Context: an optimization exercise on an open-source flow, tuned for small area, a short achievable clock period and few clock cycles per item. The choices shown serve that exercise and are no tape-out recipe. Where RTL was checked, it was by simulation tests only, not by an equivalence proof against the original. The series may have gaps, and a smaller design here may also do less where the tests do not look. Only the layout flow was run in run 2; the RTL was not checked for function there.

## flow/design.v in outline (module list and top-level ports)
// module coeff_calc: 479 lines
// module fir: 4947 lines
module fir(
  clock,
  reset,
  calculate,
  data_in,
  data_out,
  data_good
);
  // ...
==> flow/run.sh <==
#!/bin/bash
# synth_recipe.tcl (not shown) runs the flow's synth.tcl, then flattens the netlist and writes it again
# the make line also repeats each setting of config.mk as NAME=value (left out here)
make -C /OpenROAD-flow-scripts/flow DESIGN_CONFIG=/design/flow/config.mk WORK_HOME=/design/flow/orfs CLKGATE_MAP_FILE= SYNTH_SCRIPT=/design/flow/synth_recipe.tcl finish
==> flow/config.mk <==
export PLATFORM = sky130hd
export DESIGN_NAME = fir
export DESIGN_NICKNAME = fir
export VERILOG_FILES = /design/flow/design.v
export SDC_FILE = /design/flow/constraint.sdc
export NUM_CORES = 4
export LEC_CHECK = 0
export CAP_MARGIN = 20
export CORE_MARGIN = 2
export CORE_UTILIZATION = 40
export SLEW_MARGIN = 20
==> flow/constraint.sdc <==
create_clock -name core_clock -period 13.0 [get_ports {clock}]
set_input_delay 2.6000 -clock core_clock [delete_from_list [all_inputs] [get_ports {clock}]]
set_output_delay 2.6000 -clock core_clock [all_outputs]
set_load 0.01 [all_outputs]
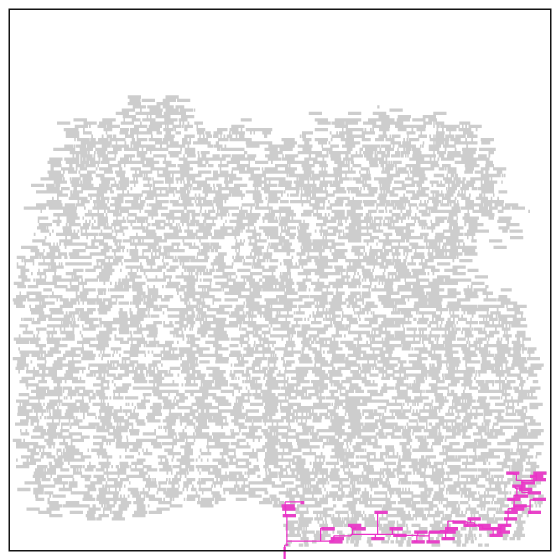
Figure 1: run 1, wires at chosen ports, followed through buffers.
Magenta stands for `calculate`, bits 1, direction input, end cells 45, buffers 2, wire 508 um.
IO Pins: 24
Buffers on Ports: 23

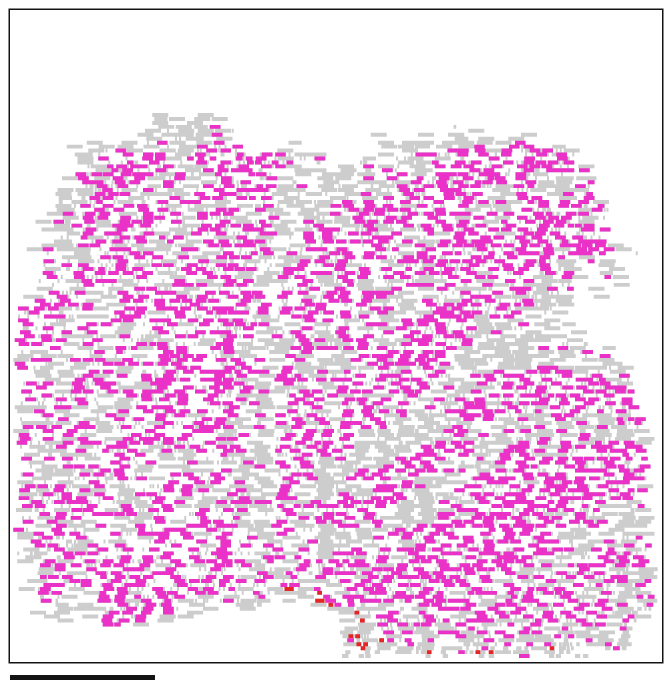
Figure 2: run 1, selected gate families.
The bar under the picture is 100 um long.
Red stands for XOR/XNOR gates, cells 18, where south. Magenta stands for adder and majority cells, cells 2127.

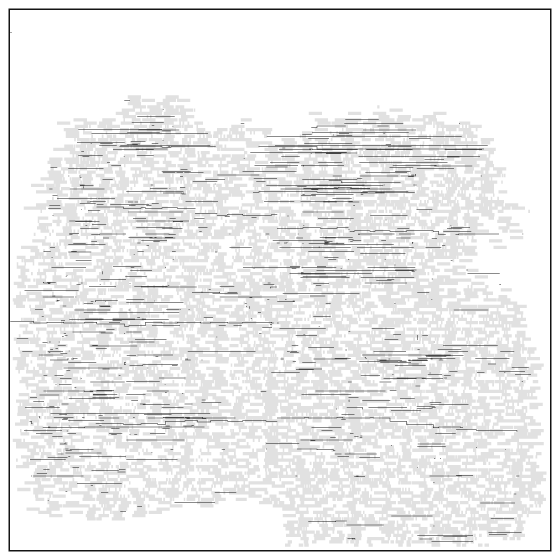
Figure 3: run 1, metal 3.
The longest straight run is 177 um. The layer carries 11300 um of wire. The wires run mostly horizontal. 398 nets have wire on it.

==> results.cfg, run 1 <==
[sta]
final_max_slew_viol_count = 0
finalSetupTns_ns = 0
setup_viol = 0
slew_headroom_pct = 26.7
fin_crit_ns = 6.55
fmax_mhz = 153
whs_ns = 0.439
grt_setup_unrepaired = no

[synth]
avgSynthCellArea_um2 = 13.9
yosysTopAreaCellShare_pct = 48.2
synth-edff-count = 931
synthArstFlopShare_pct = 0.852
yosys-top-cells-area = fa_1 48%, edfxtp_1 35%, inv_1 12%
yosysWarnings = 1
yosysTopAreaCell = fa_1
netlist_area_mm2 = 0.0792
synth.most_common_cell = inv_1
synth_flop_cell = edfxtp_1
ys_types = 39

[detailed_routing]
drt_iter0_markers = 3245
num_vias = 39400
routed_wire_length_per_instance_um = 25.3
wl_um = 217000

[placement]
gp_congestion = 0.968
hpwl_um = 185000

[status]
status = finished clean

[floorplanning]
start_util_pct = 40.2
rows = 163
fp.coreArea_mm2 = 0.197

[critical_path]
critPathMaxFanout = 4
r2r_cells = 15
cp-end-kind = output pin

[global_route]
grt_usage_pct = 22.3
grt_max_degree = 176
grt_pass1_wl_um = 318000
gr-total-overflow = 0

[final_layout]
multi_input_area_mm2 = 0.0416
drive_gt1_share_pct = 3.22
regArea_mm2 = 0.0282

[clock_network]
tritoncts = yes
root_buffer = clkbuf_16
cts_resized = 0

[min_path]
holdPathStages = 1
Testbench counts for the RTL of run 1, summed over its fixed seeds: cycles 4,000, items 4,000.
==> run 1: metal layers <==
metal / vias to the layer above / track usage (%) / share of wire, %
met5: - / 0 / 0
li1: 16200 / - / -
met1: 21700 / 29.7 / 40
met2: 1188 / 37.9 / 51
met3: 289 / 3.38 / 5.2
met4: 0 / 6.81 / 3.5
==> run 1: per-stage QoR <==
| step | setup slack, ns | utilization (%) |
|---|---|---|
| global placement | 6.58 | 42.1 |
| global route | 6.27 | 43.9 |
| finish | 6.45 | 43.9 |
| CTS | 6.42 | 43.9 |
| floorplan | 3.55 | - |
| detailed placement | 6.55 | 42.1 |
==> run 1: cells in the final DEF, fill, tap and decap left out, drive strengths merged, types with 2 or more instances in the layout <==
cell type / count
o21ai: 6
clkdlybuf4s50: 22
ha: 220
xnor2: 15
nand4: 4
bufinv: 10
and4: 2
a21oi: 12
xor2: 3
edfxtp: 931
diode: 2
clkbuf: 124
fa: 1907
nand3: 9
buf: 14
a221oi: 2
inv: 2522
clkinvlp: 14
nand2: 7
and3: 3
dfrtp: 7
nor2b: 3
or4: 2
clkinv: 52
a21o: 2
nor2: 18
==> run 1: worst max-delay path: cells and delay by family (launching register included) <==
| kind | cells | cell delay (ns) |
|---|---|---|
| xor gates and xnor gates | 1 | 0.29 |
| adders and majority gates | 1 | 0.29 |
| buffers and inverters | 1 | 0.60 |
| AOI/OAI and AO/OA | 3 | 0.72 |
| DFF | 1 | 0.39 |
| and+or+nand+nor | 3 | 0.94 |
==> run 1: cell families (layout without fill, tap and decap cells) <==
logic type | after synthesis | in the layout | share of synthesized area, %
buf+inv | 2523 | 2758 | 12.0
mux | 1 | 1 | 0.0142
other cells | 0 | 2 | 0
xor+xnor | 18 | 18 | 0.199
flops | 939 | 939 | 35.5
compound gates | 31 | 31 | 0.291
fa+ha+maj | 2127 | 2127 | 51.7
simple gates | 53 | 53 | 0.336
==> run 1: area by class of cell <==
type / count / share of cell area, %
inverter: 2518 / 10.9
timing repair buffer: 36 / 0.440
clock inverter: 80 / 0.897
sequential: 939 / 32.6
multi-input combinational: 2230 / 48.1
tap: 2640 / 3.82
antenna: 2 / 0.00579
clock buffer: 124 / 3.20
Figure 4. Track usage over the die (run 1).
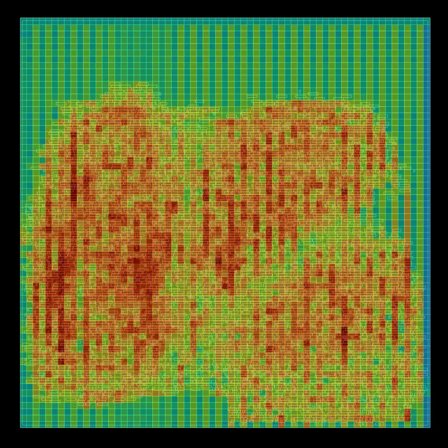

--- run 2 (changed files replaced; the others as in run 1) ---
==> flow/design.v <==
module coeff_calc (
    coeff
);
  parameter coeffIndex = 0;
  parameter ones = 0;
  output reg [16:0] coeff;
  always @ (*) begin
    if (ones) coeff = 17'd1;  
    else
      case ( coeffIndex )
        12'd0: coeff   =  17'd442;  
        12'd1: coeff   = -17'd373;
        12'd2: coeff   = -17'd169;
        12'd3: coeff   = -17'd37;
        12'd4: coeff   =  17'd20;
        12'd5: coeff   =  17'd15;
        12'd6: coeff   = -17'd21;
        12'd7: coeff   = -17'd61;
        12'd8: coeff   = -17'd80;
        12'd9: coeff   = -17'd70;
        12'd10: coeff  = -17'd37;
        12'd11: coeff  =  17'd4;
        12'd12: coeff  =  17'd35;
        12'd13: coeff  =  17'd45;
        12'd14: coeff  =  17'd32;
        12'd15: coeff  =  17'd3;
        12'd16: coeff  = -17'd29;
        12'd17: coeff  = -17'd49;
        12'd18: coeff  = -17'd49;
        12'd19: coeff  = -17'd30;
        12'd20: coeff  =  17'd0;
        12'd21: coeff  =  17'd29;
        12'd22: coeff  =  17'd44;
        12'd23: coeff  =  17'd41;
        12'd24: coeff  =  17'd22;
        12'd25: coeff  = -17'd6;
        12'd26: coeff  = -17'd31;
        12'd27: coeff  = -17'd43;
        12'd28: coeff  = -17'd37;
        12'd29: coeff  = -17'd18;
        12'd30: coeff  =  17'd8;
        12'd31: coeff  =  17'd29;
        12'd32: coeff  =  17'd38;
        12'd33: coeff  =  17'd31;
        12'd34: coeff  =  17'd13;
        12'd35: coeff  = -17'd9;
        12'd36: coeff  = -17'd25;
        12'd37: coeff  = -17'd31;
        12'd38: coeff  = -17'd24;
        12'd39: coeff  = -17'd9;
        12'd40: coeff  =  17'd8;
        12'd41: coeff  =  17'd19;
        12'd42: coeff  =  17'd21;
        12'd43: coeff  =  17'd15;
        12'd44: coeff  =  17'd4;
        12'd45: coeff  = -17'd6;
        12'd46: coeff  = -17'd11;
        12'd47: coeff  = -17'd10;
        12'd48: coeff  = -17'd4;
        12'd49: coeff  =  17'd1;
        12'd50: coeff  =  17'd3;
        12'd51: coeff  =  17'd1;
        12'd52: coeff  = -17'd4;
        12'd53: coeff  = -17'd7;
        12'd54: coeff  = -17'd7;
        12'd55: coeff  = -17'd1;
        12'd56: coeff  =  17'd10;
        12'd57: coeff  =  17'd19;
        12'd58: coeff  =  17'd21;
        12'd59: coeff  =  17'd13;
        12'd60: coeff  = -17'd3;
        12'd61: coeff  = -17'd21;
        12'd62: coeff  = -17'd34;
        12'd63: coeff  = -17'd34;
        12'd64: coeff  = -17'd19;
        12'd65: coeff  =  17'd7;
        12'd66: coeff  =  17'd33;
        12'd67: coeff  =  17'd49;
        12'd68: coeff  =  17'd47;
        12'd69: coeff  =  17'd25;
        12'd70: coeff  = -17'd10;
        12'd71: coeff  = -17'd44;
        12'd72: coeff  = -17'd63;
        12'd73: coeff  = -17'd58;
        12'd74: coeff  = -17'd29;
        12'd75: coeff  =  17'd13;
        12'd76: coeff  =  17'd52;
        12'd77: coeff  =  17'd73;
        12'd78: coeff  =  17'd66;
        12'd79: coeff  =  17'd33;
        12'd80: coeff  = -17'd15;
        12'd81: coeff  = -17'd58;
        12'd82: coeff  = -17'd80;
        12'd83: coeff  = -17'd70;
        12'd84: coeff  = -17'd34;
        12'd85: coeff  =  17'd16;
        12'd86: coeff  =  17'd60;
        12'd87: coeff  =  17'd80;
        12'd88: coeff  =  17'd69;
        12'd89: coeff  =  17'd32;
        12'd90: coeff  = -17'd16;
        12'd91: coeff  = -17'd57;
        12'd92: coeff  = -17'd75;
        12'd93: coeff  = -17'd63;
        12'd94: coeff  = -17'd29;
        12'd95: coeff  =  17'd15;
        12'd96: coeff  =  17'd50;
        12'd97: coeff  =  17'd63;
        12'd98: coeff  =  17'd51;
        12'd99: coeff  =  17'd22;
        12'd100: coeff = -17'd12;
        12'd101: coeff = -17'd37;
        12'd102: coeff = -17'd44;
        12'd103: coeff = -17'd34;
        12'd104: coeff = -17'd13;
        12'd105: coeff =  17'd7;
        12'd106: coeff =  17'd19;
        12'd107: coeff =  17'd19;
        12'd108: coeff =  17'd11;
        12'd109: coeff =  17'd2;
        12'd110: coeff = -17'd1;
        12'd111: coeff =  17'd3;
        12'd112: coeff =  17'd11;
        12'd113: coeff =  17'd16;
        12'd114: coeff =  17'd10;
        12'd115: coeff = -17'd7;
        12'd116: coeff = -17'd29;
        12'd117: coeff = -17'd46;
        12'd118: coeff = -17'd46;
        12'd119: coeff = -17'd24;
        12'd120: coeff =  17'd15;
        12'd121: coeff =  17'd56;
        12'd122: coeff =  17'd81;
        12'd123: coeff =  17'd76;
        12'd124: coeff =  17'd37;
        12'd125: coeff = -17'd24;
        12'd126: coeff = -17'd83;
        12'd127: coeff = -17'd116;
        12'd128: coeff = -17'd105;
        12'd129: coeff = -17'd50;
        12'd130: coeff =  17'd32;
        12'd131: coeff =  17'd109;
        12'd132: coeff =  17'd148;
        12'd133: coeff =  17'd131;
        12'd134: coeff =  17'd60;
        12'd135: coeff = -17'd39;
        12'd136: coeff = -17'd130;
        12'd137: coeff = -17'd173;
        12'd138: coeff = -17'd151;
        12'd139: coeff = -17'd68;
        12'd140: coeff =  17'd45;
        12'd141: coeff =  17'd144;
        12'd142: coeff =  17'd190;
        12'd143: coeff =  17'd162;
        12'd144: coeff =  17'd71;
        12'd145: coeff = -17'd48;
        12'd146: coeff = -17'd150;
        12'd147: coeff = -17'd194;
        12'd148: coeff = -17'd163;
        12'd149: coeff = -17'd70;
        12'd150: coeff =  17'd48;
        12'd151: coeff =  17'd145;
        12'd152: coeff =  17'd184;
        12'd153: coeff =  17'd152;
        12'd154: coeff =  17'd64;
        12'd155: coeff = -17'd44;
        12'd156: coeff = -17'd128;
        12'd157: coeff = -17'd159;
        12'd158: coeff = -17'd127;
        12'd159: coeff = -17'd51;
        12'd160: coeff =  17'd35;
        12'd161: coeff =  17'd98;
        12'd162: coeff =  17'd116;
        12'd163: coeff =  17'd88;
        12'd164: coeff =  17'd33;
        12'd165: coeff = -17'd22;
        12'd166: coeff = -17'd55;
        12'd167: coeff = -17'd57;
        12'd168: coeff = -17'd36;
        12'd169: coeff = -17'd10;
        12'd170: coeff =  17'd4;
        12'd171: coeff = -17'd2;
        12'd172: coeff = -17'd19;
        12'd173: coeff = -17'd30;
        12'd174: coeff = -17'd19;
        12'd175: coeff =  17'd19;
        12'd176: coeff =  17'd71;
        12'd177: coeff =  17'd110;
        12'd178: coeff =  17'd108;
        12'd179: coeff =  17'd52;
        12'd180: coeff = -17'd47;
        12'd181: coeff = -17'd151;
        12'd182: coeff = -17'd214;
        12'd183: coeff = -17'd196;
        12'd184: coeff = -17'd88;
        12'd185: coeff =  17'd78;
        12'd186: coeff =  17'd240;
        12'd187: coeff =  17'd327;
        12'd188: coeff =  17'd290;
        12'd189: coeff =  17'd126;
        12'd190: coeff = -17'd111;
        12'd191: coeff = -17'd333;
        12'd192: coeff = -17'd445;
        12'd193: coeff = -17'd387;
        12'd194: coeff = -17'd165;
        12'd195: coeff =  17'd147;
        12'd196: coeff =  17'd429;
        12'd197: coeff =  17'd564;
        12'd198: coeff =  17'd484;
        12'd199: coeff =  17'd202;
        12'd200: coeff = -17'd183;
        12'd201: coeff = -17'd523;
        12'd202: coeff = -17'd680;
        12'd203: coeff = -17'd577;
        12'd204: coeff = -17'd237;
        12'd205: coeff =  17'd217;
        12'd206: coeff =  17'd613;
        12'd207: coeff =  17'd788;
        12'd208: coeff =  17'd662;
        12'd209: coeff =  17'd269;
        12'd210: coeff = -17'd249;
        12'd211: coeff = -17'd693;
        12'd212: coeff = -17'd883;
        12'd213: coeff = -17'd736;
        12'd214: coeff = -17'd294;
        12'd215: coeff =  17'd278;
        12'd216: coeff =  17'd761;
        12'd217: coeff =  17'd962;
        12'd218: coeff =  17'd795;
        12'd219: coeff =  17'd314;
        12'd220: coeff = -17'd301;
        12'd221: coeff = -17'd813;
        12'd222: coeff = -17'd1021;
        12'd223: coeff = -17'd837;
        12'd224: coeff = -17'd326;
        12'd225: coeff =  17'd318;
        12'd226: coeff =  17'd848;
        12'd227: coeff =  17'd1057;
        12'd228: coeff =  17'd861;
        12'd229: coeff =  17'd331;
        12'd230: coeff = -17'd329;
        12'd231: coeff = -17'd865;
        12'd232: coeff =  17'd31698;
        12'd233: coeff = -17'd865;
        12'd234: coeff = -17'd329;
        12'd235: coeff =  17'd331;
        12'd236: coeff =  17'd861;
        12'd237: coeff =  17'd1057;
        12'd238: coeff =  17'd848;
        12'd239: coeff =  17'd318;
        12'd240: coeff = -17'd326;
        12'd241: coeff = -17'd837;
        12'd242: coeff = -17'd1021;
        12'd243: coeff = -17'd813;
        12'd244: coeff = -17'd301;
        12'd245: coeff =  17'd314;
        12'd246: coeff =  17'd795;
        12'd247: coeff =  17'd962;
        12'd248: coeff =  17'd761;
        12'd249: coeff =  17'd278;
        12'd250: coeff = -17'd294;
        12'd251: coeff = -17'd736;
        12'd252: coeff = -17'd883;
        12'd253: coeff = -17'd693;
        12'd254: coeff = -17'd249;
        12'd255: coeff =  17'd269;
        12'd256: coeff =  17'd662;
        12'd257: coeff =  17'd788;
        12'd258: coeff =  17'd613;
        12'd259: coeff =  17'd217;
        12'd260: coeff = -17'd237;
        12'd261: coeff = -17'd577;
        12'd262: coeff = -17'd680;
        12'd263: coeff = -17'd523;
        12'd264: coeff = -17'd183;
        12'd265: coeff =  17'd202;
        12'd266: coeff =  17'd484;
        12'd267: coeff =  17'd564;
        12'd268: coeff =  17'd429;
        12'd269: coeff =  17'd147;
        12'd270: coeff = -17'd165;
        12'd271: coeff = -17'd387;
        12'd272: coeff = -17'd445;
        12'd273: coeff = -17'd333;
        12'd274: coeff = -17'd111;
        12'd275: coeff =  17'd126;
        12'd276: coeff =  17'd290;
        12'd277: coeff =  17'd327;
        12'd278: coeff =  17'd240;
        12'd279: coeff =  17'd78;
        12'd280: coeff = -17'd88;
        12'd281: coeff = -17'd196;
        12'd282: coeff = -17'd214;
        12'd283: coeff = -17'd151;
        12'd284: coeff = -17'd47;
        12'd285: coeff =  17'd52;
        12'd286: coeff =  17'd108;
        12'd287: coeff =  17'd110;
        12'd288: coeff =  17'd71;
        12'd289: coeff =  17'd19;
        12'd290: coeff = -17'd19;
        12'd291: coeff = -17'd30;
        12'd292: coeff = -17'd19;
        12'd293: coeff = -17'd2;
        12'd294: coeff =  17'd4;
        12'd295: coeff = -17'd10;
        12'd296: coeff = -17'd36;
        12'd297: coeff = -17'd57;
        12'd298: coeff = -17'd55;
        12'd299: coeff = -17'd22;
        12'd300: coeff =  17'd33;
        12'd301: coeff =  17'd88;
        12'd302: coeff =  17'd116;
        12'd303: coeff =  17'd98;
        12'd304: coeff =  17'd35;
        12'd305: coeff = -17'd51;
        12'd306: coeff = -17'd127;
        12'd307: coeff = -17'd159;
        12'd308: coeff = -17'd128;
        12'd309: coeff = -17'd44;
        12'd310: coeff =  17'd64;
        12'd311: coeff =  17'd152;
        12'd312: coeff =  17'd184;
        12'd313: coeff =  17'd145;
        12'd314: coeff =  17'd48;
        12'd315: coeff = -17'd70;
        12'd316: coeff = -17'd163;
        12'd317: coeff = -17'd194;
        12'd318: coeff = -17'd150;
        12'd319: coeff = -17'd48;
        12'd320: coeff =  17'd71;
        12'd321: coeff =  17'd162;
        12'd322: coeff =  17'd190;
        12'd323: coeff =  17'd144;
        12'd324: coeff =  17'd45;
        12'd325: coeff = -17'd68;
        12'd326: coeff = -17'd151;
        12'd327: coeff = -17'd173;
        12'd328: coeff = -17'd130;
        12'd329: coeff = -17'd39;
        12'd330: coeff =  17'd60;
        12'd331: coeff =  17'd131;
        12'd332: coeff =  17'd148;
        12'd333: coeff =  17'd109;
        12'd334: coeff =  17'd32;
        12'd335: coeff = -17'd50;
        12'd336: coeff = -17'd105;
        12'd337: coeff = -17'd116;
        12'd338: coeff = -17'd83;
        12'd339: coeff = -17'd24;
        12'd340: coeff =  17'd37;
        12'd341: coeff =  17'd76;
        12'd342: coeff =  17'd81;
        12'd343: coeff =  17'd56;
        12'd344: coeff =  17'd15;
        12'd345: coeff = -17'd24;
        12'd346: coeff = -17'd46;
        12'd347: coeff = -17'd46;
        12'd348: coeff = -17'd29;
        12'd349: coeff = -17'd7;
        12'd350: coeff =  17'd10;
        12'd351: coeff =  17'd16;
        12'd352: coeff =  17'd11;
        12'd353: coeff =  17'd3;
        12'd354: coeff = -17'd1;
        12'd355: coeff =  17'd2;
        12'd356: coeff =  17'd11;
        12'd357: coeff =  17'd19;
        12'd358: coeff =  17'd19;
        12'd359: coeff =  17'd7;
        12'd360: coeff = -17'd13;
        12'd361: coeff = -17'd34;
        12'd362: coeff = -17'd44;
        12'd363: coeff = -17'd37;
        12'd364: coeff = -17'd12;
        12'd365: coeff =  17'd22;
        12'd366: coeff =  17'd51;
        12'd367: coeff =  17'd63;
        12'd368: coeff =  17'd50;
        12'd369: coeff =  17'd15;
        12'd370: coeff = -17'd29;
        12'd371: coeff = -17'd63;
        12'd372: coeff = -17'd75;
        12'd373: coeff = -17'd57;
        12'd374: coeff = -17'd16;
        12'd375: coeff =  17'd32;
        12'd376: coeff =  17'd69;
        12'd377: coeff =  17'd80;
        12'd378: coeff =  17'd60;
        12'd379: coeff =  17'd16;
        12'd380: coeff = -17'd34;
        12'd381: coeff = -17'd70;
        12'd382: coeff = -17'd80;
        12'd383: coeff = -17'd58;
        12'd384: coeff = -17'd15;
        12'd385: coeff =  17'd33;
        12'd386: coeff =  17'd66;
        12'd387: coeff =  17'd73;
        12'd388: coeff =  17'd52;
        12'd389: coeff =  17'd13;
        12'd390: coeff = -17'd29;
        12'd391: coeff = -17'd58;
        12'd392: coeff = -17'd63;
        12'd393: coeff = -17'd44;
        12'd394: coeff = -17'd10;
        12'd395: coeff =  17'd25;
        12'd396: coeff =  17'd47;
        12'd397: coeff =  17'd49;
        12'd398: coeff =  17'd33;
        12'd399: coeff =  17'd7;
        12'd400: coeff = -17'd19;
        12'd401: coeff = -17'd34;
        12'd402: coeff = -17'd34;
        12'd403: coeff = -17'd21;
        12'd404: coeff = -17'd3;
        12'd405: coeff =  17'd13;
        12'd406: coeff =  17'd21;
        12'd407: coeff =  17'd19;
        12'd408: coeff =  17'd10;
        12'd409: coeff = -17'd1;
        12'd410: coeff = -17'd7;
        12'd411: coeff = -17'd7;
        12'd412: coeff = -17'd4;
        12'd413: coeff =  17'd1;
        12'd414: coeff =  17'd3;
        12'd415: coeff =  17'd1;
        12'd416: coeff = -17'd4;
        12'd417: coeff = -17'd10;
        12'd418: coeff = -17'd11;
        12'd419: coeff = -17'd6;
        12'd420: coeff =  17'd4;
        12'd421: coeff =  17'd15;
        12'd422: coeff =  17'd21;
        12'd423: coeff =  17'd19;
        12'd424: coeff =  17'd8;
        12'd425: coeff = -17'd9;
        12'd426: coeff = -17'd24;
        12'd427: coeff = -17'd31;
        12'd428: coeff = -17'd25;
        12'd429: coeff = -17'd9;
        12'd430: coeff =  17'd13;
        12'd431: coeff =  17'd31;
        12'd432: coeff =  17'd38;
        12'd433: coeff =  17'd29;
        12'd434: coeff =  17'd8;
        12'd435: coeff = -17'd18;
        12'd436: coeff = -17'd37;
        12'd437: coeff = -17'd43;
        12'd438: coeff = -17'd31;
        12'd439: coeff = -17'd6;
        12'd440: coeff =  17'd22;
        12'd441: coeff =  17'd41;
        12'd442: coeff =  17'd44;
        12'd443: coeff =  17'd29;
        12'd444: coeff =  17'd0;
        12'd445: coeff = -17'd30;
        12'd446: coeff = -17'd49;
        12'd447: coeff = -17'd49;
        12'd448: coeff = -17'd29;
        12'd449: coeff =  17'd3;
        12'd450: coeff =  17'd32;
        12'd451: coeff =  17'd45;
        12'd452: coeff =  17'd35;
        12'd453: coeff =  17'd4;
        12'd454: coeff = -17'd37;
        12'd455: coeff = -17'd70;
        12'd456: coeff = -17'd80;
        12'd457: coeff = -17'd61;
        12'd458: coeff = -17'd21;
        12'd459: coeff =  17'd15;
        12'd460: coeff =  17'd20;
        12'd461: coeff = -17'd37;
        12'd462: coeff = -17'd169;
        12'd463: coeff = -17'd373;
        12'd464: coeff =  17'd442;    
        default: coeff =  17'h0000;
      endcase
  end
endmodule
module fir(
  clock,
  reset,
  calculate,
  data_in,
  data_out,
  data_good
);
  parameter width = 10;
  parameter length = 80;
  parameter n_coeffs = 465;
  parameter ones = 0;
  parameter n = 5;
  localparam lanes = length / n;
  localparam accw  = width + 17;
  input clock;
  input reset;
  input calculate;
  input      [width-1:0] data_in;
  output reg [width-1:0] data_out;
  output     data_good;
  reg run;
  reg [2:0] cycle;
  reg  [width*length-1:0] history;
  wire [width-1:0]        data_value [length-1:0];
  wire [16:0] coeff [length-1:0];
  wire signed [accw-1:0] mult_value [(length/n)-1:0];
  wire signed [accw-1:0] sum_value  [(length/n)-1:0];
  reg signed [accw-1:0] accumulator;
  assign data_good = ~run;
  always @(posedge clock or negedge reset) begin
    if (reset == 0) begin
      run         <= 0;
      cycle       <= 0;
      accumulator <= 0;
      data_out    <= 0;
      history     <= 0;
    end
    else if (run) begin
      if (cycle > n - 1) begin
        data_out <= accumulator[width+14:15];
        run      <= 0;
      end
      else begin
        cycle       <= cycle + 1;
        accumulator <= accumulator + sum_value[lanes-1];
      end
    end
    else if (calculate) begin
      history     <= {history[width*(length-1)-1:0], data_in};
      run         <= 1;
      cycle       <= 0;
      accumulator <= 0;
    end
  end
  genvar i;
  generate
    for (i = 0; i < length; i = i+1) begin:coeff_gen
      assign data_value[i] = history[width*i +: width];
      coeff_calc #((n_coeffs-1) - i, ones) ARRAY_CELL(coeff[i]);
    end
  endgenerate
  generate
    for (i = 0; i < lanes; i = i + 1) begin:fir_gen
      reg [width-1:0] mux_data;
      reg [16:0]      mux_coeff;
      integer j;
      always @(*) begin
        mux_data  = {width{1'b0}};
        mux_coeff = 17'd0;
        for (j = 0; j < n; j = j + 1) begin
          if (cycle == j) begin
            mux_data  = data_value[i*n + j];
            mux_coeff = coeff[i*n + j];
          end
        end
      end
      assign mult_value[i] = $signed({1'b0, mux_data}) * $signed(mux_coeff);
      if (i == 0) assign sum_value[i] = mult_value[i];
      else        assign sum_value[i] = sum_value[i-1] + mult_value[i];
    end
  endgenerate
endmodule
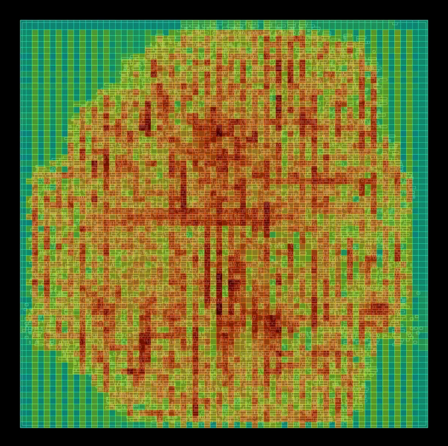
Figure 5: run 2, track usage over the die.
met1 global-route usage: 38.8%
met2 usage: 42.6%
wire length per cell: 24.2 um

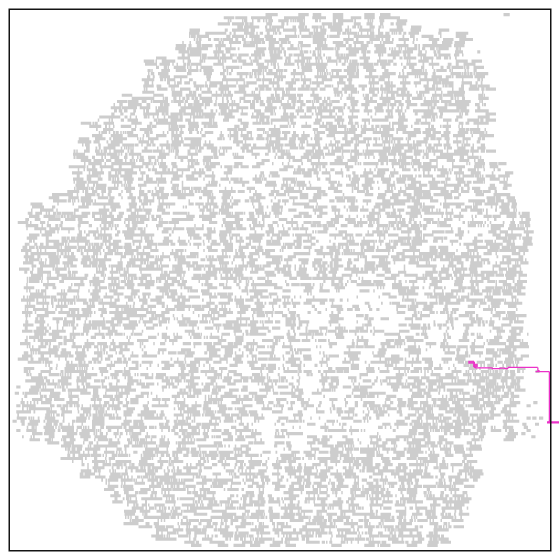
Figure 6: run 2, wires at chosen ports, followed through buffers.
Magenta stands for `calculate`, bits 1, direction input, end cells 2, buffers 1, wire 125 um.

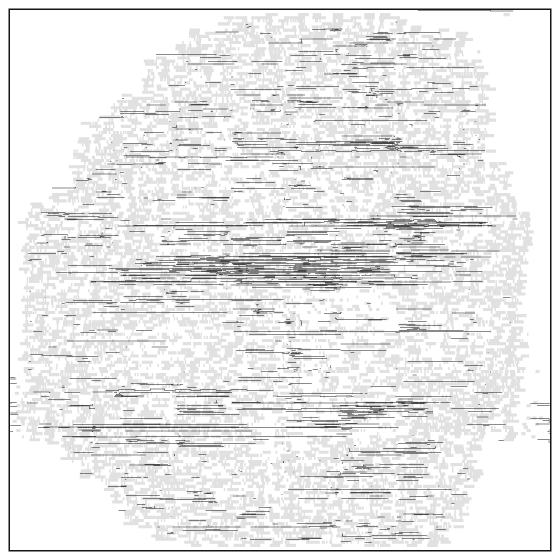
Figure 7: run 2, metal 3.
met3 usage: 5.07%
Detailed Route WL: 304000 um
via count: 65200

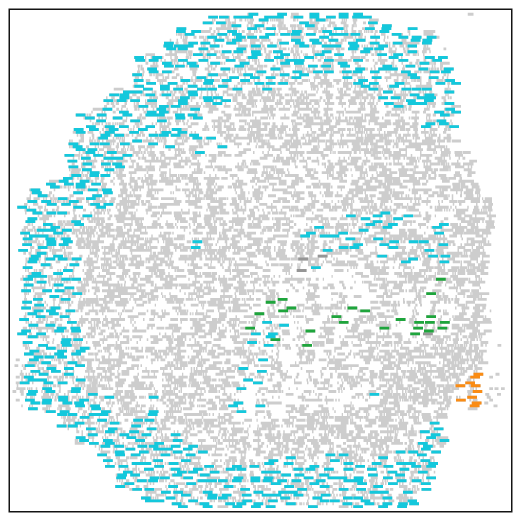
Figure 8: run 2, where the registers sit.
Other sequential cells in the stronger gray, the rest of the logic in the fainter gray.
Cyan stands for `history`, flops 800, where all over the die. Orange stands for `data_out`, flops 10, where south-east. Green stands for `accumulator`, flops 25.

==> run 2 against run 1 <==
  * Maximum frequency down 49%
  * First-iteration DRC count up 95%
  * Wire length up 40%
  * Critical path type is now register to register
  * Synthesized cell count up 71%
  * Clock-buffer cell count up 12
  * Register-to-register slack worse by 6.3 ns
  * Clock skew up 0.015 ns
==> results.cfg, run 2 <==
[synth]
yosysTopAreaCellShare_pct = 34.0
ys_types = 79
synth_flop_cell = dfrtp_1
yosysTopAreaCell = fa_1
synthMuxAreaShare_pct = 0.446
synth-compound-area-share_pct = 5.38
synthArstFlopShare_pct = 100
avgSynthCellArea_um2 = 9.04
synth_fa_ha_area_share_pct = 42.7
yosys-top-cells-area = fa_1 34%, dfrtp_1 24%, nand2_1 12%

[critical_path]
cp-end-kind = register

[sta]
setup_viol = 0
whs_ns = 0.464
fmax_mhz = 78.5
slew_headroom_pct = 12.8
fin_crit_ns = 12.73

[global_route]
gr-total-overflow = 0
grt_max_degree = 232
grt_pass1_wl_um = 453000

[floorplanning]
io_pins = 24
rows = 172
fp.coreArea_mm2 = 0.219

[status]
status = finished clean

[final_layout]
fin_util_pct = 43.4
final_common_cell = nand2_1
final_cell_mix = 2807 x nand2_1, 1870 x inv_1, 1495 x fa_1, 839 x dfrtp_1, 609 x ha_1
## run 2: stage by stage
stage | cell area (um^2) | setup slack, ns
3_3_place_gp | 91700 | 0.683
3_5_place_dp | 91700 | 0.607
6_report | 95100 | 0.266
2_1_floorplan | 88100 | 1.68
5_1_grt | 95100 | 0.102
4_1_cts | 95000 | 0.606
## run 2: layout make-up
type	instances	area (um^2)	share of cell area (%)
Multi-Input combinational cell	6621	58400	61.4
Sequential cell	839	21000	22.1
Tap cell	2871	3590	3.78
Clock buffer	136	2790	2.93
Timing Repair Buffer	182	1770	1.86
Inverter	1872	7030	7.40
Clock inverter	44	536	0.563
Antenna cell	9	22.5	0.0237
## run 2: logic make-up (layout without fill, tap and decap cells)
kind of cell | count (synthesis) | after routing
flops | 839 | 839
other cells | 0 | 9
buf+inv | 2286 | 2234
fa+ha+maj | 2106 | 2106
xor+xnor | 43 | 43
compound gates | 651 | 651
mux | 37 | 37
simple gates | 3784 | 3784
## run 2: metal layers
metal	track usage, %	wire length, um
met1	38.8	133000
met4	9.14	11200
met3	5.07	22500
met2	42.6	137000
met5	0	14
## run 2: critical path: cells and delay by family (launching register included)
family	cells	cell delay, ns
buffers and inverters	9	1.07
AOI/OAI and AO/OA	5	1.62
adders and majority gates	14	6.85
DFF	1	0.53
and+or+nand+nor	6	2.51
## Run 3: large edit since run 2, in outline
flow/design.v: 562 -> 5434 lines; modules unchanged: 1
  fir: edited, 83 -> 4947 lines
  fir_fa: new, 4 lines
  fir_ha: new, 4 lines
==> module fir_fa as of run 3 <==
module fir_fa(input a, input b, input c, output s, output co);
  assign s = a ^ b ^ c;
  assign co = (a & b) | (a & c) | (b & c);
endmodule
==> module fir_ha as of run 3 <==
module fir_ha(input a, input b, output s, output co);
  assign s = a ^ b;
  assign co = a & b;
endmodule
--- a/flow/config.mk
+++ b/flow/config.mk
@@ -10,2 +10,3 @@
 export CORE_UTILIZATION = 40
 export SLEW_MARGIN = 20
+export SYNTH_HIERARCHICAL = 1
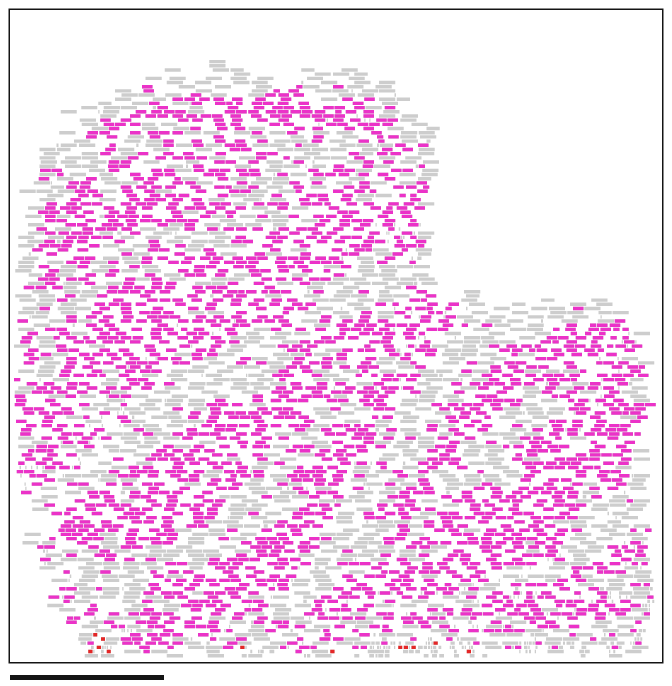
Figure 9: run 3, selected gate families.
The bar under the picture is 100 um long.
Magenta stands for adder and majority cells, cells 2132, where all over the die. Red stands for XOR/XNOR gates, cells 12.
most common library cell in the layout ignoring fill and taps: fa_1
fin cells: 5934
multi-input combinational area share: 53.8%

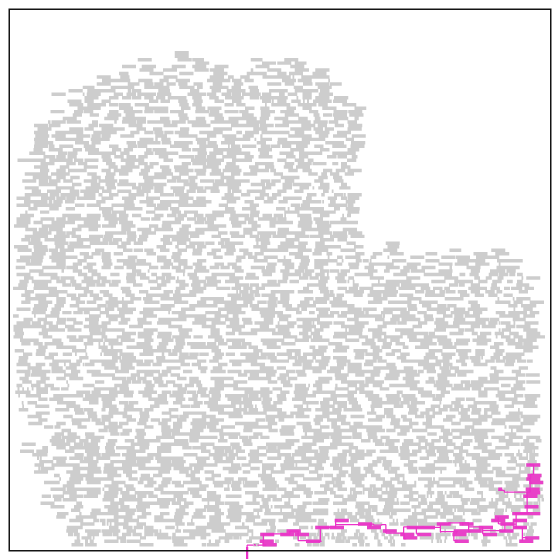
Figure 10: run 3, wires at chosen ports, followed through buffers.
Magenta stands for `calculate`, bits 1, direction input, end cells 45, buffers 2, wire 485 um.

==> run 3 against run 2 <==
  * Synthesized area fell by 20%
  * Cell count fell by 53%
  * Maximum frequency rose by 90%
  * Via count fell by 52%
  * Wire length fell by 33%
==> results.cfg, run 3 <==
[synth]
yosysWarnings = 7
synth.most_common_cell = fa_1
synthArstFlopShare_pct = 0.852
synth-edff-count = 931
yosysTopAreaCell = fa_1
yosysTopAreaCellShare_pct = 54.2
ys_types = 39
netlist_area_mm2 = 0.0705

[final_layout]
final_cell_area_mm2 = 0.0775
regArea_mm2 = 0.0282

[detailed_routing]
drt_iter0_markers = 3312

[global_route]
grt_pass1_wl_um = 295000
grt_max_degree = 168

[critical_path]
cp-end-kind = output pin
r2r_cells = 13
critPathMaxFanout = 6

[sta]
fmax_mhz = 149
final_max_slew_viol_count = 0
finalSetupTns_ns = 0
slew_headroom_pct = 25.4

[floorplanning]
fp.coreArea_mm2 = 0.176

[clock_network]
root_buffer = clkbuf_16
cts_resized = 0

[status]
status = finished clean

[min_path]
holdPathStages = 1

[placement]
gp_congestion = 0.932
Testbench counts for the RTL of run 3, summed over its fixed seeds: cycles 4,000, items 4,000.
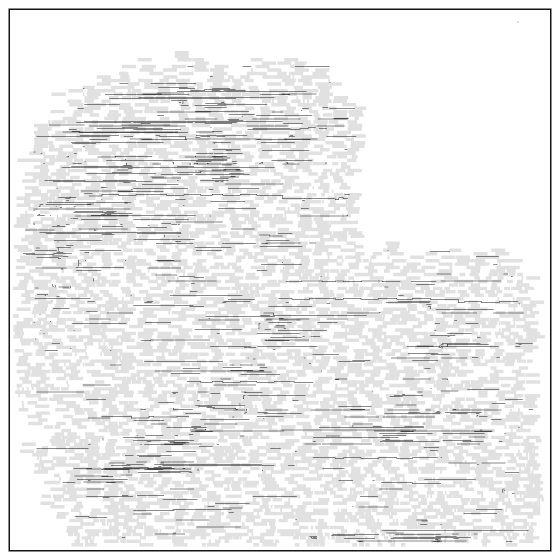
Figure 11: run 3, metal 3.
The wires run mostly horizontal. 441 nets have wire on it.

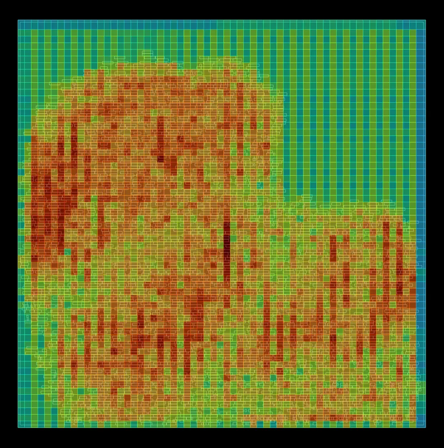
Figure 12: run 3, track usage over the die.
met3 usage: 3.97%
final design utilization: 44.1%

## run 3: changes by cell type after synthesis, sizes merged, moves of 389 or more
cell    before   now
nor2       571    17
dfrtp      839     7
nand2     2810    18
ha         611   222
fa        1495  1910
edfxtp       0   931
inv       1872   166
## run 3: worst max-delay path, stage by stage, from the launching register on
cell and delay, ns:
edfxtp_1 0.37, ha_1 0.40, nand2_1 0.15, nor3_1 0.72, o2111ai_1 0.29, o211ai_1 0.38
nand3_1 0.13, o311ai_0 0.23, clkdlybuf4s50_1 0.67
## run 3: final cells by class
class	instances	area share, %
Tap cell	2340	3.78
Multi-Input combinational cell	2249	53.8
Clock inverter	81	1.21
Clock buffer	124	3.59
Antenna cell	2	0.00646
Timing Repair Buffer	33	0.468
Sequential cell	939	36.3
Inverter	166	0.804
## run 3: layer usage
layer	up-vias	GRT usage (%)	share of wire [%]
met5	-	0	0
met4	0	6.11	2.8
met3	250	3.97	6.2
met2	1229	38.3	49
met1	18500	34.5	42
li1	11600	-	-
## run 3: per-stage QoR
step                      hold slack, ns  worst slack (ns)
after floorplan                    0.407              3.55
after global placement             0.414              6.80
after detailed placement           0.424              6.73
after CTS                          0.433              6.25
after global routing               0.450              5.94
final                              0.434              6.30
## run 3: cell families (layout without fill, tap and decap cells)
logic type / count (synthesis) / in the layout / share of synthesized area, %
fa+ha+maj: 2132 / 2132 / 58.2
flops: 939 / 939 / 39.9
buf+inv: 171 / 404 / 0.926
simple gates: 56 / 56 / 0.362
compound gates: 46 / 46 / 0.438
xor+xnor: 12 / 12 / 0.149
other cells: 2 / 4 / 0.0107
mux: 1 / 1 / 0.0160
--- run 4: outline of the changes from run 3 ---
flow/design.v: 5434 -> 5541 lines; modules unchanged: 3
  fir: edited, 4947 -> 5054 lines
--- a/flow/config.mk
+++ b/flow/config.mk
@@ -6,7 +6,8 @@
 export NUM_CORES = 4
 export LEC_CHECK = 0
+export ABC_CLOCK_PERIOD_IN_PS = 2000
 export CAP_MARGIN = 20
 export CORE_MARGIN = 2
-export CORE_UTILIZATION = 40
+export CORE_UTILIZATION = 55
 export SLEW_MARGIN = 20
 export SYNTH_HIERARCHICAL = 1
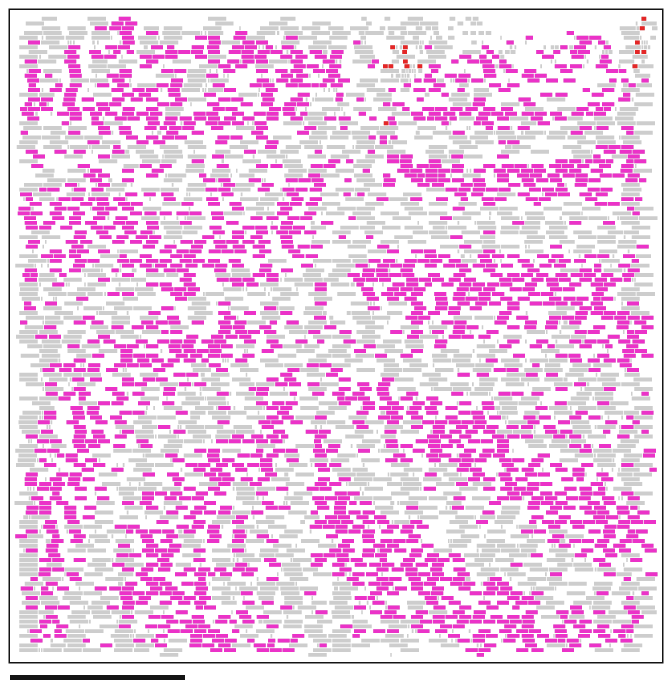
Figure 13: run 4, selected gate families.
The bar under the picture is 100 um long.
Red stands for XOR/XNOR gates, cells 15. Magenta stands for adder and majority cells, cells 2085, where all over the die.

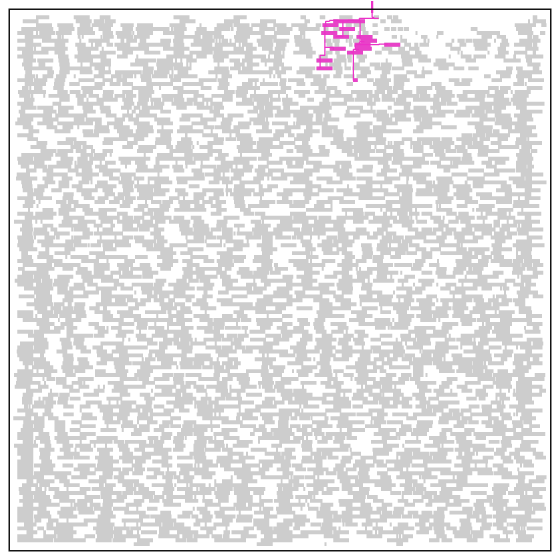
Figure 14: run 4, wires at chosen ports, followed through buffers.

==> run 4 against run 3 <==
  * Global-route usage rose by 2.5 points
  * Via count up 1.7%
  * Final area grew 5.2%
  * Still clean on timing, DRC and antenna
==> results.cfg, run 4 <==
[synth]
synth_flop_cell = edfxtp_1
yosys-top-cells-area = fa_1 51%, edfxtp_1 42%, ha_1 3.2%
yosysTopAreaCell = fa_1
ys_types = 32
yosysWarnings = 7
synthArstFlopShare_pct = 0.748
synth-edff-count = 1061
avgSynthCellArea_um2 = 19.7
netlist_area_mm2 = 0.0751
yosysTopAreaCellShare_pct = 50.5
synth.most_common_cell = fa_1

[floorplanning]
io_pins = 24
rows = 135
start_util_pct = 55.5
fp.coreArea_mm2 = 0.135

[critical_path]
critPathMaxFanout = 4
cp-end-kind = register
r2r_cells = 15

[min_path]
holdPathStages = 0

[sta]
slew_headroom_pct = 28.0
final_max_slew_viol_count = 0
fin_crit_ns = 5.85
grt_setup_unrepaired = no
finalSetupTns_ns = 0
setup_viol = 0
fmax_mhz = 171

[global_route]
grt_max_degree = 180
grt_pass1_wl_um = 265000
gr-total-overflow = 0

[clock_network]
clk_latency_ns = 0.75
root_buffer = clkbuf_16
cts_resized = 0
tritoncts = yes

[placement]
hpwl_um = 143000
place.port_buffers = 23
gp_congestion = 0.934

[detailed_routing]
routed_wire_length_per_instance_um = 29.1
drc = 0
drt_iter0_markers = 2730
wl_um = 170000
ant_nets = 0
num_vias = 32100

[final_layout]
fin_nets = 6063
final_common_cell = fa_1
final_cell_mix = 1895 x fa_1, 1061 x edfxtp_1, 569 x inv_1, 190 x ha_1, 119 x clkbuf_16
drive_gt1_share_pct = 4.89

[status]
status = finished clean
Testbench counts for the RTL of run 4, summed over its fixed seeds: cycles 4,000, items 4,000.
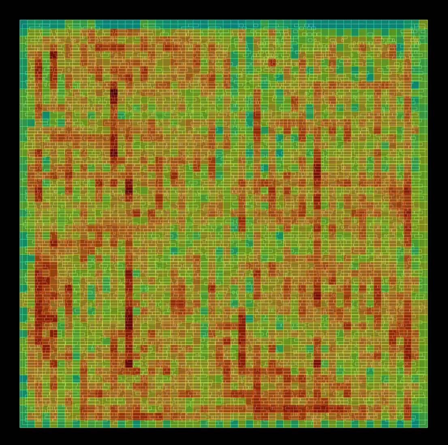
Figure 15: run 4, track usage over the die.
final design utilization: 60.2%
met1 global-route usage: 39.5%
GRT Total Usage: 26.4%

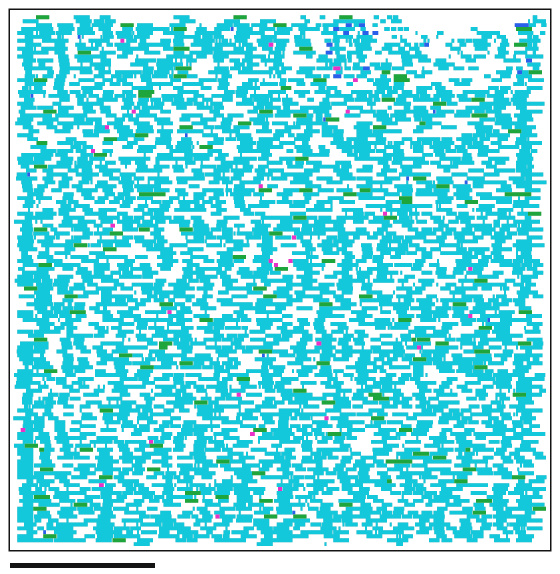
Figure 16: run 4, cell sizes after repair.
The bar under the picture is 100 um long.
Blue stands for drive 2, cells 27, most used clkinv_2. Green stands for drive 6 and up, cells 144, most used clkbuf_16. Cyan stands for drive 1 or less, cells 3867, most used fa_1. Magenta stands for drive 3 to 4, cells 28, most used clkinvlp_4.

run 4: cell types whose count changed in the layout (fill, tap and decap cells not counted), sizes merged, moves of 4 or more:
cell    change
inv       +404
bufinv      -6
fa         -15
mux2        +7
nor2        +4
nand3       -5
edfxtp    +130
a21oi      -13
clkbuf     +20
nand2      -14
ha         -32
run 4: layout make-up:
type,count,area [um^2]
Inverter,569,2140
Tap cell,1781,2230
Fill cell,9883,53900
Multi-Input combinational cell,2172,40900
Clock buffer,144,3070
Sequential cell,1069,32100
Timing Repair Buffer,34,354
Antenna cell,1,2.50
Clock inverter,78,807
run 4: metrics by stage:
stage          instances  instance area [um^2]  setup WS, ns  hold slack [ns]
2_1_floorplan       3816                 75100          2.40            0.400
4_1_cts             5847                 81600          7.13            0.418
6_report            5848                 81600          7.15            0.419
5_1_grt             5847                 81600          6.81            0.426
3_3_place_gp        5625                 77700          6.38            0.403
3_5_place_dp        5625                 77700          6.39            0.405
run 4: logic make-up (layout without fill, tap and decap cells):
kind of cell,count (synthesis),count (layout),share of synthesized area [%]
adder cells (fa/ha/maj),2085,2085,53.7
flip-flops,1069,1069,42.7
buffers and inverters,575,825,2.89
AND/OR/NAND/NOR,38,38,0.250
AO/OA/AOI/OAI,23,23,0.215
XOR/XNOR,15,15,0.175
multiplexers,8,8,0.120
other,1,4,0.00499
run 4: routing by layer:
layer / share of wire, % / track usage (%) / wire length [um]
met5: 0.0076 / 0 / 13
met4: 2.0 / 5.60 / 3340
met3: 5.8 / 4.75 / 9950
met2: 49 / 41.6 / 83400
met1: 43 / 39.5 / 73500
run 4: critical path, stage by stage:
cell and delay, ns:
clkdlybuf4s50_1 0.63, inv_1 0.16, fa_1 0.40, fa_1 0.40, fa_1 0.47, ha_1 0.23, fa_1 0.41, a211oi_1 0.28
nor2_1 0.11, xor2_1 0.34, nand3_1 0.15, xnor2_1 0.15
Figure 17. Metal 3 (run 4).
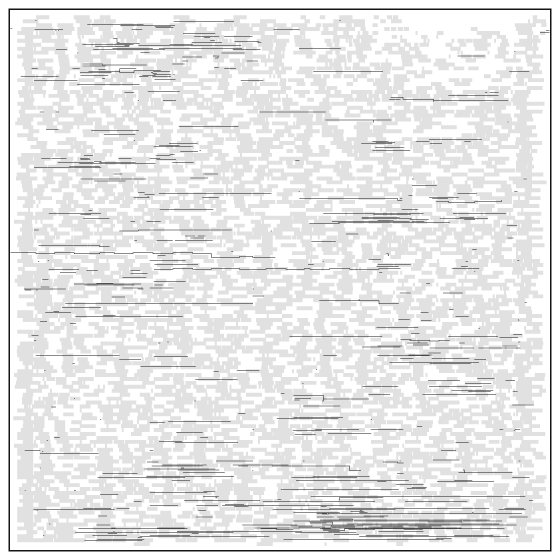

--- run 5 (diff from run 4) ---
==> flow/flow/run.sh (new file) <==
#!/bin/bash
set -euo pipefail
W=$(pwd)
MARGIN=$(cat flow/margin.txt)
# synthesis exactly as standard.sh does it
bash standard.sh synth > synth.log 2>&1
# the remaining steps: same make command with the repair margin added
sed -e "s|CLKGATE_MAP_FILE= |CLKGATE_MAP_FILE= SETUP_SLACK_MARGIN=$MARGIN TNS_END_PERCENT=100 |" \
    standard.sh > flow_layout.sh
bash flow_layout.sh finish > layout.log 2>&1
test -f out/final.def
==> flow/flow/margin.txt (new file) <==
8.8
==> flow/standard.sh (new file) <==
#!/bin/bash
# synth_recipe.tcl (not shown) runs the flow's synth.tcl, then flattens the netlist and writes it again
# the make line also repeats each setting of config.mk as NAME=value (left out here)
make -C /OpenROAD-flow-scripts/flow DESIGN_CONFIG=/design/flow/config.mk WORK_HOME=/design/flow/orfs CLKGATE_MAP_FILE= SYNTH_SCRIPT=/design/flow/synth_recipe.tcl "${@:-finish}"
removed: flow/run.sh
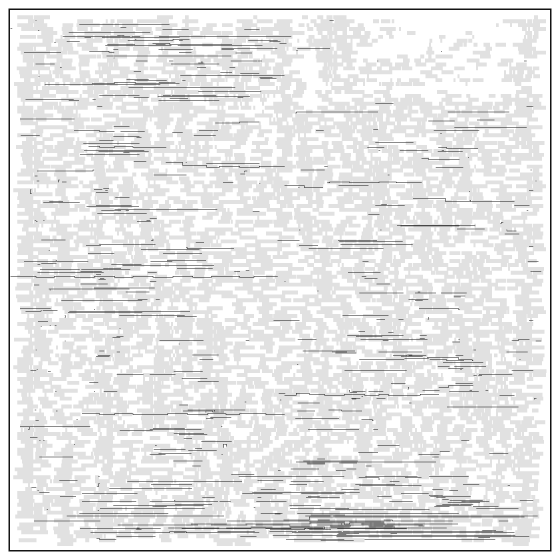
Figure 18: run 5, metal 3.
The layer carries 11300 um of wire. 365 nets have wire on it. The longest straight run is 167 um.
met3 usage: 6.09%
Detailed Route WL: 178000 um

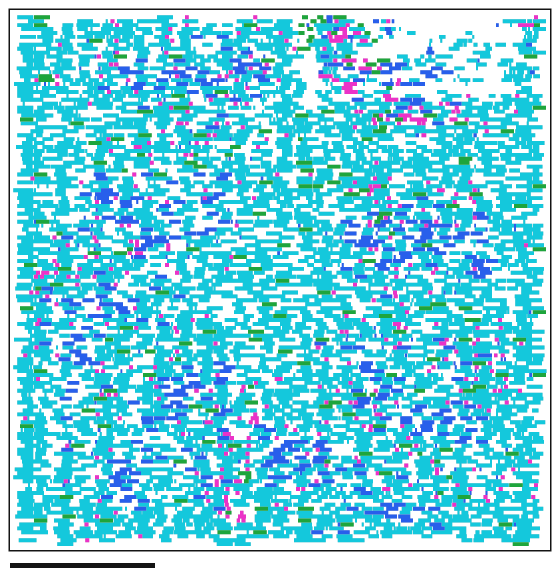
Figure 19: run 5, cell sizes after repair.
The bar under the picture is 100 um long.
Blue stands for drive 2, cells 527, most used fa_2. Cyan stands for drive 1 or less, cells 3304, most used fa_1. Magenta stands for drive 3 to 4, cells 441, most used buf_4. Green stands for drive 6 and up, cells 193, most used clkbuf_16.
final instance area: 0.0860 mm^2
Area Growth Syn to Fin: 14.5%
Worst Setup Slack, final: 7.95 ns
Non-CTS buffers: 436

==> run 5 against run 4 <==
  * Critical path type is now register to register
  * Non-clock buffer count increased by 402
  * Via count increased by 5.8%
  * Wire length increased by 4.7%
  * First-iteration DRC count decreased by 1.2%
==> results.cfg, run 5 <==
[status]
status = finished clean

[clock_network]
clk_latency_ns = 0.74
tritoncts = yes
root_buffer = clkbuf_16

[floorplanning]
start_util_pct = 55.5
io_pins = 24
rows = 135

[sta]
finalSetupTns_ns = 0
fmax_mhz = 198
final_max_slew_viol_count = 0
slew_headroom_pct = 32.8
fin_crit_ns = 5.05

[placement]
hpwl_um = 144000
gp_congestion = 0.946
place.port_buffers = 23

[critical_path]
crit_cells = 14
cp-end-kind = register
slowest_delay_ns = 0.56
cp_num_buf_inv = 1
cpLargestDelayFamily = adder cells
critPathMaxFanout = 4
r2r_cells = 14
path_cells = clkinvlp_4, ha_4, fa_2, fa_1, fa_2, fa_2, fa_1, fa_1, ha_1, a21o_1, a21o_1, a221oi_2, o21ai_1, a31o_2

[detailed_routing]
num_vias = 34000
drc = 0
routed_wire_length_per_instance_um = 28.5
ant_nets = 0

[final_layout]
fin_nets = 6466
final_common_cell = fa_1
fin_util_pct = 63.5
n_antenna_cell = 0
multi_input_area_mm2 = 0.0420
fillers = 9499
final_cell_mix = 1542 x fa_1, 1061 x edfxtp_1, 400 x inv_1, 370 x buf_4, 353 x fa_2

[synth]
yosys-top-cells-area = fa_1 51%, edfxtp_1 42%, ha_1 3.2%
netlist_area_mm2 = 0.0751
avgSynthCellArea_um2 = 19.7
yosysWarnings = 7
yosysTopAreaCellShare_pct = 50.5
synth_flop_cell = edfxtp_1
ys_types = 32
synthArstFlopShare_pct = 0.748

[global_route]
gr-total-overflow = 0
grt_max_degree = 85

[min_path]
holdPathStages = 0
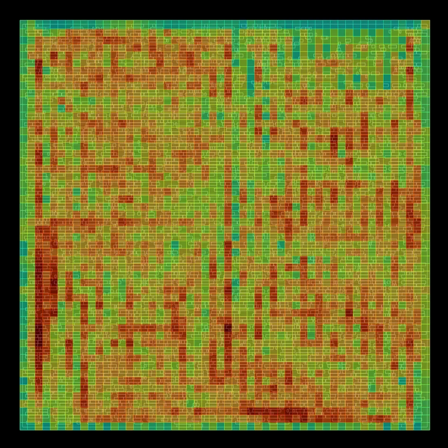
Figure 20: run 5, track usage over the die.
grt peak-use layer: met2
GRT Total Usage: 27.5%

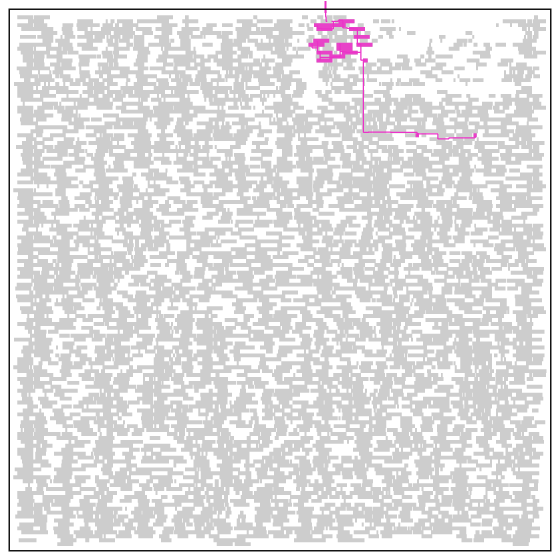
Figure 21: run 5, wires at chosen ports, followed through buffers.
Magenta stands for `calculate`, bits 1, direction input, end cells 18, buffers 1, wire 275 um.

run 5: changes by cell type in the layout (fill, tap and decap cells not counted), sizes merged:
cell and delta:
buf +415, diode -1, clkdlybuf4s50 -21, clkdlybuf4s15 +5
clkbuf -1, inv -26, dlygate4sd2 +3, or2 +2
clkinvlp +22
run 5: layer usage:
| layer | share of wire, % | vias to the layer above | wire length (um) | track usage, % |
|---|---|---|---|---|
| met5 | 0 | - | 0 | 0 |
| met4 | 2.2 | 0 | 3980 | 5.74 |
| met3 | 6.3 | 191 | 11300 | 6.09 |
| met2 | 49 | 982 | 87300 | 43.2 |
| met1 | 42 | 19400 | 75700 | 40.5 |
| li1 | - | 13500 | - | - |
run 5: per-stage QoR:
step                      hold WS, ns  area [um^2]  instances
after global routing            0.430        86000       6246
after CTS                       0.419        84600       6128
after floorplan                 0.400        75200       3816
after detailed placement        0.405        77800       5627
final                           0.418        86000       6246
after global placement          0.402        77800       5627
run 5: worst reg2reg max path: cells and delay by family (launching register included):
family	cells	cell delay (ns)
adder cells (fa/ha/maj)	8	3.29
flip-flops	1	0.40
buffers and inverters	1	0.21
AO/OA/AOI/OAI	5	0.89
run 5: area by class of cell:
class                   instances  area share (%)
multi-input cells            2174            48.8
clock inverters                74           0.804
repair buffers                436            4.21
clock buffers                 143            3.67
flip-flops and latches       1069            37.3
well taps                    1781            2.59
inverters                     569            2.64
run 5: cell families (layout without fill, tap and decap cells):
kind of cell / after synthesis / after routing / share of synthesized area, %
adder cells (fa/ha/maj): 2085 / 2085 / 53.7
AND/OR/NAND/NOR: 38 / 40 / 0.250
other: 1 / 3 / 0.00499
buffers and inverters: 575 / 1222 / 2.89
multiplexers: 8 / 8 / 0.120
XOR/XNOR: 15 / 15 / 0.175
flip-flops: 1069 / 1069 / 42.7
AO/OA/AOI/OAI: 23 / 23 / 0.215
run 5: what timing repair did:
| item | 4_1_cts | 5_1_grt |
|---|---|---|
| cloned | 3 | 0 |
| buffers inserted | 281 | 118 |
| resized for setup | 467 | 212 |
| pin swaps | 134 | 121 |
| hold endpoints to repair | 0 | 0 |
| setup endpoints to repair | 1158 | 409 |
Figure 22. Selected gate families (run 5).
The bar under the picture is 100 um long.
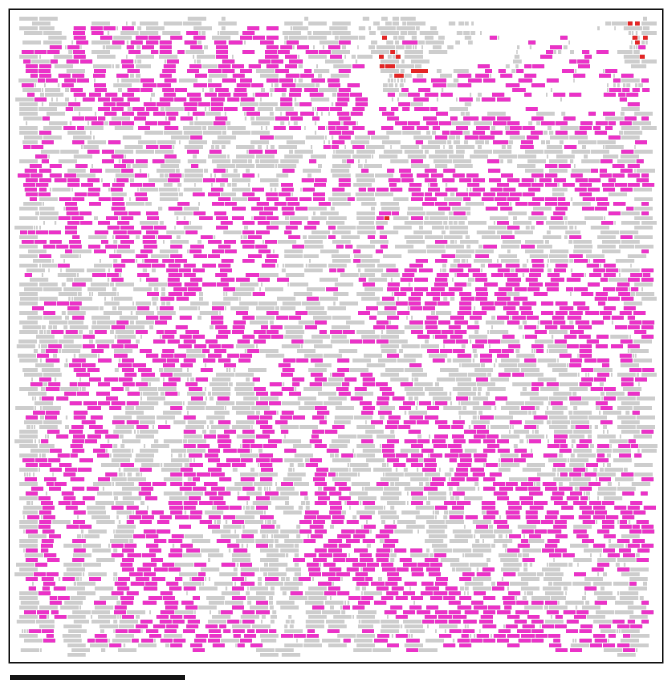

==> run 6: too many edits to list; what changed since run 5 <==
flow/design.v: 5541 -> 5491 lines; modules unchanged: 3
  fir: edited, 5054 -> 5004 lines
==> flow/flow/run.sh (replaced) <==
#!/bin/bash
set -euo pipefail
MARGIN=$(cat flow/margin.txt)
# synthesis exactly as standard.sh does it
bash standard.sh synth > synth.log 2>&1
# the remaining steps: same make command with the repair margin added
sed -e "s|CLKGATE_MAP_FILE= |CLKGATE_MAP_FILE= SETUP_SLACK_MARGIN=$MARGIN TNS_END_PERCENT=100 'BUFFER_PORTS_ARGS=-buffer_cell sky130_fd_sc_hd__buf_4' |" \
    standard.sh > flow_layout.sh
bash flow_layout.sh finish > layout.log 2>&1
test -f out/final.def
==> flow/flow/margin.txt (replaced) <==
9.0
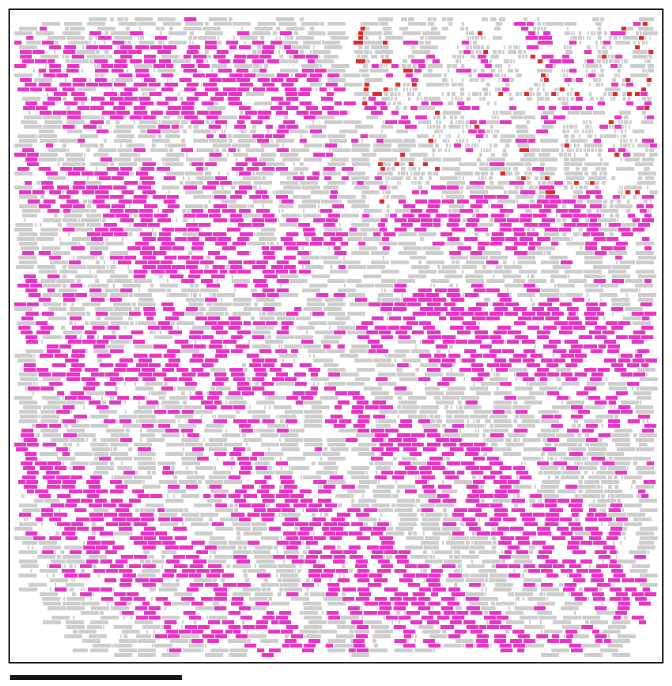
Figure 23: run 6, selected gate families.
The bar under the picture is 100 um long.
Red stands for XOR/XNOR gates, cells 62. Magenta stands for adder and majority cells, cells 2076, where all over the die.
multi-input combinational area share: 50.1%
fin cells: 6887

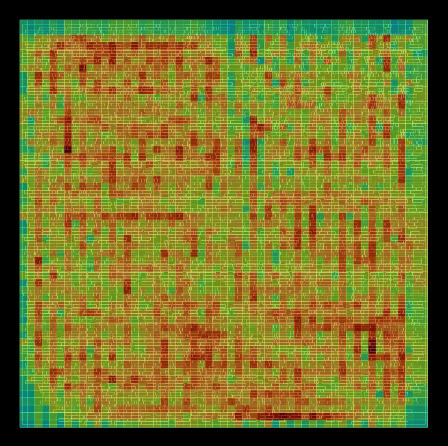
Figure 24: run 6, track usage over the die.
met1 global-route usage: 41.4%
wire length per cell: 26.9 um
final design utilization: 64.5%
GRT Total Usage: 27.7%

==> run 6 against run 5 <==
  * Clock skew fell by 0.010 ns
  * Via count rose by 9.4%
  * Clock-buffer cell count rose by 23
  * Maximum frequency rose by 0.60%
  * Die area rose by 3.1%
  * Setup slack improved by 0.030 ns
  * Synthesized cell count rose by 14%
  * Cell count rose by 10%
  * Final area rose by 4.8%
  * First-iteration DRC count rose by 12%
  * Critical endpoint is now Y1[6]
==> results.cfg, run 6 <==
[global_route]
grt_pass1_wl_um = 281000
gr-total-overflow = 0

[placement]
dp_slack_ns = 6.76
place.port_buffers = 23
hpwl_um = 146000
gp_congestion = 0.876

[clock_network]
tritoncts = yes
root_buffer = clkbuf_16
clk_latency_ns = 0.75

[sta]
finalSetupTns_ns = 0
grt_setup_unrepaired = yes
setup_viol = 0
final_max_slew_viol_count = 0
slew_headroom_pct = 45.4
fmax_mhz = 199
fin_ws_ns = 7.98

[detailed_routing]
drc = 0
route.met2.wl_um = 88400
drt_iter0_markers = 3035
ant_nets = 0
top_layer = met4

[final_layout]
n_antenna_cell = 0
final_cell_area_mm2 = 0.0901
drive_gt1_share_pct = 30.5
fillers = 9854
area_delta_synth_final_pct = 16.3

[synth]
ys_types = 64
yosysTopAreaCellShare_pct = 47.3
synth.most_common_cell = fa_1
avgSynthCellArea_um2 = 17.9
yosysTopAreaCell = fa_1
netlist_area_mm2 = 0.0775
synth_flop_cell = edfxtp_1
synth-edff-count = 1037

[critical_path]
cp-end-kind = register
slowest_delay_ns = 0.35
slowest_stage = fa_2
cp_num_buf_inv = 4
path_cells = buf_12, clkinvlp_4, ha_4, nor2_2, o21ai_1, o21ai_1, a21oi_2, ha_1, ha_2, fa_2, a21oi_2, nor2_1, nor2_2, buf_4, buf_6, nor2b_4, a311oi_2, mux2i_1, xor2_1
crit_cells = 19

[status]
status = finished clean

[floorplanning]
io_pins = 24
fp.coreArea_mm2 = 0.140
Testbench counts for the RTL of run 6, summed over its fixed seeds: cycles 4,000, items 4,000.
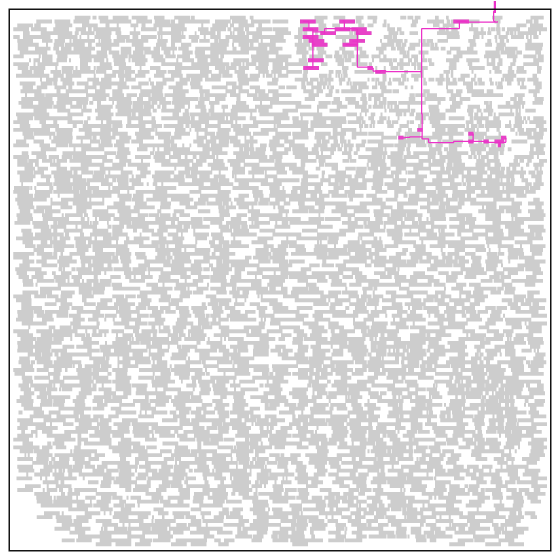
Figure 25: run 6, wires at chosen ports, followed through buffers.
Magenta stands for `calculate`, bits 1, direction input, end cells 27, buffers 1, wire 428 um.

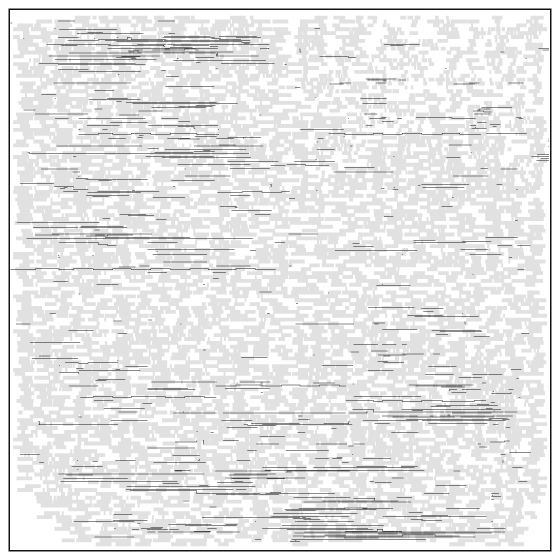
Figure 26: run 6, metal 3.
via count: 37200
met3 usage: 6.28%
Detailed Route WL: 185000 um

[run 6: cell count changes after synthesis, moves of 16 or more]
| cell | change |
|---|---|
| mux2i_1 | +18 |
| clkbuf_1 | +30 |
| xnor2_1 | +33 |
| o21ai_0 | +56 |
| a21o_1 | +16 |
| a21oi_1 | +70 |
| dfxtp_1 | +30 |
| ha_1 | +54 |
| nand2_1 | +55 |
| fa_1 | -63 |
| edfxtp_1 | -24 |
| nor2_1 | +61 |
[run 6: cells by family (layout without fill, tap and decap cells)]
group	Yosys count	in the layout	synth area share [%]
flops	1075	1075	41.2
xor+xnor	62	62	0.720
buf+inv	620	1297	3.02
fa+ha+maj	2076	2076	51.3
mux	28	28	0.392
compound gates	254	254	2.11
other cells	1	2	0.00484
simple gates	216	217	1.27
[run 6: final cells by class]
| cell class | instances | area (um^2) | area share, % |
|---|---|---|---|
| inverter | 580 | 2340 | 2.60 |
| tap | 1876 | 2350 | 2.60 |
| clock inverter | 64 | 582 | 0.646 |
| multi-input combinational | 2639 | 45100 | 50.1 |
| sequential | 1075 | 31900 | 35.4 |
| clock buffer | 166 | 3540 | 3.92 |
| timing repair buffer | 487 | 4230 | 4.70 |
[run 6: worst register-to-register path, cell delays in order, from the launching register on]
cell and delay (ns):
edfxtp_1 0.42, fa_1 0.45, ha_1 0.37, nand2_1 0.10, a2bb2oi_1 0.20, o211ai_1 0.20, a31oi_2 0.35, o21ai_0 0.15
a211oi_1 0.31, nor2_1 0.10, ha_1 0.31, ha_2 0.19, fa_2 0.35, a21oi_2 0.13, nor2_1 0.06, nor2_2 0.19
buf_4 0.15, buf_6 0.09, nor2b_4 0.04, a311oi_2 0.22, mux2i_1 0.13, xor2_1 0.17
[run 6: what timing repair did]
item                       in CTS  in global routing
pin swaps                     295                203
buffers inserted              383                 67
hold endpoints to repair        0                  0
setup endpoints to repair    1000                689
resized for setup             771                156
gates cloned                    5                  0
[run 6: layer usage]
layer / vias to the layer above / track usage [%]
met3: 193 / 6.28
met1: 20500 / 41.4
met4: 0 / 5.44
met5: - / 0
met2: 1030 / 42.7
li1: 15400 / -
Figure 27. Cell sizes after repair (run 6).
The bar under the picture is 100 um long.
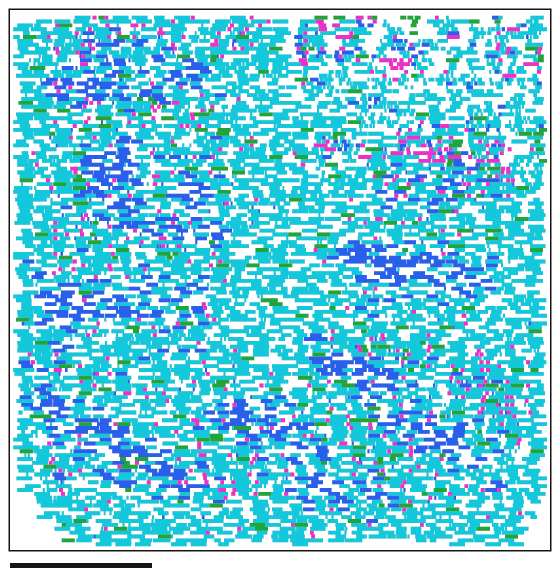

==> run 7: too many edits to list; what changed since run 6 <==
flow/design.v: 5491 -> 5185 lines; modules unchanged: 3
  fir: edited, 5004 -> 4698 lines
==> flow/flow/run.sh (replaced) <==
#!/bin/bash
set -euo pipefail
MARGIN=$(cat flow/margin.txt)
TNS=$(cat flow/tns.txt)
# synthesis exactly as standard.sh does it
bash standard.sh synth > synth.log 2>&1
# the remaining steps: the same make command with the repair target added
sed -e "s|CLKGATE_MAP_FILE= |CLKGATE_MAP_FILE= SETUP_SLACK_MARGIN=$MARGIN TNS_END_PERCENT=$TNS 'BUFFER_PORTS_ARGS=-buffer_cell sky130_fd_sc_hd__buf_4' |" \
    standard.sh > flow_layout.sh
bash flow_layout.sh finish > layout.log 2>&1
test -f out/final.def
==> flow/flow/margin.txt (replaced) <==
8.4
==> flow/flow/tns.txt (new file) <==
10
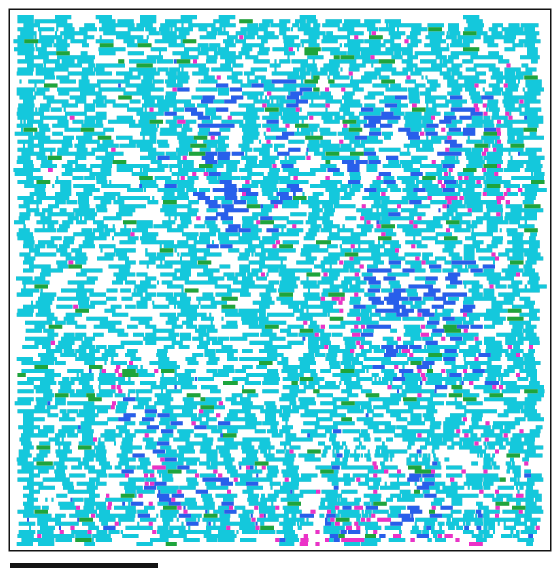
Figure 28: run 7, cell sizes after repair.
The bar under the picture is 100 um long.
Non-CTS buffers: 284
final instance area: 0.0806 mm^2
Area Growth Syn to Fin: 12.3%

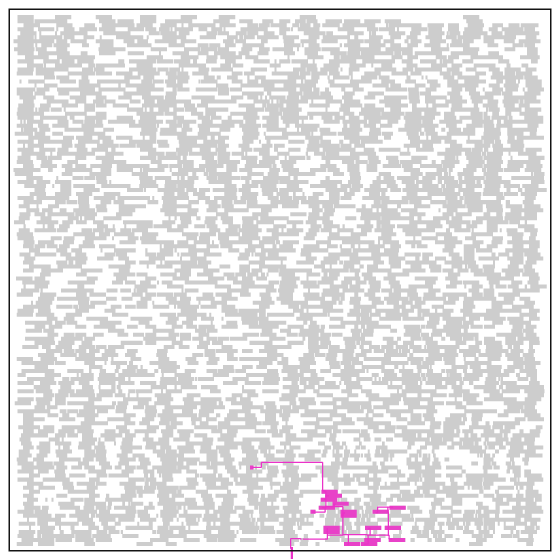
Figure 29: run 7, wires at chosen ports, followed through buffers.

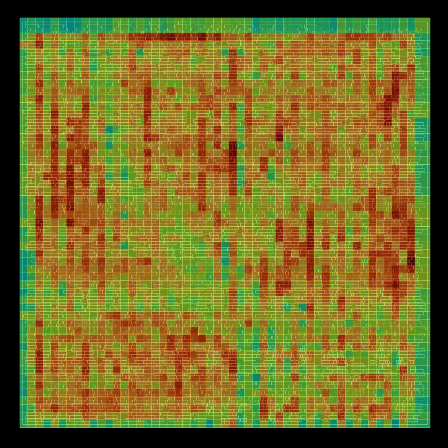
Figure 30: run 7, track usage over the die.
GRT Total Usage: 29.5%
final design utilization: 62.3%
met1 global-route usage: 42.4%

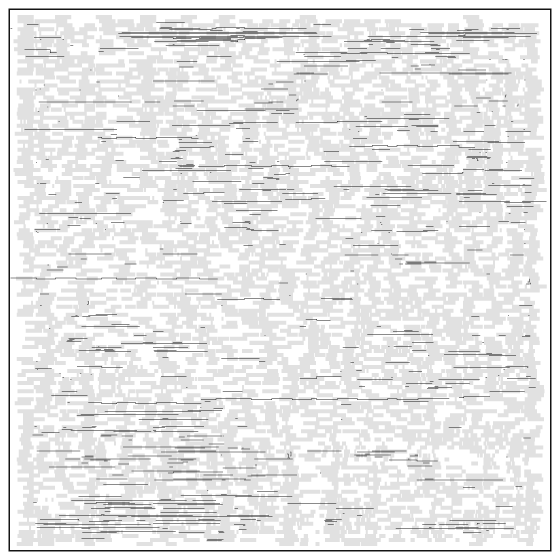
Figure 31: run 7, metal 3.
The wires run mostly horizontal. The layer holds 5.3% of the routed length. 399 nets have wire on it. The layer carries 9640 um of wire. The longest straight run is 134 um.

==> run 7 against run 6 <==
  * Critical path type unchanged
  * Die area shrank 7.3%
  * Via count down 12%
  * Largest cell class unchanged
  * Critical path depth down 6
  * Still clean
==> results.cfg, run 7 <==
[status]
status = finished clean

[min_path]
holdPathStages = 0
hp-class = register to register

[final_layout]
final_common_cell = fa_1
fin_nets = 6049
final_cell_mix = 1637 x fa_1, 969 x edfxtp_1, 323 x inv_1, 266 x buf_4, 243 x fa_2
n_antenna_cell = 0
drive_gt1_share_pct = 18.7

[clock_network]
clk_latency_ns = 0.73
root_buffer = clkbuf_16

[sta]
fin_crit_ns = 4.98
fmax_mhz = 201
slew_headroom_pct = 32.7
grt_setup_unrepaired = yes
final_max_slew_viol_count = 0
finalSetupTns_ns = 0
setup_viol = 0

[placement]
place_area_mm2 = 0.0742
hpwl_um = 148000
gp_congestion = 0.929

[synth]
yosysTopAreaCellShare_pct = 52.4
yosys-top-cells-area = fa_1 52%, edfxtp_1 41%, ha_1 3.0%
ys_types = 49
netlist_area_mm2 = 0.0718
yosysWarnings = 7
avgSynthCellArea_um2 = 19.9
yosysTopAreaCell = fa_1
synth_flop_cell = edfxtp_1

[critical_path]
cp-end-kind = register
critPathMaxFanout = 2
r2r_cells = 9

[detailed_routing]
drc = 0
wl_um = 182000
routed_wire_length_per_instance_um = 31.2
ant_nets = 0
drt_iter0_markers = 2815

[floorplanning]
io_pins = 24
fp.coreArea_mm2 = 0.129
start_util_pct = 55.4

[global_route]
grt_max_degree = 163
gr-total-overflow = 0
grt_pass1_wl_um = 273000
Testbench counts for the RTL of run 7, summed over its fixed seeds: cycles 4,000, items 4,000.
run 7: area by class of cell:
| type | instances | area, um^2 |
|---|---|---|
| fillers | 9307 | 48900 |
| multi-input cells | 2250 | 41800 |
| flip-flops and latches | 977 | 29300 |
| clock buffers | 132 | 2860 |
| repair buffers | 284 | 2280 |
| well taps | 1742 | 2180 |
| inverters | 363 | 1410 |
| clock inverters | 73 | 800 |
run 7: logic make-up (layout without fill, tap and decap cells):
| kind of cell | after synthesis | after routing | synth area share [%] |
|---|---|---|---|
| adder cells (fa/ha/maj) | 2051 | 2051 | 55.4 |
| AND/OR/NAND/NOR | 77 | 78 | 0.521 |
| buffers and inverters | 372 | 852 | 1.96 |
| flip-flops | 977 | 977 | 40.8 |
| AO/OA/AOI/OAI | 81 | 81 | 0.750 |
| multiplexers | 8 | 8 | 0.126 |
| XOR/XNOR | 32 | 32 | 0.391 |
run 7: critical path, cell delays in order:
cell,delay [ns]
buf_12,0.09
inv_8,0.03
fa_2,0.33
fa_2,0.35
fa_1,0.51
ha_4,0.19
fa_2,0.34
a21o_1,0.20
a21oi_4,0.18
xnor2_2,0.14
and2_4,0.18
nand4_1,0.14
xnor2_1,0.16
run 7: per-stage QoR:
stage / std cells / hold WS, ns / util, % / setup slack (ns)
detailed placement: 5364 / 0.405 / 57.3 / 6.80
CTS: 5812 / 0.418 / 62.2 / 8.01
finish: 5821 / 0.419 / 62.3 / 8.02
floorplan: 3598 / 0.400 / - / 3.08
global route: 5821 / 0.422 / 62.3 / 7.86
global placement: 5364 / 0.402 / 57.3 / 6.88
run 7: what timing repair did:
item,CTS,global route
gates resized for setup,319,11
gates cloned,1,1
pin swaps,179,13
buffers inserted,242,7
setup endpoints to repair,607,501
run 7: layer usage:
layer | vias up | track usage, % | wire length (um)
met1 | 18800 | 42.4 | 75400
met2 | 1009 | 47.0 | 89800
met5 | - | 0 | 0
met4 | 0 | 9.28 | 6590
li1 | 12700 | - | -
met3 | 250 | 4.92 | 9640
Figure 32. Selected gate families (run 7).
The bar under the picture is 100 um long.
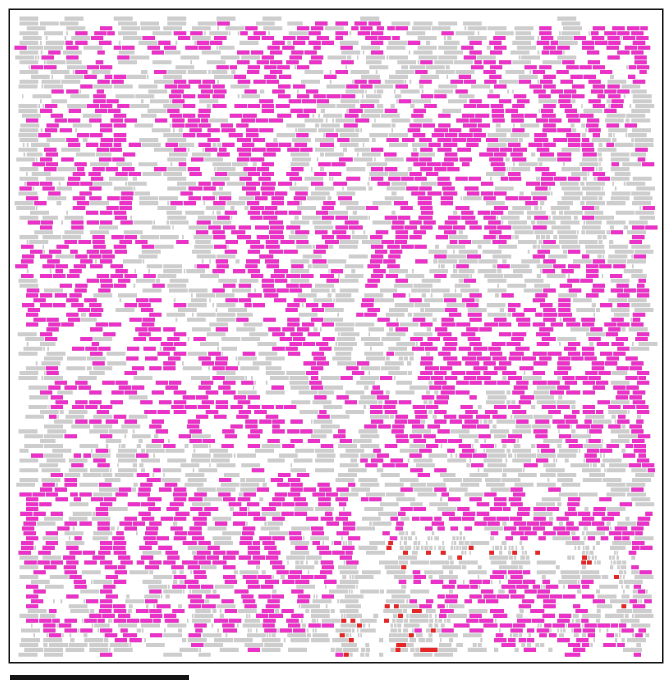

--- run 8 (diff from run 7) ---
--- a/flow/config.mk
+++ b/flow/config.mk
@@ -9,5 +9,6 @@
 export CAP_MARGIN = 20
 export CORE_MARGIN = 2
 export CORE_UTILIZATION = 55
+export CTS_BUF_LIST = sky130_fd_sc_hd__clkbuf_4 sky130_fd_sc_hd__clkbuf_8
 export SLEW_MARGIN = 20
 export SYNTH_HIERARCHICAL = 1
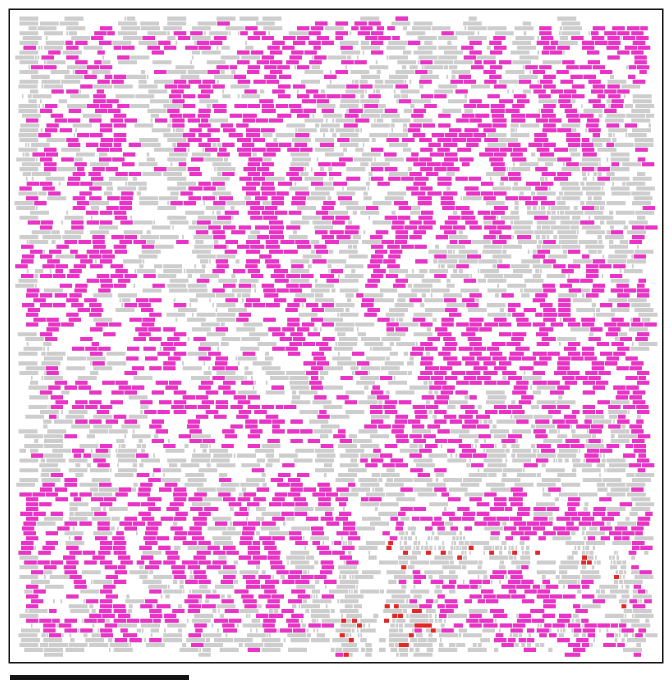
Figure 33: run 8, selected gate families.
The bar under the picture is 100 um long.
Magenta stands for adder and majority cells, cells 2051, where all over the die. Red stands for XOR/XNOR gates, cells 32.
multi-input combinational area share: 51.9%
fin cells: 5955

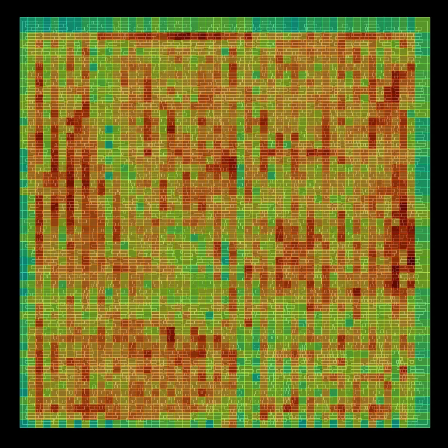
Figure 34: run 8, track usage over the die.
met3 usage: 5.46%
final design utilization: 62.5%
met1 global-route usage: 42.3%

==> run 8 against run 7 <==
  * Critical path depth stayed put
  * Die area stayed put
  * Critical path type unchanged
  * Largest cell class unchanged
==> results.cfg, run 8 <==
[synth]
synthMuxAreaShare_pct = 0.126
synth-edff-count = 969
synth.most_common_cell = fa_1
yosysTopAreaCell = fa_1
yosys.area_share.simple_pct = 0.521
netlist_area_mm2 = 0.0718
yosysWarnings = 7
synth-compound-area-share_pct = 0.750
ys_types = 49
synth_fa_ha_area_share_pct = 55.4
synth_flop_cell = edfxtp_1
yosys.area_share.xor_xnor_pct = 0.391

[floorplanning]
fp.coreArea_mm2 = 0.129
rows = 132
io_pins = 24
start_util_pct = 55.4

[critical_path]
r2r_cells = 8
slowest_stage = fa_2
cp-end-kind = register
crit_top_cell = fa_2
slowest_delay_ns = 0.43

[detailed_routing]
drc = 0
ant_nets = 0
drt_iter0_markers = 2951
num_vias = 33100

[final_layout]
area_delta_synth_final_pct = 12.8
final_cell_mix = 1605 x fa_1, 969 x edfxtp_1, 318 x inv_1, 275 x fa_2, 275 x buf_4
fin_nets = 6132
final_cell_area_mm2 = 0.0809
drive_gt1_share_pct = 22.5

[global_route]
grt_max_degree = 194
gr-total-overflow = 0
grt_pass1_wl_um = 275000
grt_usage_pct = 29.6

[sta]
setup_viol = 0
slew_headroom_pct = 13.1
fin_crit_ns = 4.96
final_max_slew_viol_count = 0
grt_setup_unrepaired = yes
finalSetupTns_ns = 0

[placement]
hpwl_um = 148000
gp_congestion = 0.929
place.port_buffers = 23
place_area_mm2 = 0.0742

[clock_network]
root_buffer = clkbuf_8
clk_latency_ns = 0.90

[status]
status = finished clean
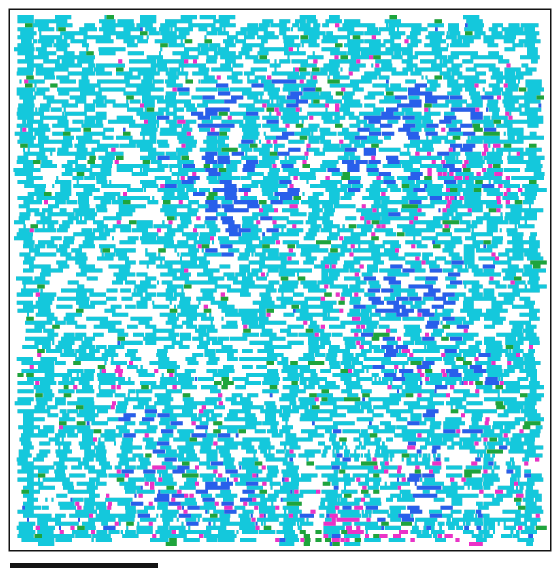
Figure 35: run 8, cell sizes after repair.
The bar under the picture is 100 um long.
Magenta stands for drive 3 to 4, cells 357, most used buf_4. Blue stands for drive 2, cells 361, most used fa_2. Green stands for drive 6 and up, cells 228, most used clkbuf_8. Cyan stands for drive 1 or less, cells 3263, most used fa_1.

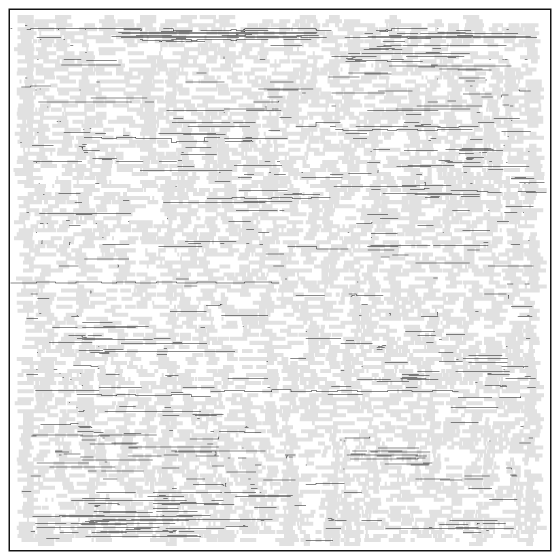
Figure 36: run 8, metal 3.
The layer carries 10500 um of wire. The longest straight run is 134 um. The wires run mostly horizontal. The layer holds 5.8% of the routed length. 405 nets have wire on it.

==> run 8: changes by cell type in the layout (fill, tap and decap cells not counted), sizes merged <==
cell | before | now
diode | 0 | 4
inv | 359 | 363
clkinv | 47 | 71
clkinvlp | 16 | 13
buf | 283 | 303
bufinv | 14 | 13
clkbuf | 132 | 219
bufbuf | 1 | 0
==> run 8: timing repair <==
action                     4_1_cts  5_1_grt
pin swaps                      215        9
cloned                           0        1
hold buffers                     0        0
setup endpoints to repair      609      599
resized for setup              367       25
setup buffers                  261        8
==> run 8: logic make-up (layout without fill, tap and decap cells) <==
family | Yosys count | in the layout
fa+ha+maj | 2051 | 2051
mux | 8 | 8
xor+xnor | 32 | 32
other cells | 0 | 4
compound gates | 81 | 81
simple gates | 77 | 78
buf+inv | 372 | 982
flops | 977 | 977
==> run 8: worst max-delay path, delay by kind of cell <==
kind            cells  cell delay (ns)
simple gates        2             0.32
compound gates      2             0.40
xor+xnor            2             0.33
fa+ha+maj           5             1.72
buf+inv             2             0.21
==> run 8: final cells by class <==
cell class	instances	area, um^2
sequential	977	29300
clock inverter	97	888
timing repair buffer	303	2440
multi-input combinational	2250	42000
tap	1742	2180
inverter	363	1410
fill	9354	48600
antenna	4	10.0
clock buffer	219	2730
==> run 8: per-stage QoR <==
step	setup slack (ns)	hold WS, ns	std cells
after floorplan	3.08	0.400	3598
after global placement	6.88	0.402	5364
after detailed placement	6.80	0.405	5364
after CTS	8.07	0.417	5941
after global routing	7.94	0.425	5955
final	8.04	0.414	5955
==> run 8: layer usage <==
layer	vias up	global-route usage, %	wire (um)
met3	265	5.46	10500
met2	1090	47.2	90700
met5	-	0	0
met4	0	9.29	6140
met1	18900	42.3	75500
li1	12800	-	-
Figure 37. Wires at chosen ports, followed through buffers (run 8).
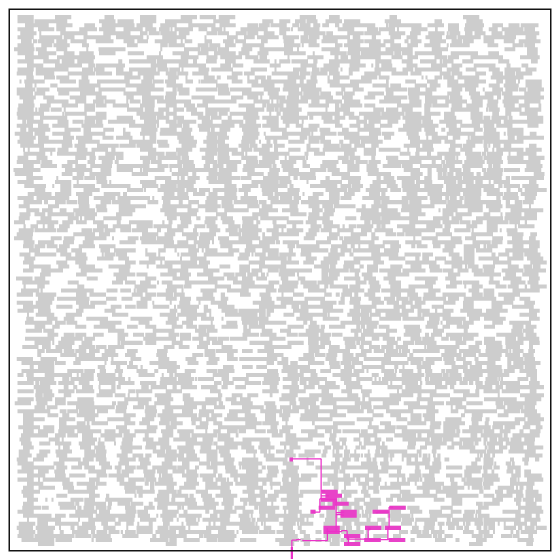

--- run 9 (diff from run 8) ---
==> flow/flow/margin.txt (replaced) <==
8.2
==> flow/flow/tns.txt (replaced) <==
100
--- a/flow/config.mk
+++ b/flow/config.mk
@@ -8,7 +8,6 @@
 export ABC_CLOCK_PERIOD_IN_PS = 2000
 export CAP_MARGIN = 20
 export CORE_MARGIN = 2
-export CORE_UTILIZATION = 55
-export CTS_BUF_LIST = sky130_fd_sc_hd__clkbuf_4 sky130_fd_sc_hd__clkbuf_8
+export CORE_UTILIZATION = 65
 export SLEW_MARGIN = 20
 export SYNTH_HIERARCHICAL = 1
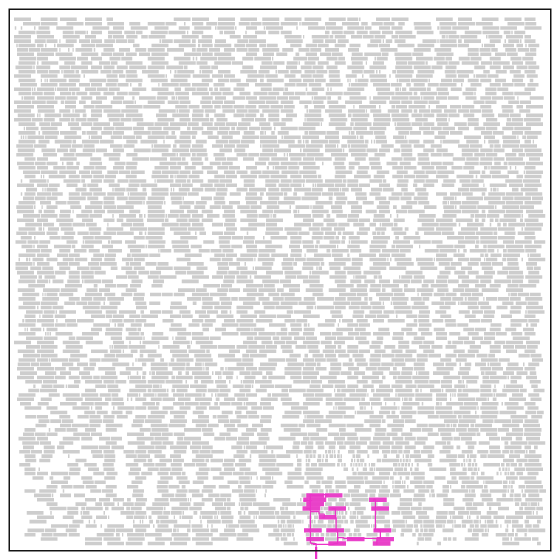
Figure 38: run 9, wires at chosen ports, followed through buffers.

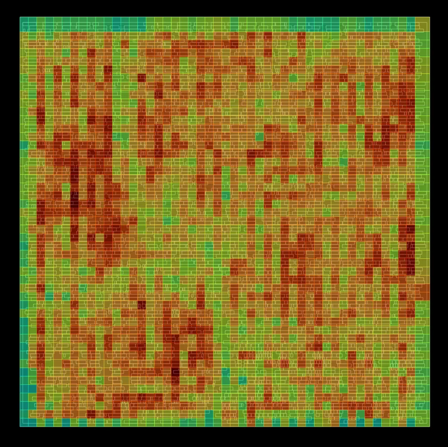
Figure 39: run 9, track usage over the die.
met3 usage: 8.13%
met2 usage: 51.0%
wire length per cell: 31.0 um

==> run 9 against run 8 <==
  * Still clean on timing, DRC and antenna
  * Hold slack improved by 0.0065 ns
  * Synthesized cell count did not move
  * Utilization rose by 11 points
  * Synthesized area did not move
  * Final area fell by 1.5%
  * Highest routed layer unchanged
==> results.cfg, run 9 <==
[status]
status = finished clean

[min_path]
hp-class = register to register

[global_route]
grt_pass1_wl_um = 257000
grt_max_degree = 183
gr-total-overflow = 0

[synth]
synth_top_family_by_area = adder cells
yosys.area_share.xor_xnor_pct = 0.391
yosys-top-cells-area = fa_1 52%, edfxtp_1 41%, ha_1 3.0%
yosysTopAreaCell = fa_1
synth-edff-count = 969
synthArstFlopShare_pct = 0.819
avgSynthCellArea_um2 = 19.9
synthMuxAreaShare_pct = 0.126
synth_flop_cell = edfxtp_1

[critical_path]
r2r_cells = 15
critPathMaxFanout = 3
cp-end-kind = register

[final_layout]
final_common_cell = fa_1
n_antenna_cell = 0
fillers = 6433
final_cell_area_mm2 = 0.0797

[detailed_routing]
drt_iter0_markers = 2852
drc = 0
wl_um = 171000
num_vias = 32500

[sta]
finalSetupTns_ns = 0
whs_ns = 0.421
final_max_slew_viol_count = 0
slew_headroom_pct = 26.1
grt_setup_unrepaired = yes
fin_crit_ns = 4.94

[placement]
hpwl_um = 140000
place.port_buffers = 23
place_area_mm2 = 0.0740

[clock_network]
clk_latency_ns = 0.72

[floorplanning]
start_util_pct = 65.7
io_pins = 24
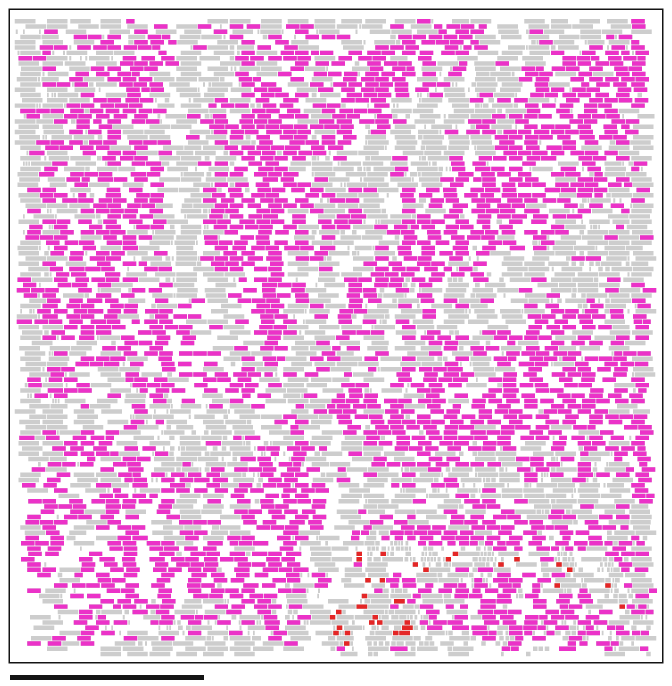
Figure 40: run 9, selected gate families.
The bar under the picture is 100 um long.
fin cells: 5514
multi-input combinational area share: 52.2%

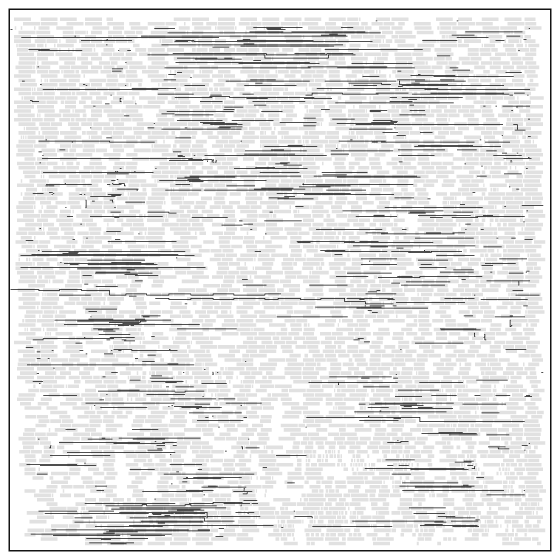
Figure 41: run 9, metal 3.
The layer holds 7.8% of the routed length. 505 nets have wire on it. The layer carries 13400 um of wire. The longest straight run is 133 um. The wires run mostly horizontal.

run 9: cell counts after synthesis:
Identical to the previous run, type by type.
run 9: logic make-up (layout without fill, tap and decap cells):
group | count (synthesis) | in the layout
compound gates | 81 | 81
xor+xnor | 32 | 32
fa+ha+maj | 2051 | 2051
buf+inv | 372 | 812
flops | 977 | 977
mux | 8 | 8
simple gates | 77 | 77
run 9: cell type report:
type | count | area (um^2) | share of cell area [%]
clock inverters | 69 | 772 | 0.968
multi-input cells | 2249 | 41600 | 52.2
inverters | 363 | 1430 | 1.79
well taps | 1476 | 1850 | 2.32
flip-flops and latches | 977 | 29300 | 36.7
clock buffers | 131 | 2790 | 3.50
repair buffers | 249 | 1990 | 2.49
run 9: layer usage:
layer | track usage [%] | routed length, um | share of wire (%)
met1 | 45.8 | 65600 | 38
met4 | 13.2 | 8090 | 4.7
met2 | 51.0 | 83800 | 49
met5 | 0 | 0 | 0
met3 | 8.13 | 13400 | 7.8
run 9: stage by stage:
stage | cells | utilization [%]
floorplan | 3598 | -
global placement | 5100 | 67.8
detailed placement | 5100 | 67.8
CTS | 5401 | 71.9
global route | 5514 | 73.1
finish | 5514 | 73.1
run 9: what timing repair did:
item,CTS,global route
hold buffers,0,0
buffers inserted,101,113
resized for setup,57,174
gates cloned,0,0
pin swaps,21,87
endpoints found under the setup margin,181,390
run 9: critical path, stage by stage:
cell,delay [ns]
buf_12,0.09
inv_12,0.03
fa_2,0.35
fa_2,0.36
fa_2,0.44
ha_4,0.19
fa_2,0.34
a21o_1,0.20
a21oi_4,0.17
xnor2_2,0.14
and2_4,0.17
nand4_1,0.12
xnor2_1,0.16
Figure 42. Cell sizes after repair (run 9).
The bar under the picture is 100 um long.
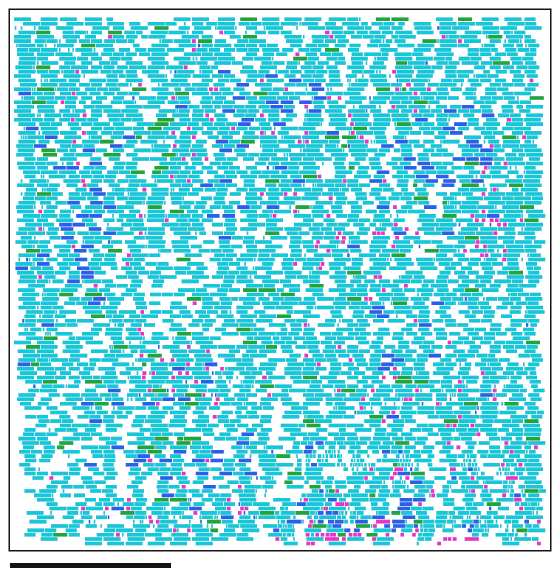

--- run 10: outline of the changes from run 9 ---
flow/design.v: 5185 -> 5460 lines; modules unchanged: 3
  fir: edited, 4698 -> 4973 lines
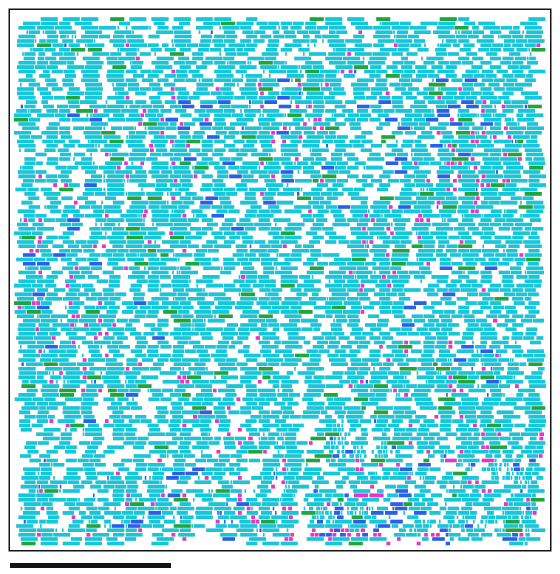
Figure 43: run 10, cell sizes after repair.
The bar under the picture is 100 um long.
Magenta stands for drive 3 to 4, cells 305, most used buf_4. Cyan stands for drive 1 or less, cells 3438, most used fa_1. Blue stands for drive 2, cells 172, most used fa_2. Green stands for drive 6 and up, cells 148, most used clkbuf_16.

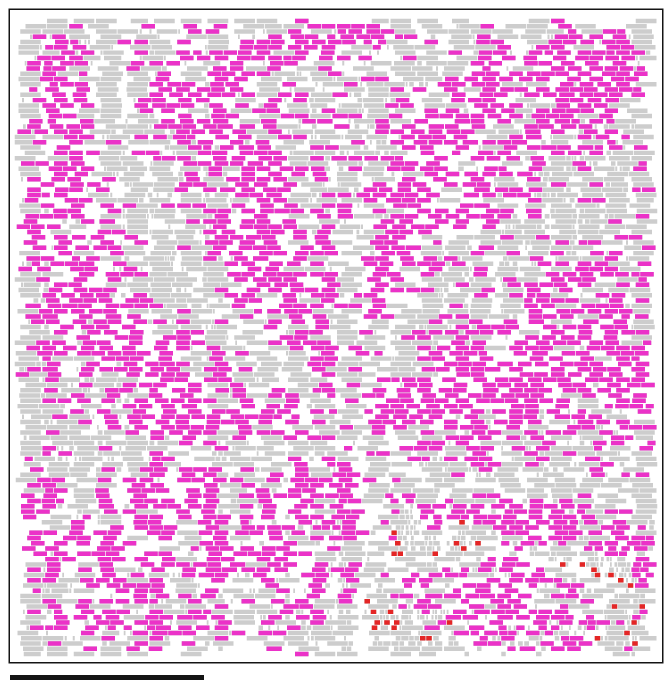
Figure 44: run 10, selected gate families.
The bar under the picture is 100 um long.
fin cells: 5539
multi-input combinational area share: 51.8%

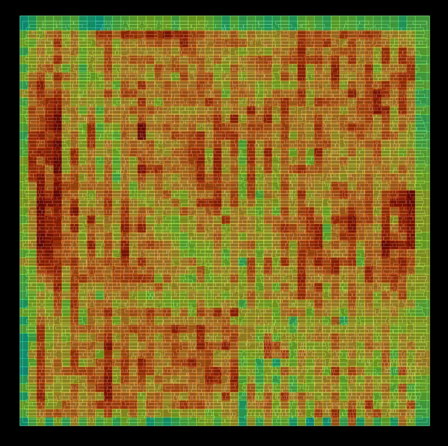
Figure 45: run 10, track usage over the die.
met2 usage: 52.4%
wire length per cell: 30.9 um
met1 global-route usage: 47.7%
final design utilization: 73.1%

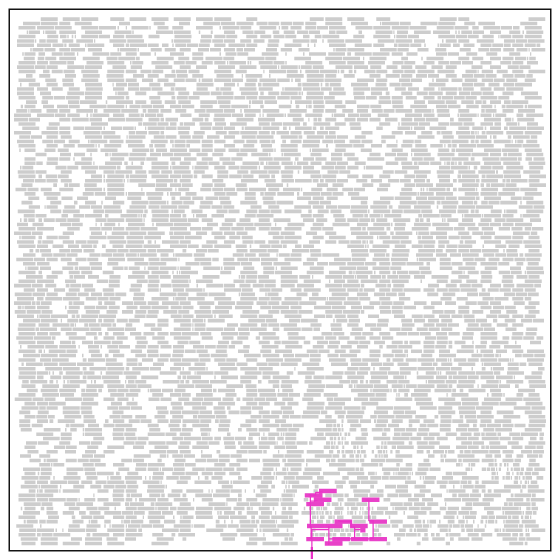
Figure 46: run 10, wires at chosen ports, followed through buffers.
Magenta stands for `calculate`, bits 1, direction input, end cells 16, buffers 1, wire 161 um.

==> run 10 against run 9 <==
  * Still clean
  * Clock-buffer cell count shrank 13
  * Maximum frequency grew 1.8%
  * Critical path type unchanged
  * Setup slack gained 0.089 ns
  * Non-clock buffer count grew 33
  * Critical endpoint unchanged
==> results.cfg, run 10 <==
[final_layout]
area_delta_synth_final_pct = 11.3
final_common_cell = fa_1
fin_nets = 6038
final_cell_mix = 1782 x fa_1, 967 x edfxtp_1, 332 x inv_1, 271 x buf_4, 169 x ha_1

[sta]
fmax_mhz = 206
whs_ns = 0.420
finalSetupTns_ns = 0
final_max_slew_viol_count = 0

[clock_network]
root_buffer = clkbuf_16
tritoncts = yes
clk_latency_ns = 0.72

[detailed_routing]
wl_um = 171000
top_layer = met4
dr_wl_met3_um = 11800
drc = 0
wl_met1_um = 66500
route.met2.wl_um = 85700

[global_route]
grt_pass1_wl_um = 259000
gr-total-overflow = 0

[floorplanning]
start_util_pct = 65.7
fp.coreArea_mm2 = 0.109
io_pins = 24
rows = 121

[synth]
synth_flop_cell = edfxtp_1
yosysTopAreaCell = fa_1
synth-edff-count = 967
synth.most_common_cell = fa_1

[min_path]
hp-class = register to register
holdPathStages = 0

[critical_path]
cp_num_buf_inv = 4
critPathMaxFanout = 4
cpLargestDelayFamily = adder cells
slowest_delay_ns = 0.57

[status]
status = finished clean

[placement]
hpwl_um = 140000
dp.cells = 5092
place.port_buffers = 23
Testbench counts for the RTL of run 10, summed over its fixed seeds: cycles 4,000, items 4,000.
[run 10: worst register-to-register path, cell delays in order, from the launching register on]
cell,delay (ns)
edfxtp_1,0.41
buf_4,0.18
fa_1,0.46
fa_1,0.47
fa_2,0.39
fa_2,0.39
fa_2,0.34
fa_2,0.57
ha_4,0.14
inv_2,0.04
fa_2,0.35
inv_1,0.08
a21oi_2,0.06
o21bai_2,0.19
a41oi_2,0.07
o21bai_1,0.16
a21oi_1,0.09
xnor2_1,0.13
[run 10: layout make-up]
cell class / count / area (um^2)
Tap cell: 1476 / 1850
Fill cell: 6457 / 29300
Inverter: 367 / 1420
Clock inverter: 81 / 1010
Multi-Input combinational cell: 2240 / 41400
Clock buffer: 118 / 2740
Sequential cell: 975 / 29200
Timing Repair Buffer: 282 / 2200
[run 10: kinds of logic after synthesis]
kind of cell | synth area share (%)
muxes | 0.126
AOI/OAI and AO/OA | 0.750
buffers and inverters | 1.97
xor gates and xnor gates | 0.403
adders and majority gates | 55.5
and+or+nand+nor | 0.501
DFF | 40.8
[run 10: per-stage QoR]
step	util [%]	setup WS [ns]	instance area (um^2)
2_1_floorplan	-	3.08	71800
3_3_place_gp	67.7	7.16	73900
3_5_place_dp	67.7	7.06	73900
4_1_cts	71.9	8.09	78400
5_1_grt	73.1	8.10	79800
6_report	73.1	8.15	79800
[run 10: layer usage]
layer	GRT usage, %	up-vias
li1	-	12600
met1	47.7	18700
met2	52.4	1439
met3	5.72	279
met4	11.0	0
met5	0	-
[run 10: repair_timing]
item                                    in CTS  in global routing
setup buffers                               99                149
cloned                                       0                  0
pin swaps                                    2                 58
endpoints found under the setup margin     377                347
hold buffers                                 0                  0
gates resized for setup                     31                118
Figure 47. Metal 3 (run 10).
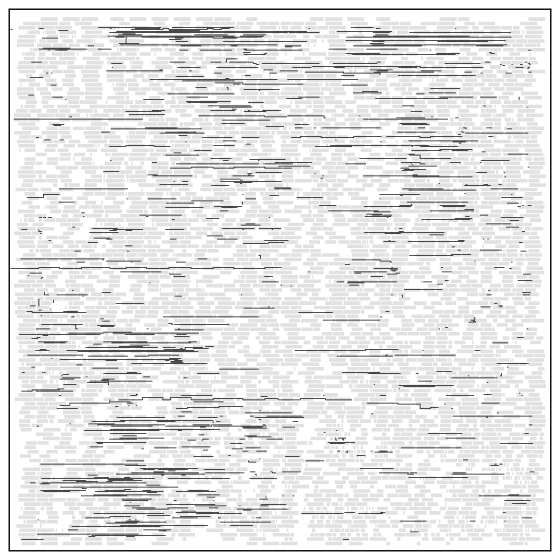

## Run 11: large edit since run 10, in outline
flow/design.v: 5460 -> 5425 lines; modules unchanged: 3
  fir: edited, 4973 -> 4938 lines
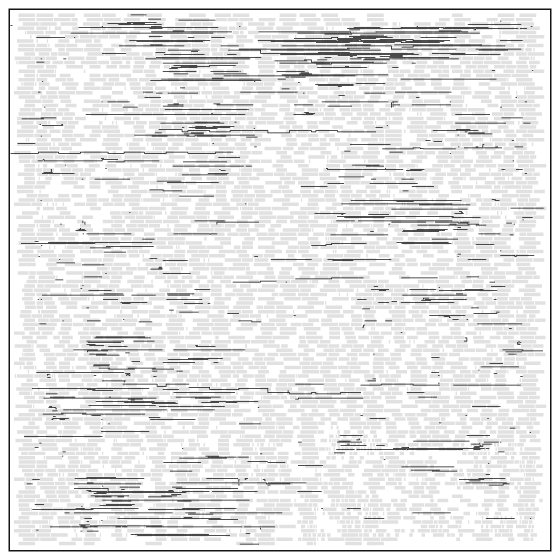
Figure 48: run 11, metal 3.
Detailed Route WL: 164000 um
via count: 32800
met3 usage: 5.99%

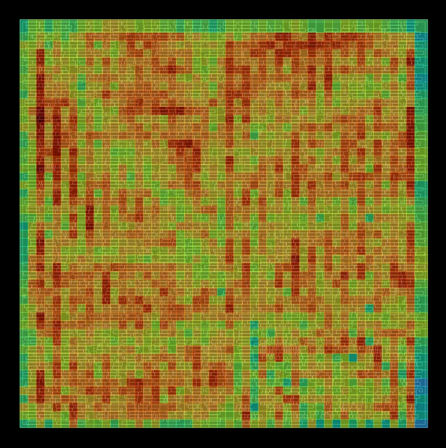
Figure 49: run 11, track usage over the die.
met2 usage: 48.2%
final design utilization: 70.8%
GRT Total Usage: 30.5%
wire length per cell: 29.9 um

==> run 11 against run 10 <==
  * Via count down 0.46%
  * Flip-flop and latch count up 68
  * Synthesized area up 3.6%
  * Hold slack about the same
  * Sequential share of layout area up 2.2 points
  * Clock skew down 0.0044 ns
  * Wire length down 4.0%
==> results.cfg, run 11 <==
[placement]
hpwl_um = 134000
gp_congestion = 0.944
place.port_buffers = 23

[sta]
setup_viol = 0
fin_crit_ns = 4.95
slew_headroom_pct = 10.5
final_max_slew_viol_count = 0
fmax_mhz = 202
finalSetupTns_ns = 0

[final_layout]
final_common_cell = fa_1
fillers = 7106
drive_gt1_share_pct = 6.94
fin_nets = 5978

[min_path]
hp-class = register to register
holdPathStages = 0

[detailed_routing]
drt_iter0_markers = 2791
drc = 0
ant_nets = 0

[clock_network]
clk_latency_ns = 0.71
root_buffer = clkbuf_16
tritoncts = yes

[global_route]
gr-total-overflow = 0
grt_max_degree = 193
grt_pass1_wl_um = 254000

[critical_path]
cpLargestDelayFamily = adder cells
crit_cells = 13
slowest_delay_ns = 0.49
cp-end-kind = register
critPathMaxFanout = 3
cp_num_buf_inv = 2
crit_top_cell = fa_2
slowest_stage = fa_2
r2r_cells = 15

[synth]
netlist_area_mm2 = 0.0743
synth_flop_cell = edfxtp_1
yosysWarnings = 7
yosys-top-cells-area = fa_1 51%, edfxtp_1 42%, ha_1 3.5%
synthArstFlopShare_pct = 0.767
synth.most_common_cell = fa_1
yosysTopAreaCellShare_pct = 50.6
ys_types = 47
yosysTopAreaCell = fa_1
avgSynthCellArea_um2 = 20.0

[floorplanning]
fp.coreArea_mm2 = 0.114

[status]
status = finished clean
Testbench counts for the RTL of run 11, summed over its fixed seeds: cycles 4,000, items 4,000.
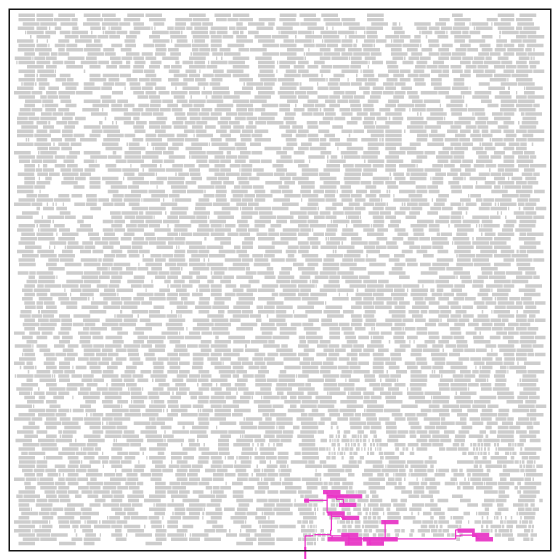
Figure 50: run 11, wires at chosen ports, followed through buffers.
Magenta stands for `calculate`, bits 1, direction input, end cells 18, buffers 1, wire 234 um.

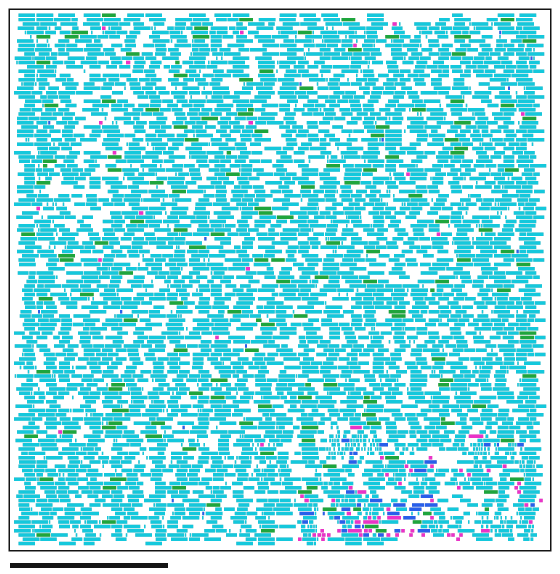
Figure 51: run 11, cell sizes after repair.
The bar under the picture is 100 um long.
Worst Setup Slack, final: 8.05 ns
Area Growth Syn to Fin: 8.59%

run 11: through the flow:
step           util (%)  instances  cell area [um^2]  hold slack, ns
2_1_floorplan         -       3717             74400           0.400
3_3_place_gp       67.1       5250             76500           0.403
3_5_place_dp       67.1       5250             76500           0.406
4_1_cts            70.7       5477             80500           0.419
5_1_grt            70.8       5489             80600           0.428
6_report           70.8       5489             80600           0.420
run 11: metal layers:
metal / share of wire (%) / GRT usage, %
met2: 50 / 48.2
met4: 2.6 / 7.10
met1: 40 / 45.4
met3: 6.9 / 5.99
met5: 0 / 0
run 11: worst reg2reg max path: cells and delay by family (launching register included):
| kind | cells | cell delay (ns) |
|---|---|---|
| adder cells (fa/ha/maj) | 8 | 3.09 |
| flip-flops | 1 | 0.42 |
| AO/OA/AOI/OAI | 2 | 0.38 |
| XOR/XNOR | 2 | 0.30 |
| AND/OR/NAND/NOR | 2 | 0.26 |
| buffers and inverters | 1 | 0.18 |
run 11: kinds of logic (layout without fill, tap and decap cells):
family / Yosys count / count (layout) / synth area share [%]
simple gates: 75 / 75 / 0.465
buf+inv: 389 / 649 / 2.00
compound gates: 79 / 79 / 0.756
mux: 8 / 8 / 0.121
other cells: 1 / 1 / 0.00505
xor+xnor: 37 / 37 / 0.436
fa+ha+maj: 2085 / 2085 / 54.1
flops: 1043 / 1043 / 42.1
run 11: area by class of cell:
| cell class | count | area [um^2] | share of cell area [%] |
|---|---|---|---|
| clock inverters | 83 | 870 | 1.08 |
| flip-flops and latches | 1043 | 31300 | 38.8 |
| repair buffers | 59 | 566 | 0.701 |
| clock buffers | 129 | 2970 | 3.69 |
| inverters | 378 | 1440 | 1.79 |
| multi-input cells | 2285 | 41600 | 51.6 |
| well taps | 1512 | 1890 | 2.35 |
run 11: repair_timing:
action | CTS | global route
resized for setup | 11 | 11
cloned | 0 | 2
setup endpoints to repair | 535 | 430
buffers inserted | 15 | 10
pin swaps | 5 | 14
endpoints found under the hold margin | 0 | 0

## what the ideal ports hide
No port has a modelled driver above. Below, the same layouts with a new extraction and two added sets of constraints.
Step 1 (the two cells are an assumption about what drives the block):
set clk [get_ports {clock}]
set_driving_cell -lib_cell sky130_fd_sc_hd__clkbuf_16 $clk
set_driving_cell -lib_cell sky130_fd_sc_hd__buf_2 [delete_from_list [all_inputs] $clk]
Step 2 times the ports against the registers' clock, not the clock port: input delays grow and output delays shrink by t, the midpoint of the rising clock arrivals with the driver on.
a / b / c = ideal ports / drivers / drivers and shift; a / b = the first two.
run	t (ns)	setup slack, ns	worst hold slack (ns)	slew at the worst register clock pin (ns)
run 1	0.835	6.446 / 6.357 / 6.568	0.439 / 0.439 / 0.439	0.07 / 0.07
run 2	0.877	0.266 / 0.266 / 0.266	0.464 / 0.464 / 0.464	0.07 / 0.07
run 3	0.829	6.300 / 6.212 / 6.721	0.434 / 0.434 / 0.434	0.07 / 0.07
run 4	0.805	7.151 / 7.191 / 6.385	0.419 / 0.419 / 0.419	0.07 / 0.07
run 5	0.794	7.953 / 7.953 / 7.223	0.418 / 0.418 / 0.418	0.07 / 0.07
run 6	0.814	7.983 / 7.992 / 7.178	0.411 / 0.411 / 0.411	0.07 / 0.07
run 7	0.787	8.021 / 8.025 / 7.243	0.419 / 0.419 / 0.419	0.07 / 0.07
run 8	0.945	8.038 / 8.081 / 7.136	0.414 / 0.414 / 0.414	0.07 / 0.07
run 9	0.764	8.065 / 8.071 / 7.307	0.421 / 0.421 / 0.421	0.07 / 0.07
run 10	0.770	8.154 / 8.153 / 7.382	0.420 / 0.420 / 0.420	0.07 / 0.07
run 11	0.776	8.055 / 8.063 / 7.286	0.420 / 0.420 / 0.420	0.07 / 0.07
After both steps setup and hold are still met in every run listed. For run 8, which loses most, drivers alone change the setup slack by +0.043 ns; drivers and shift together by -0.902 ns.
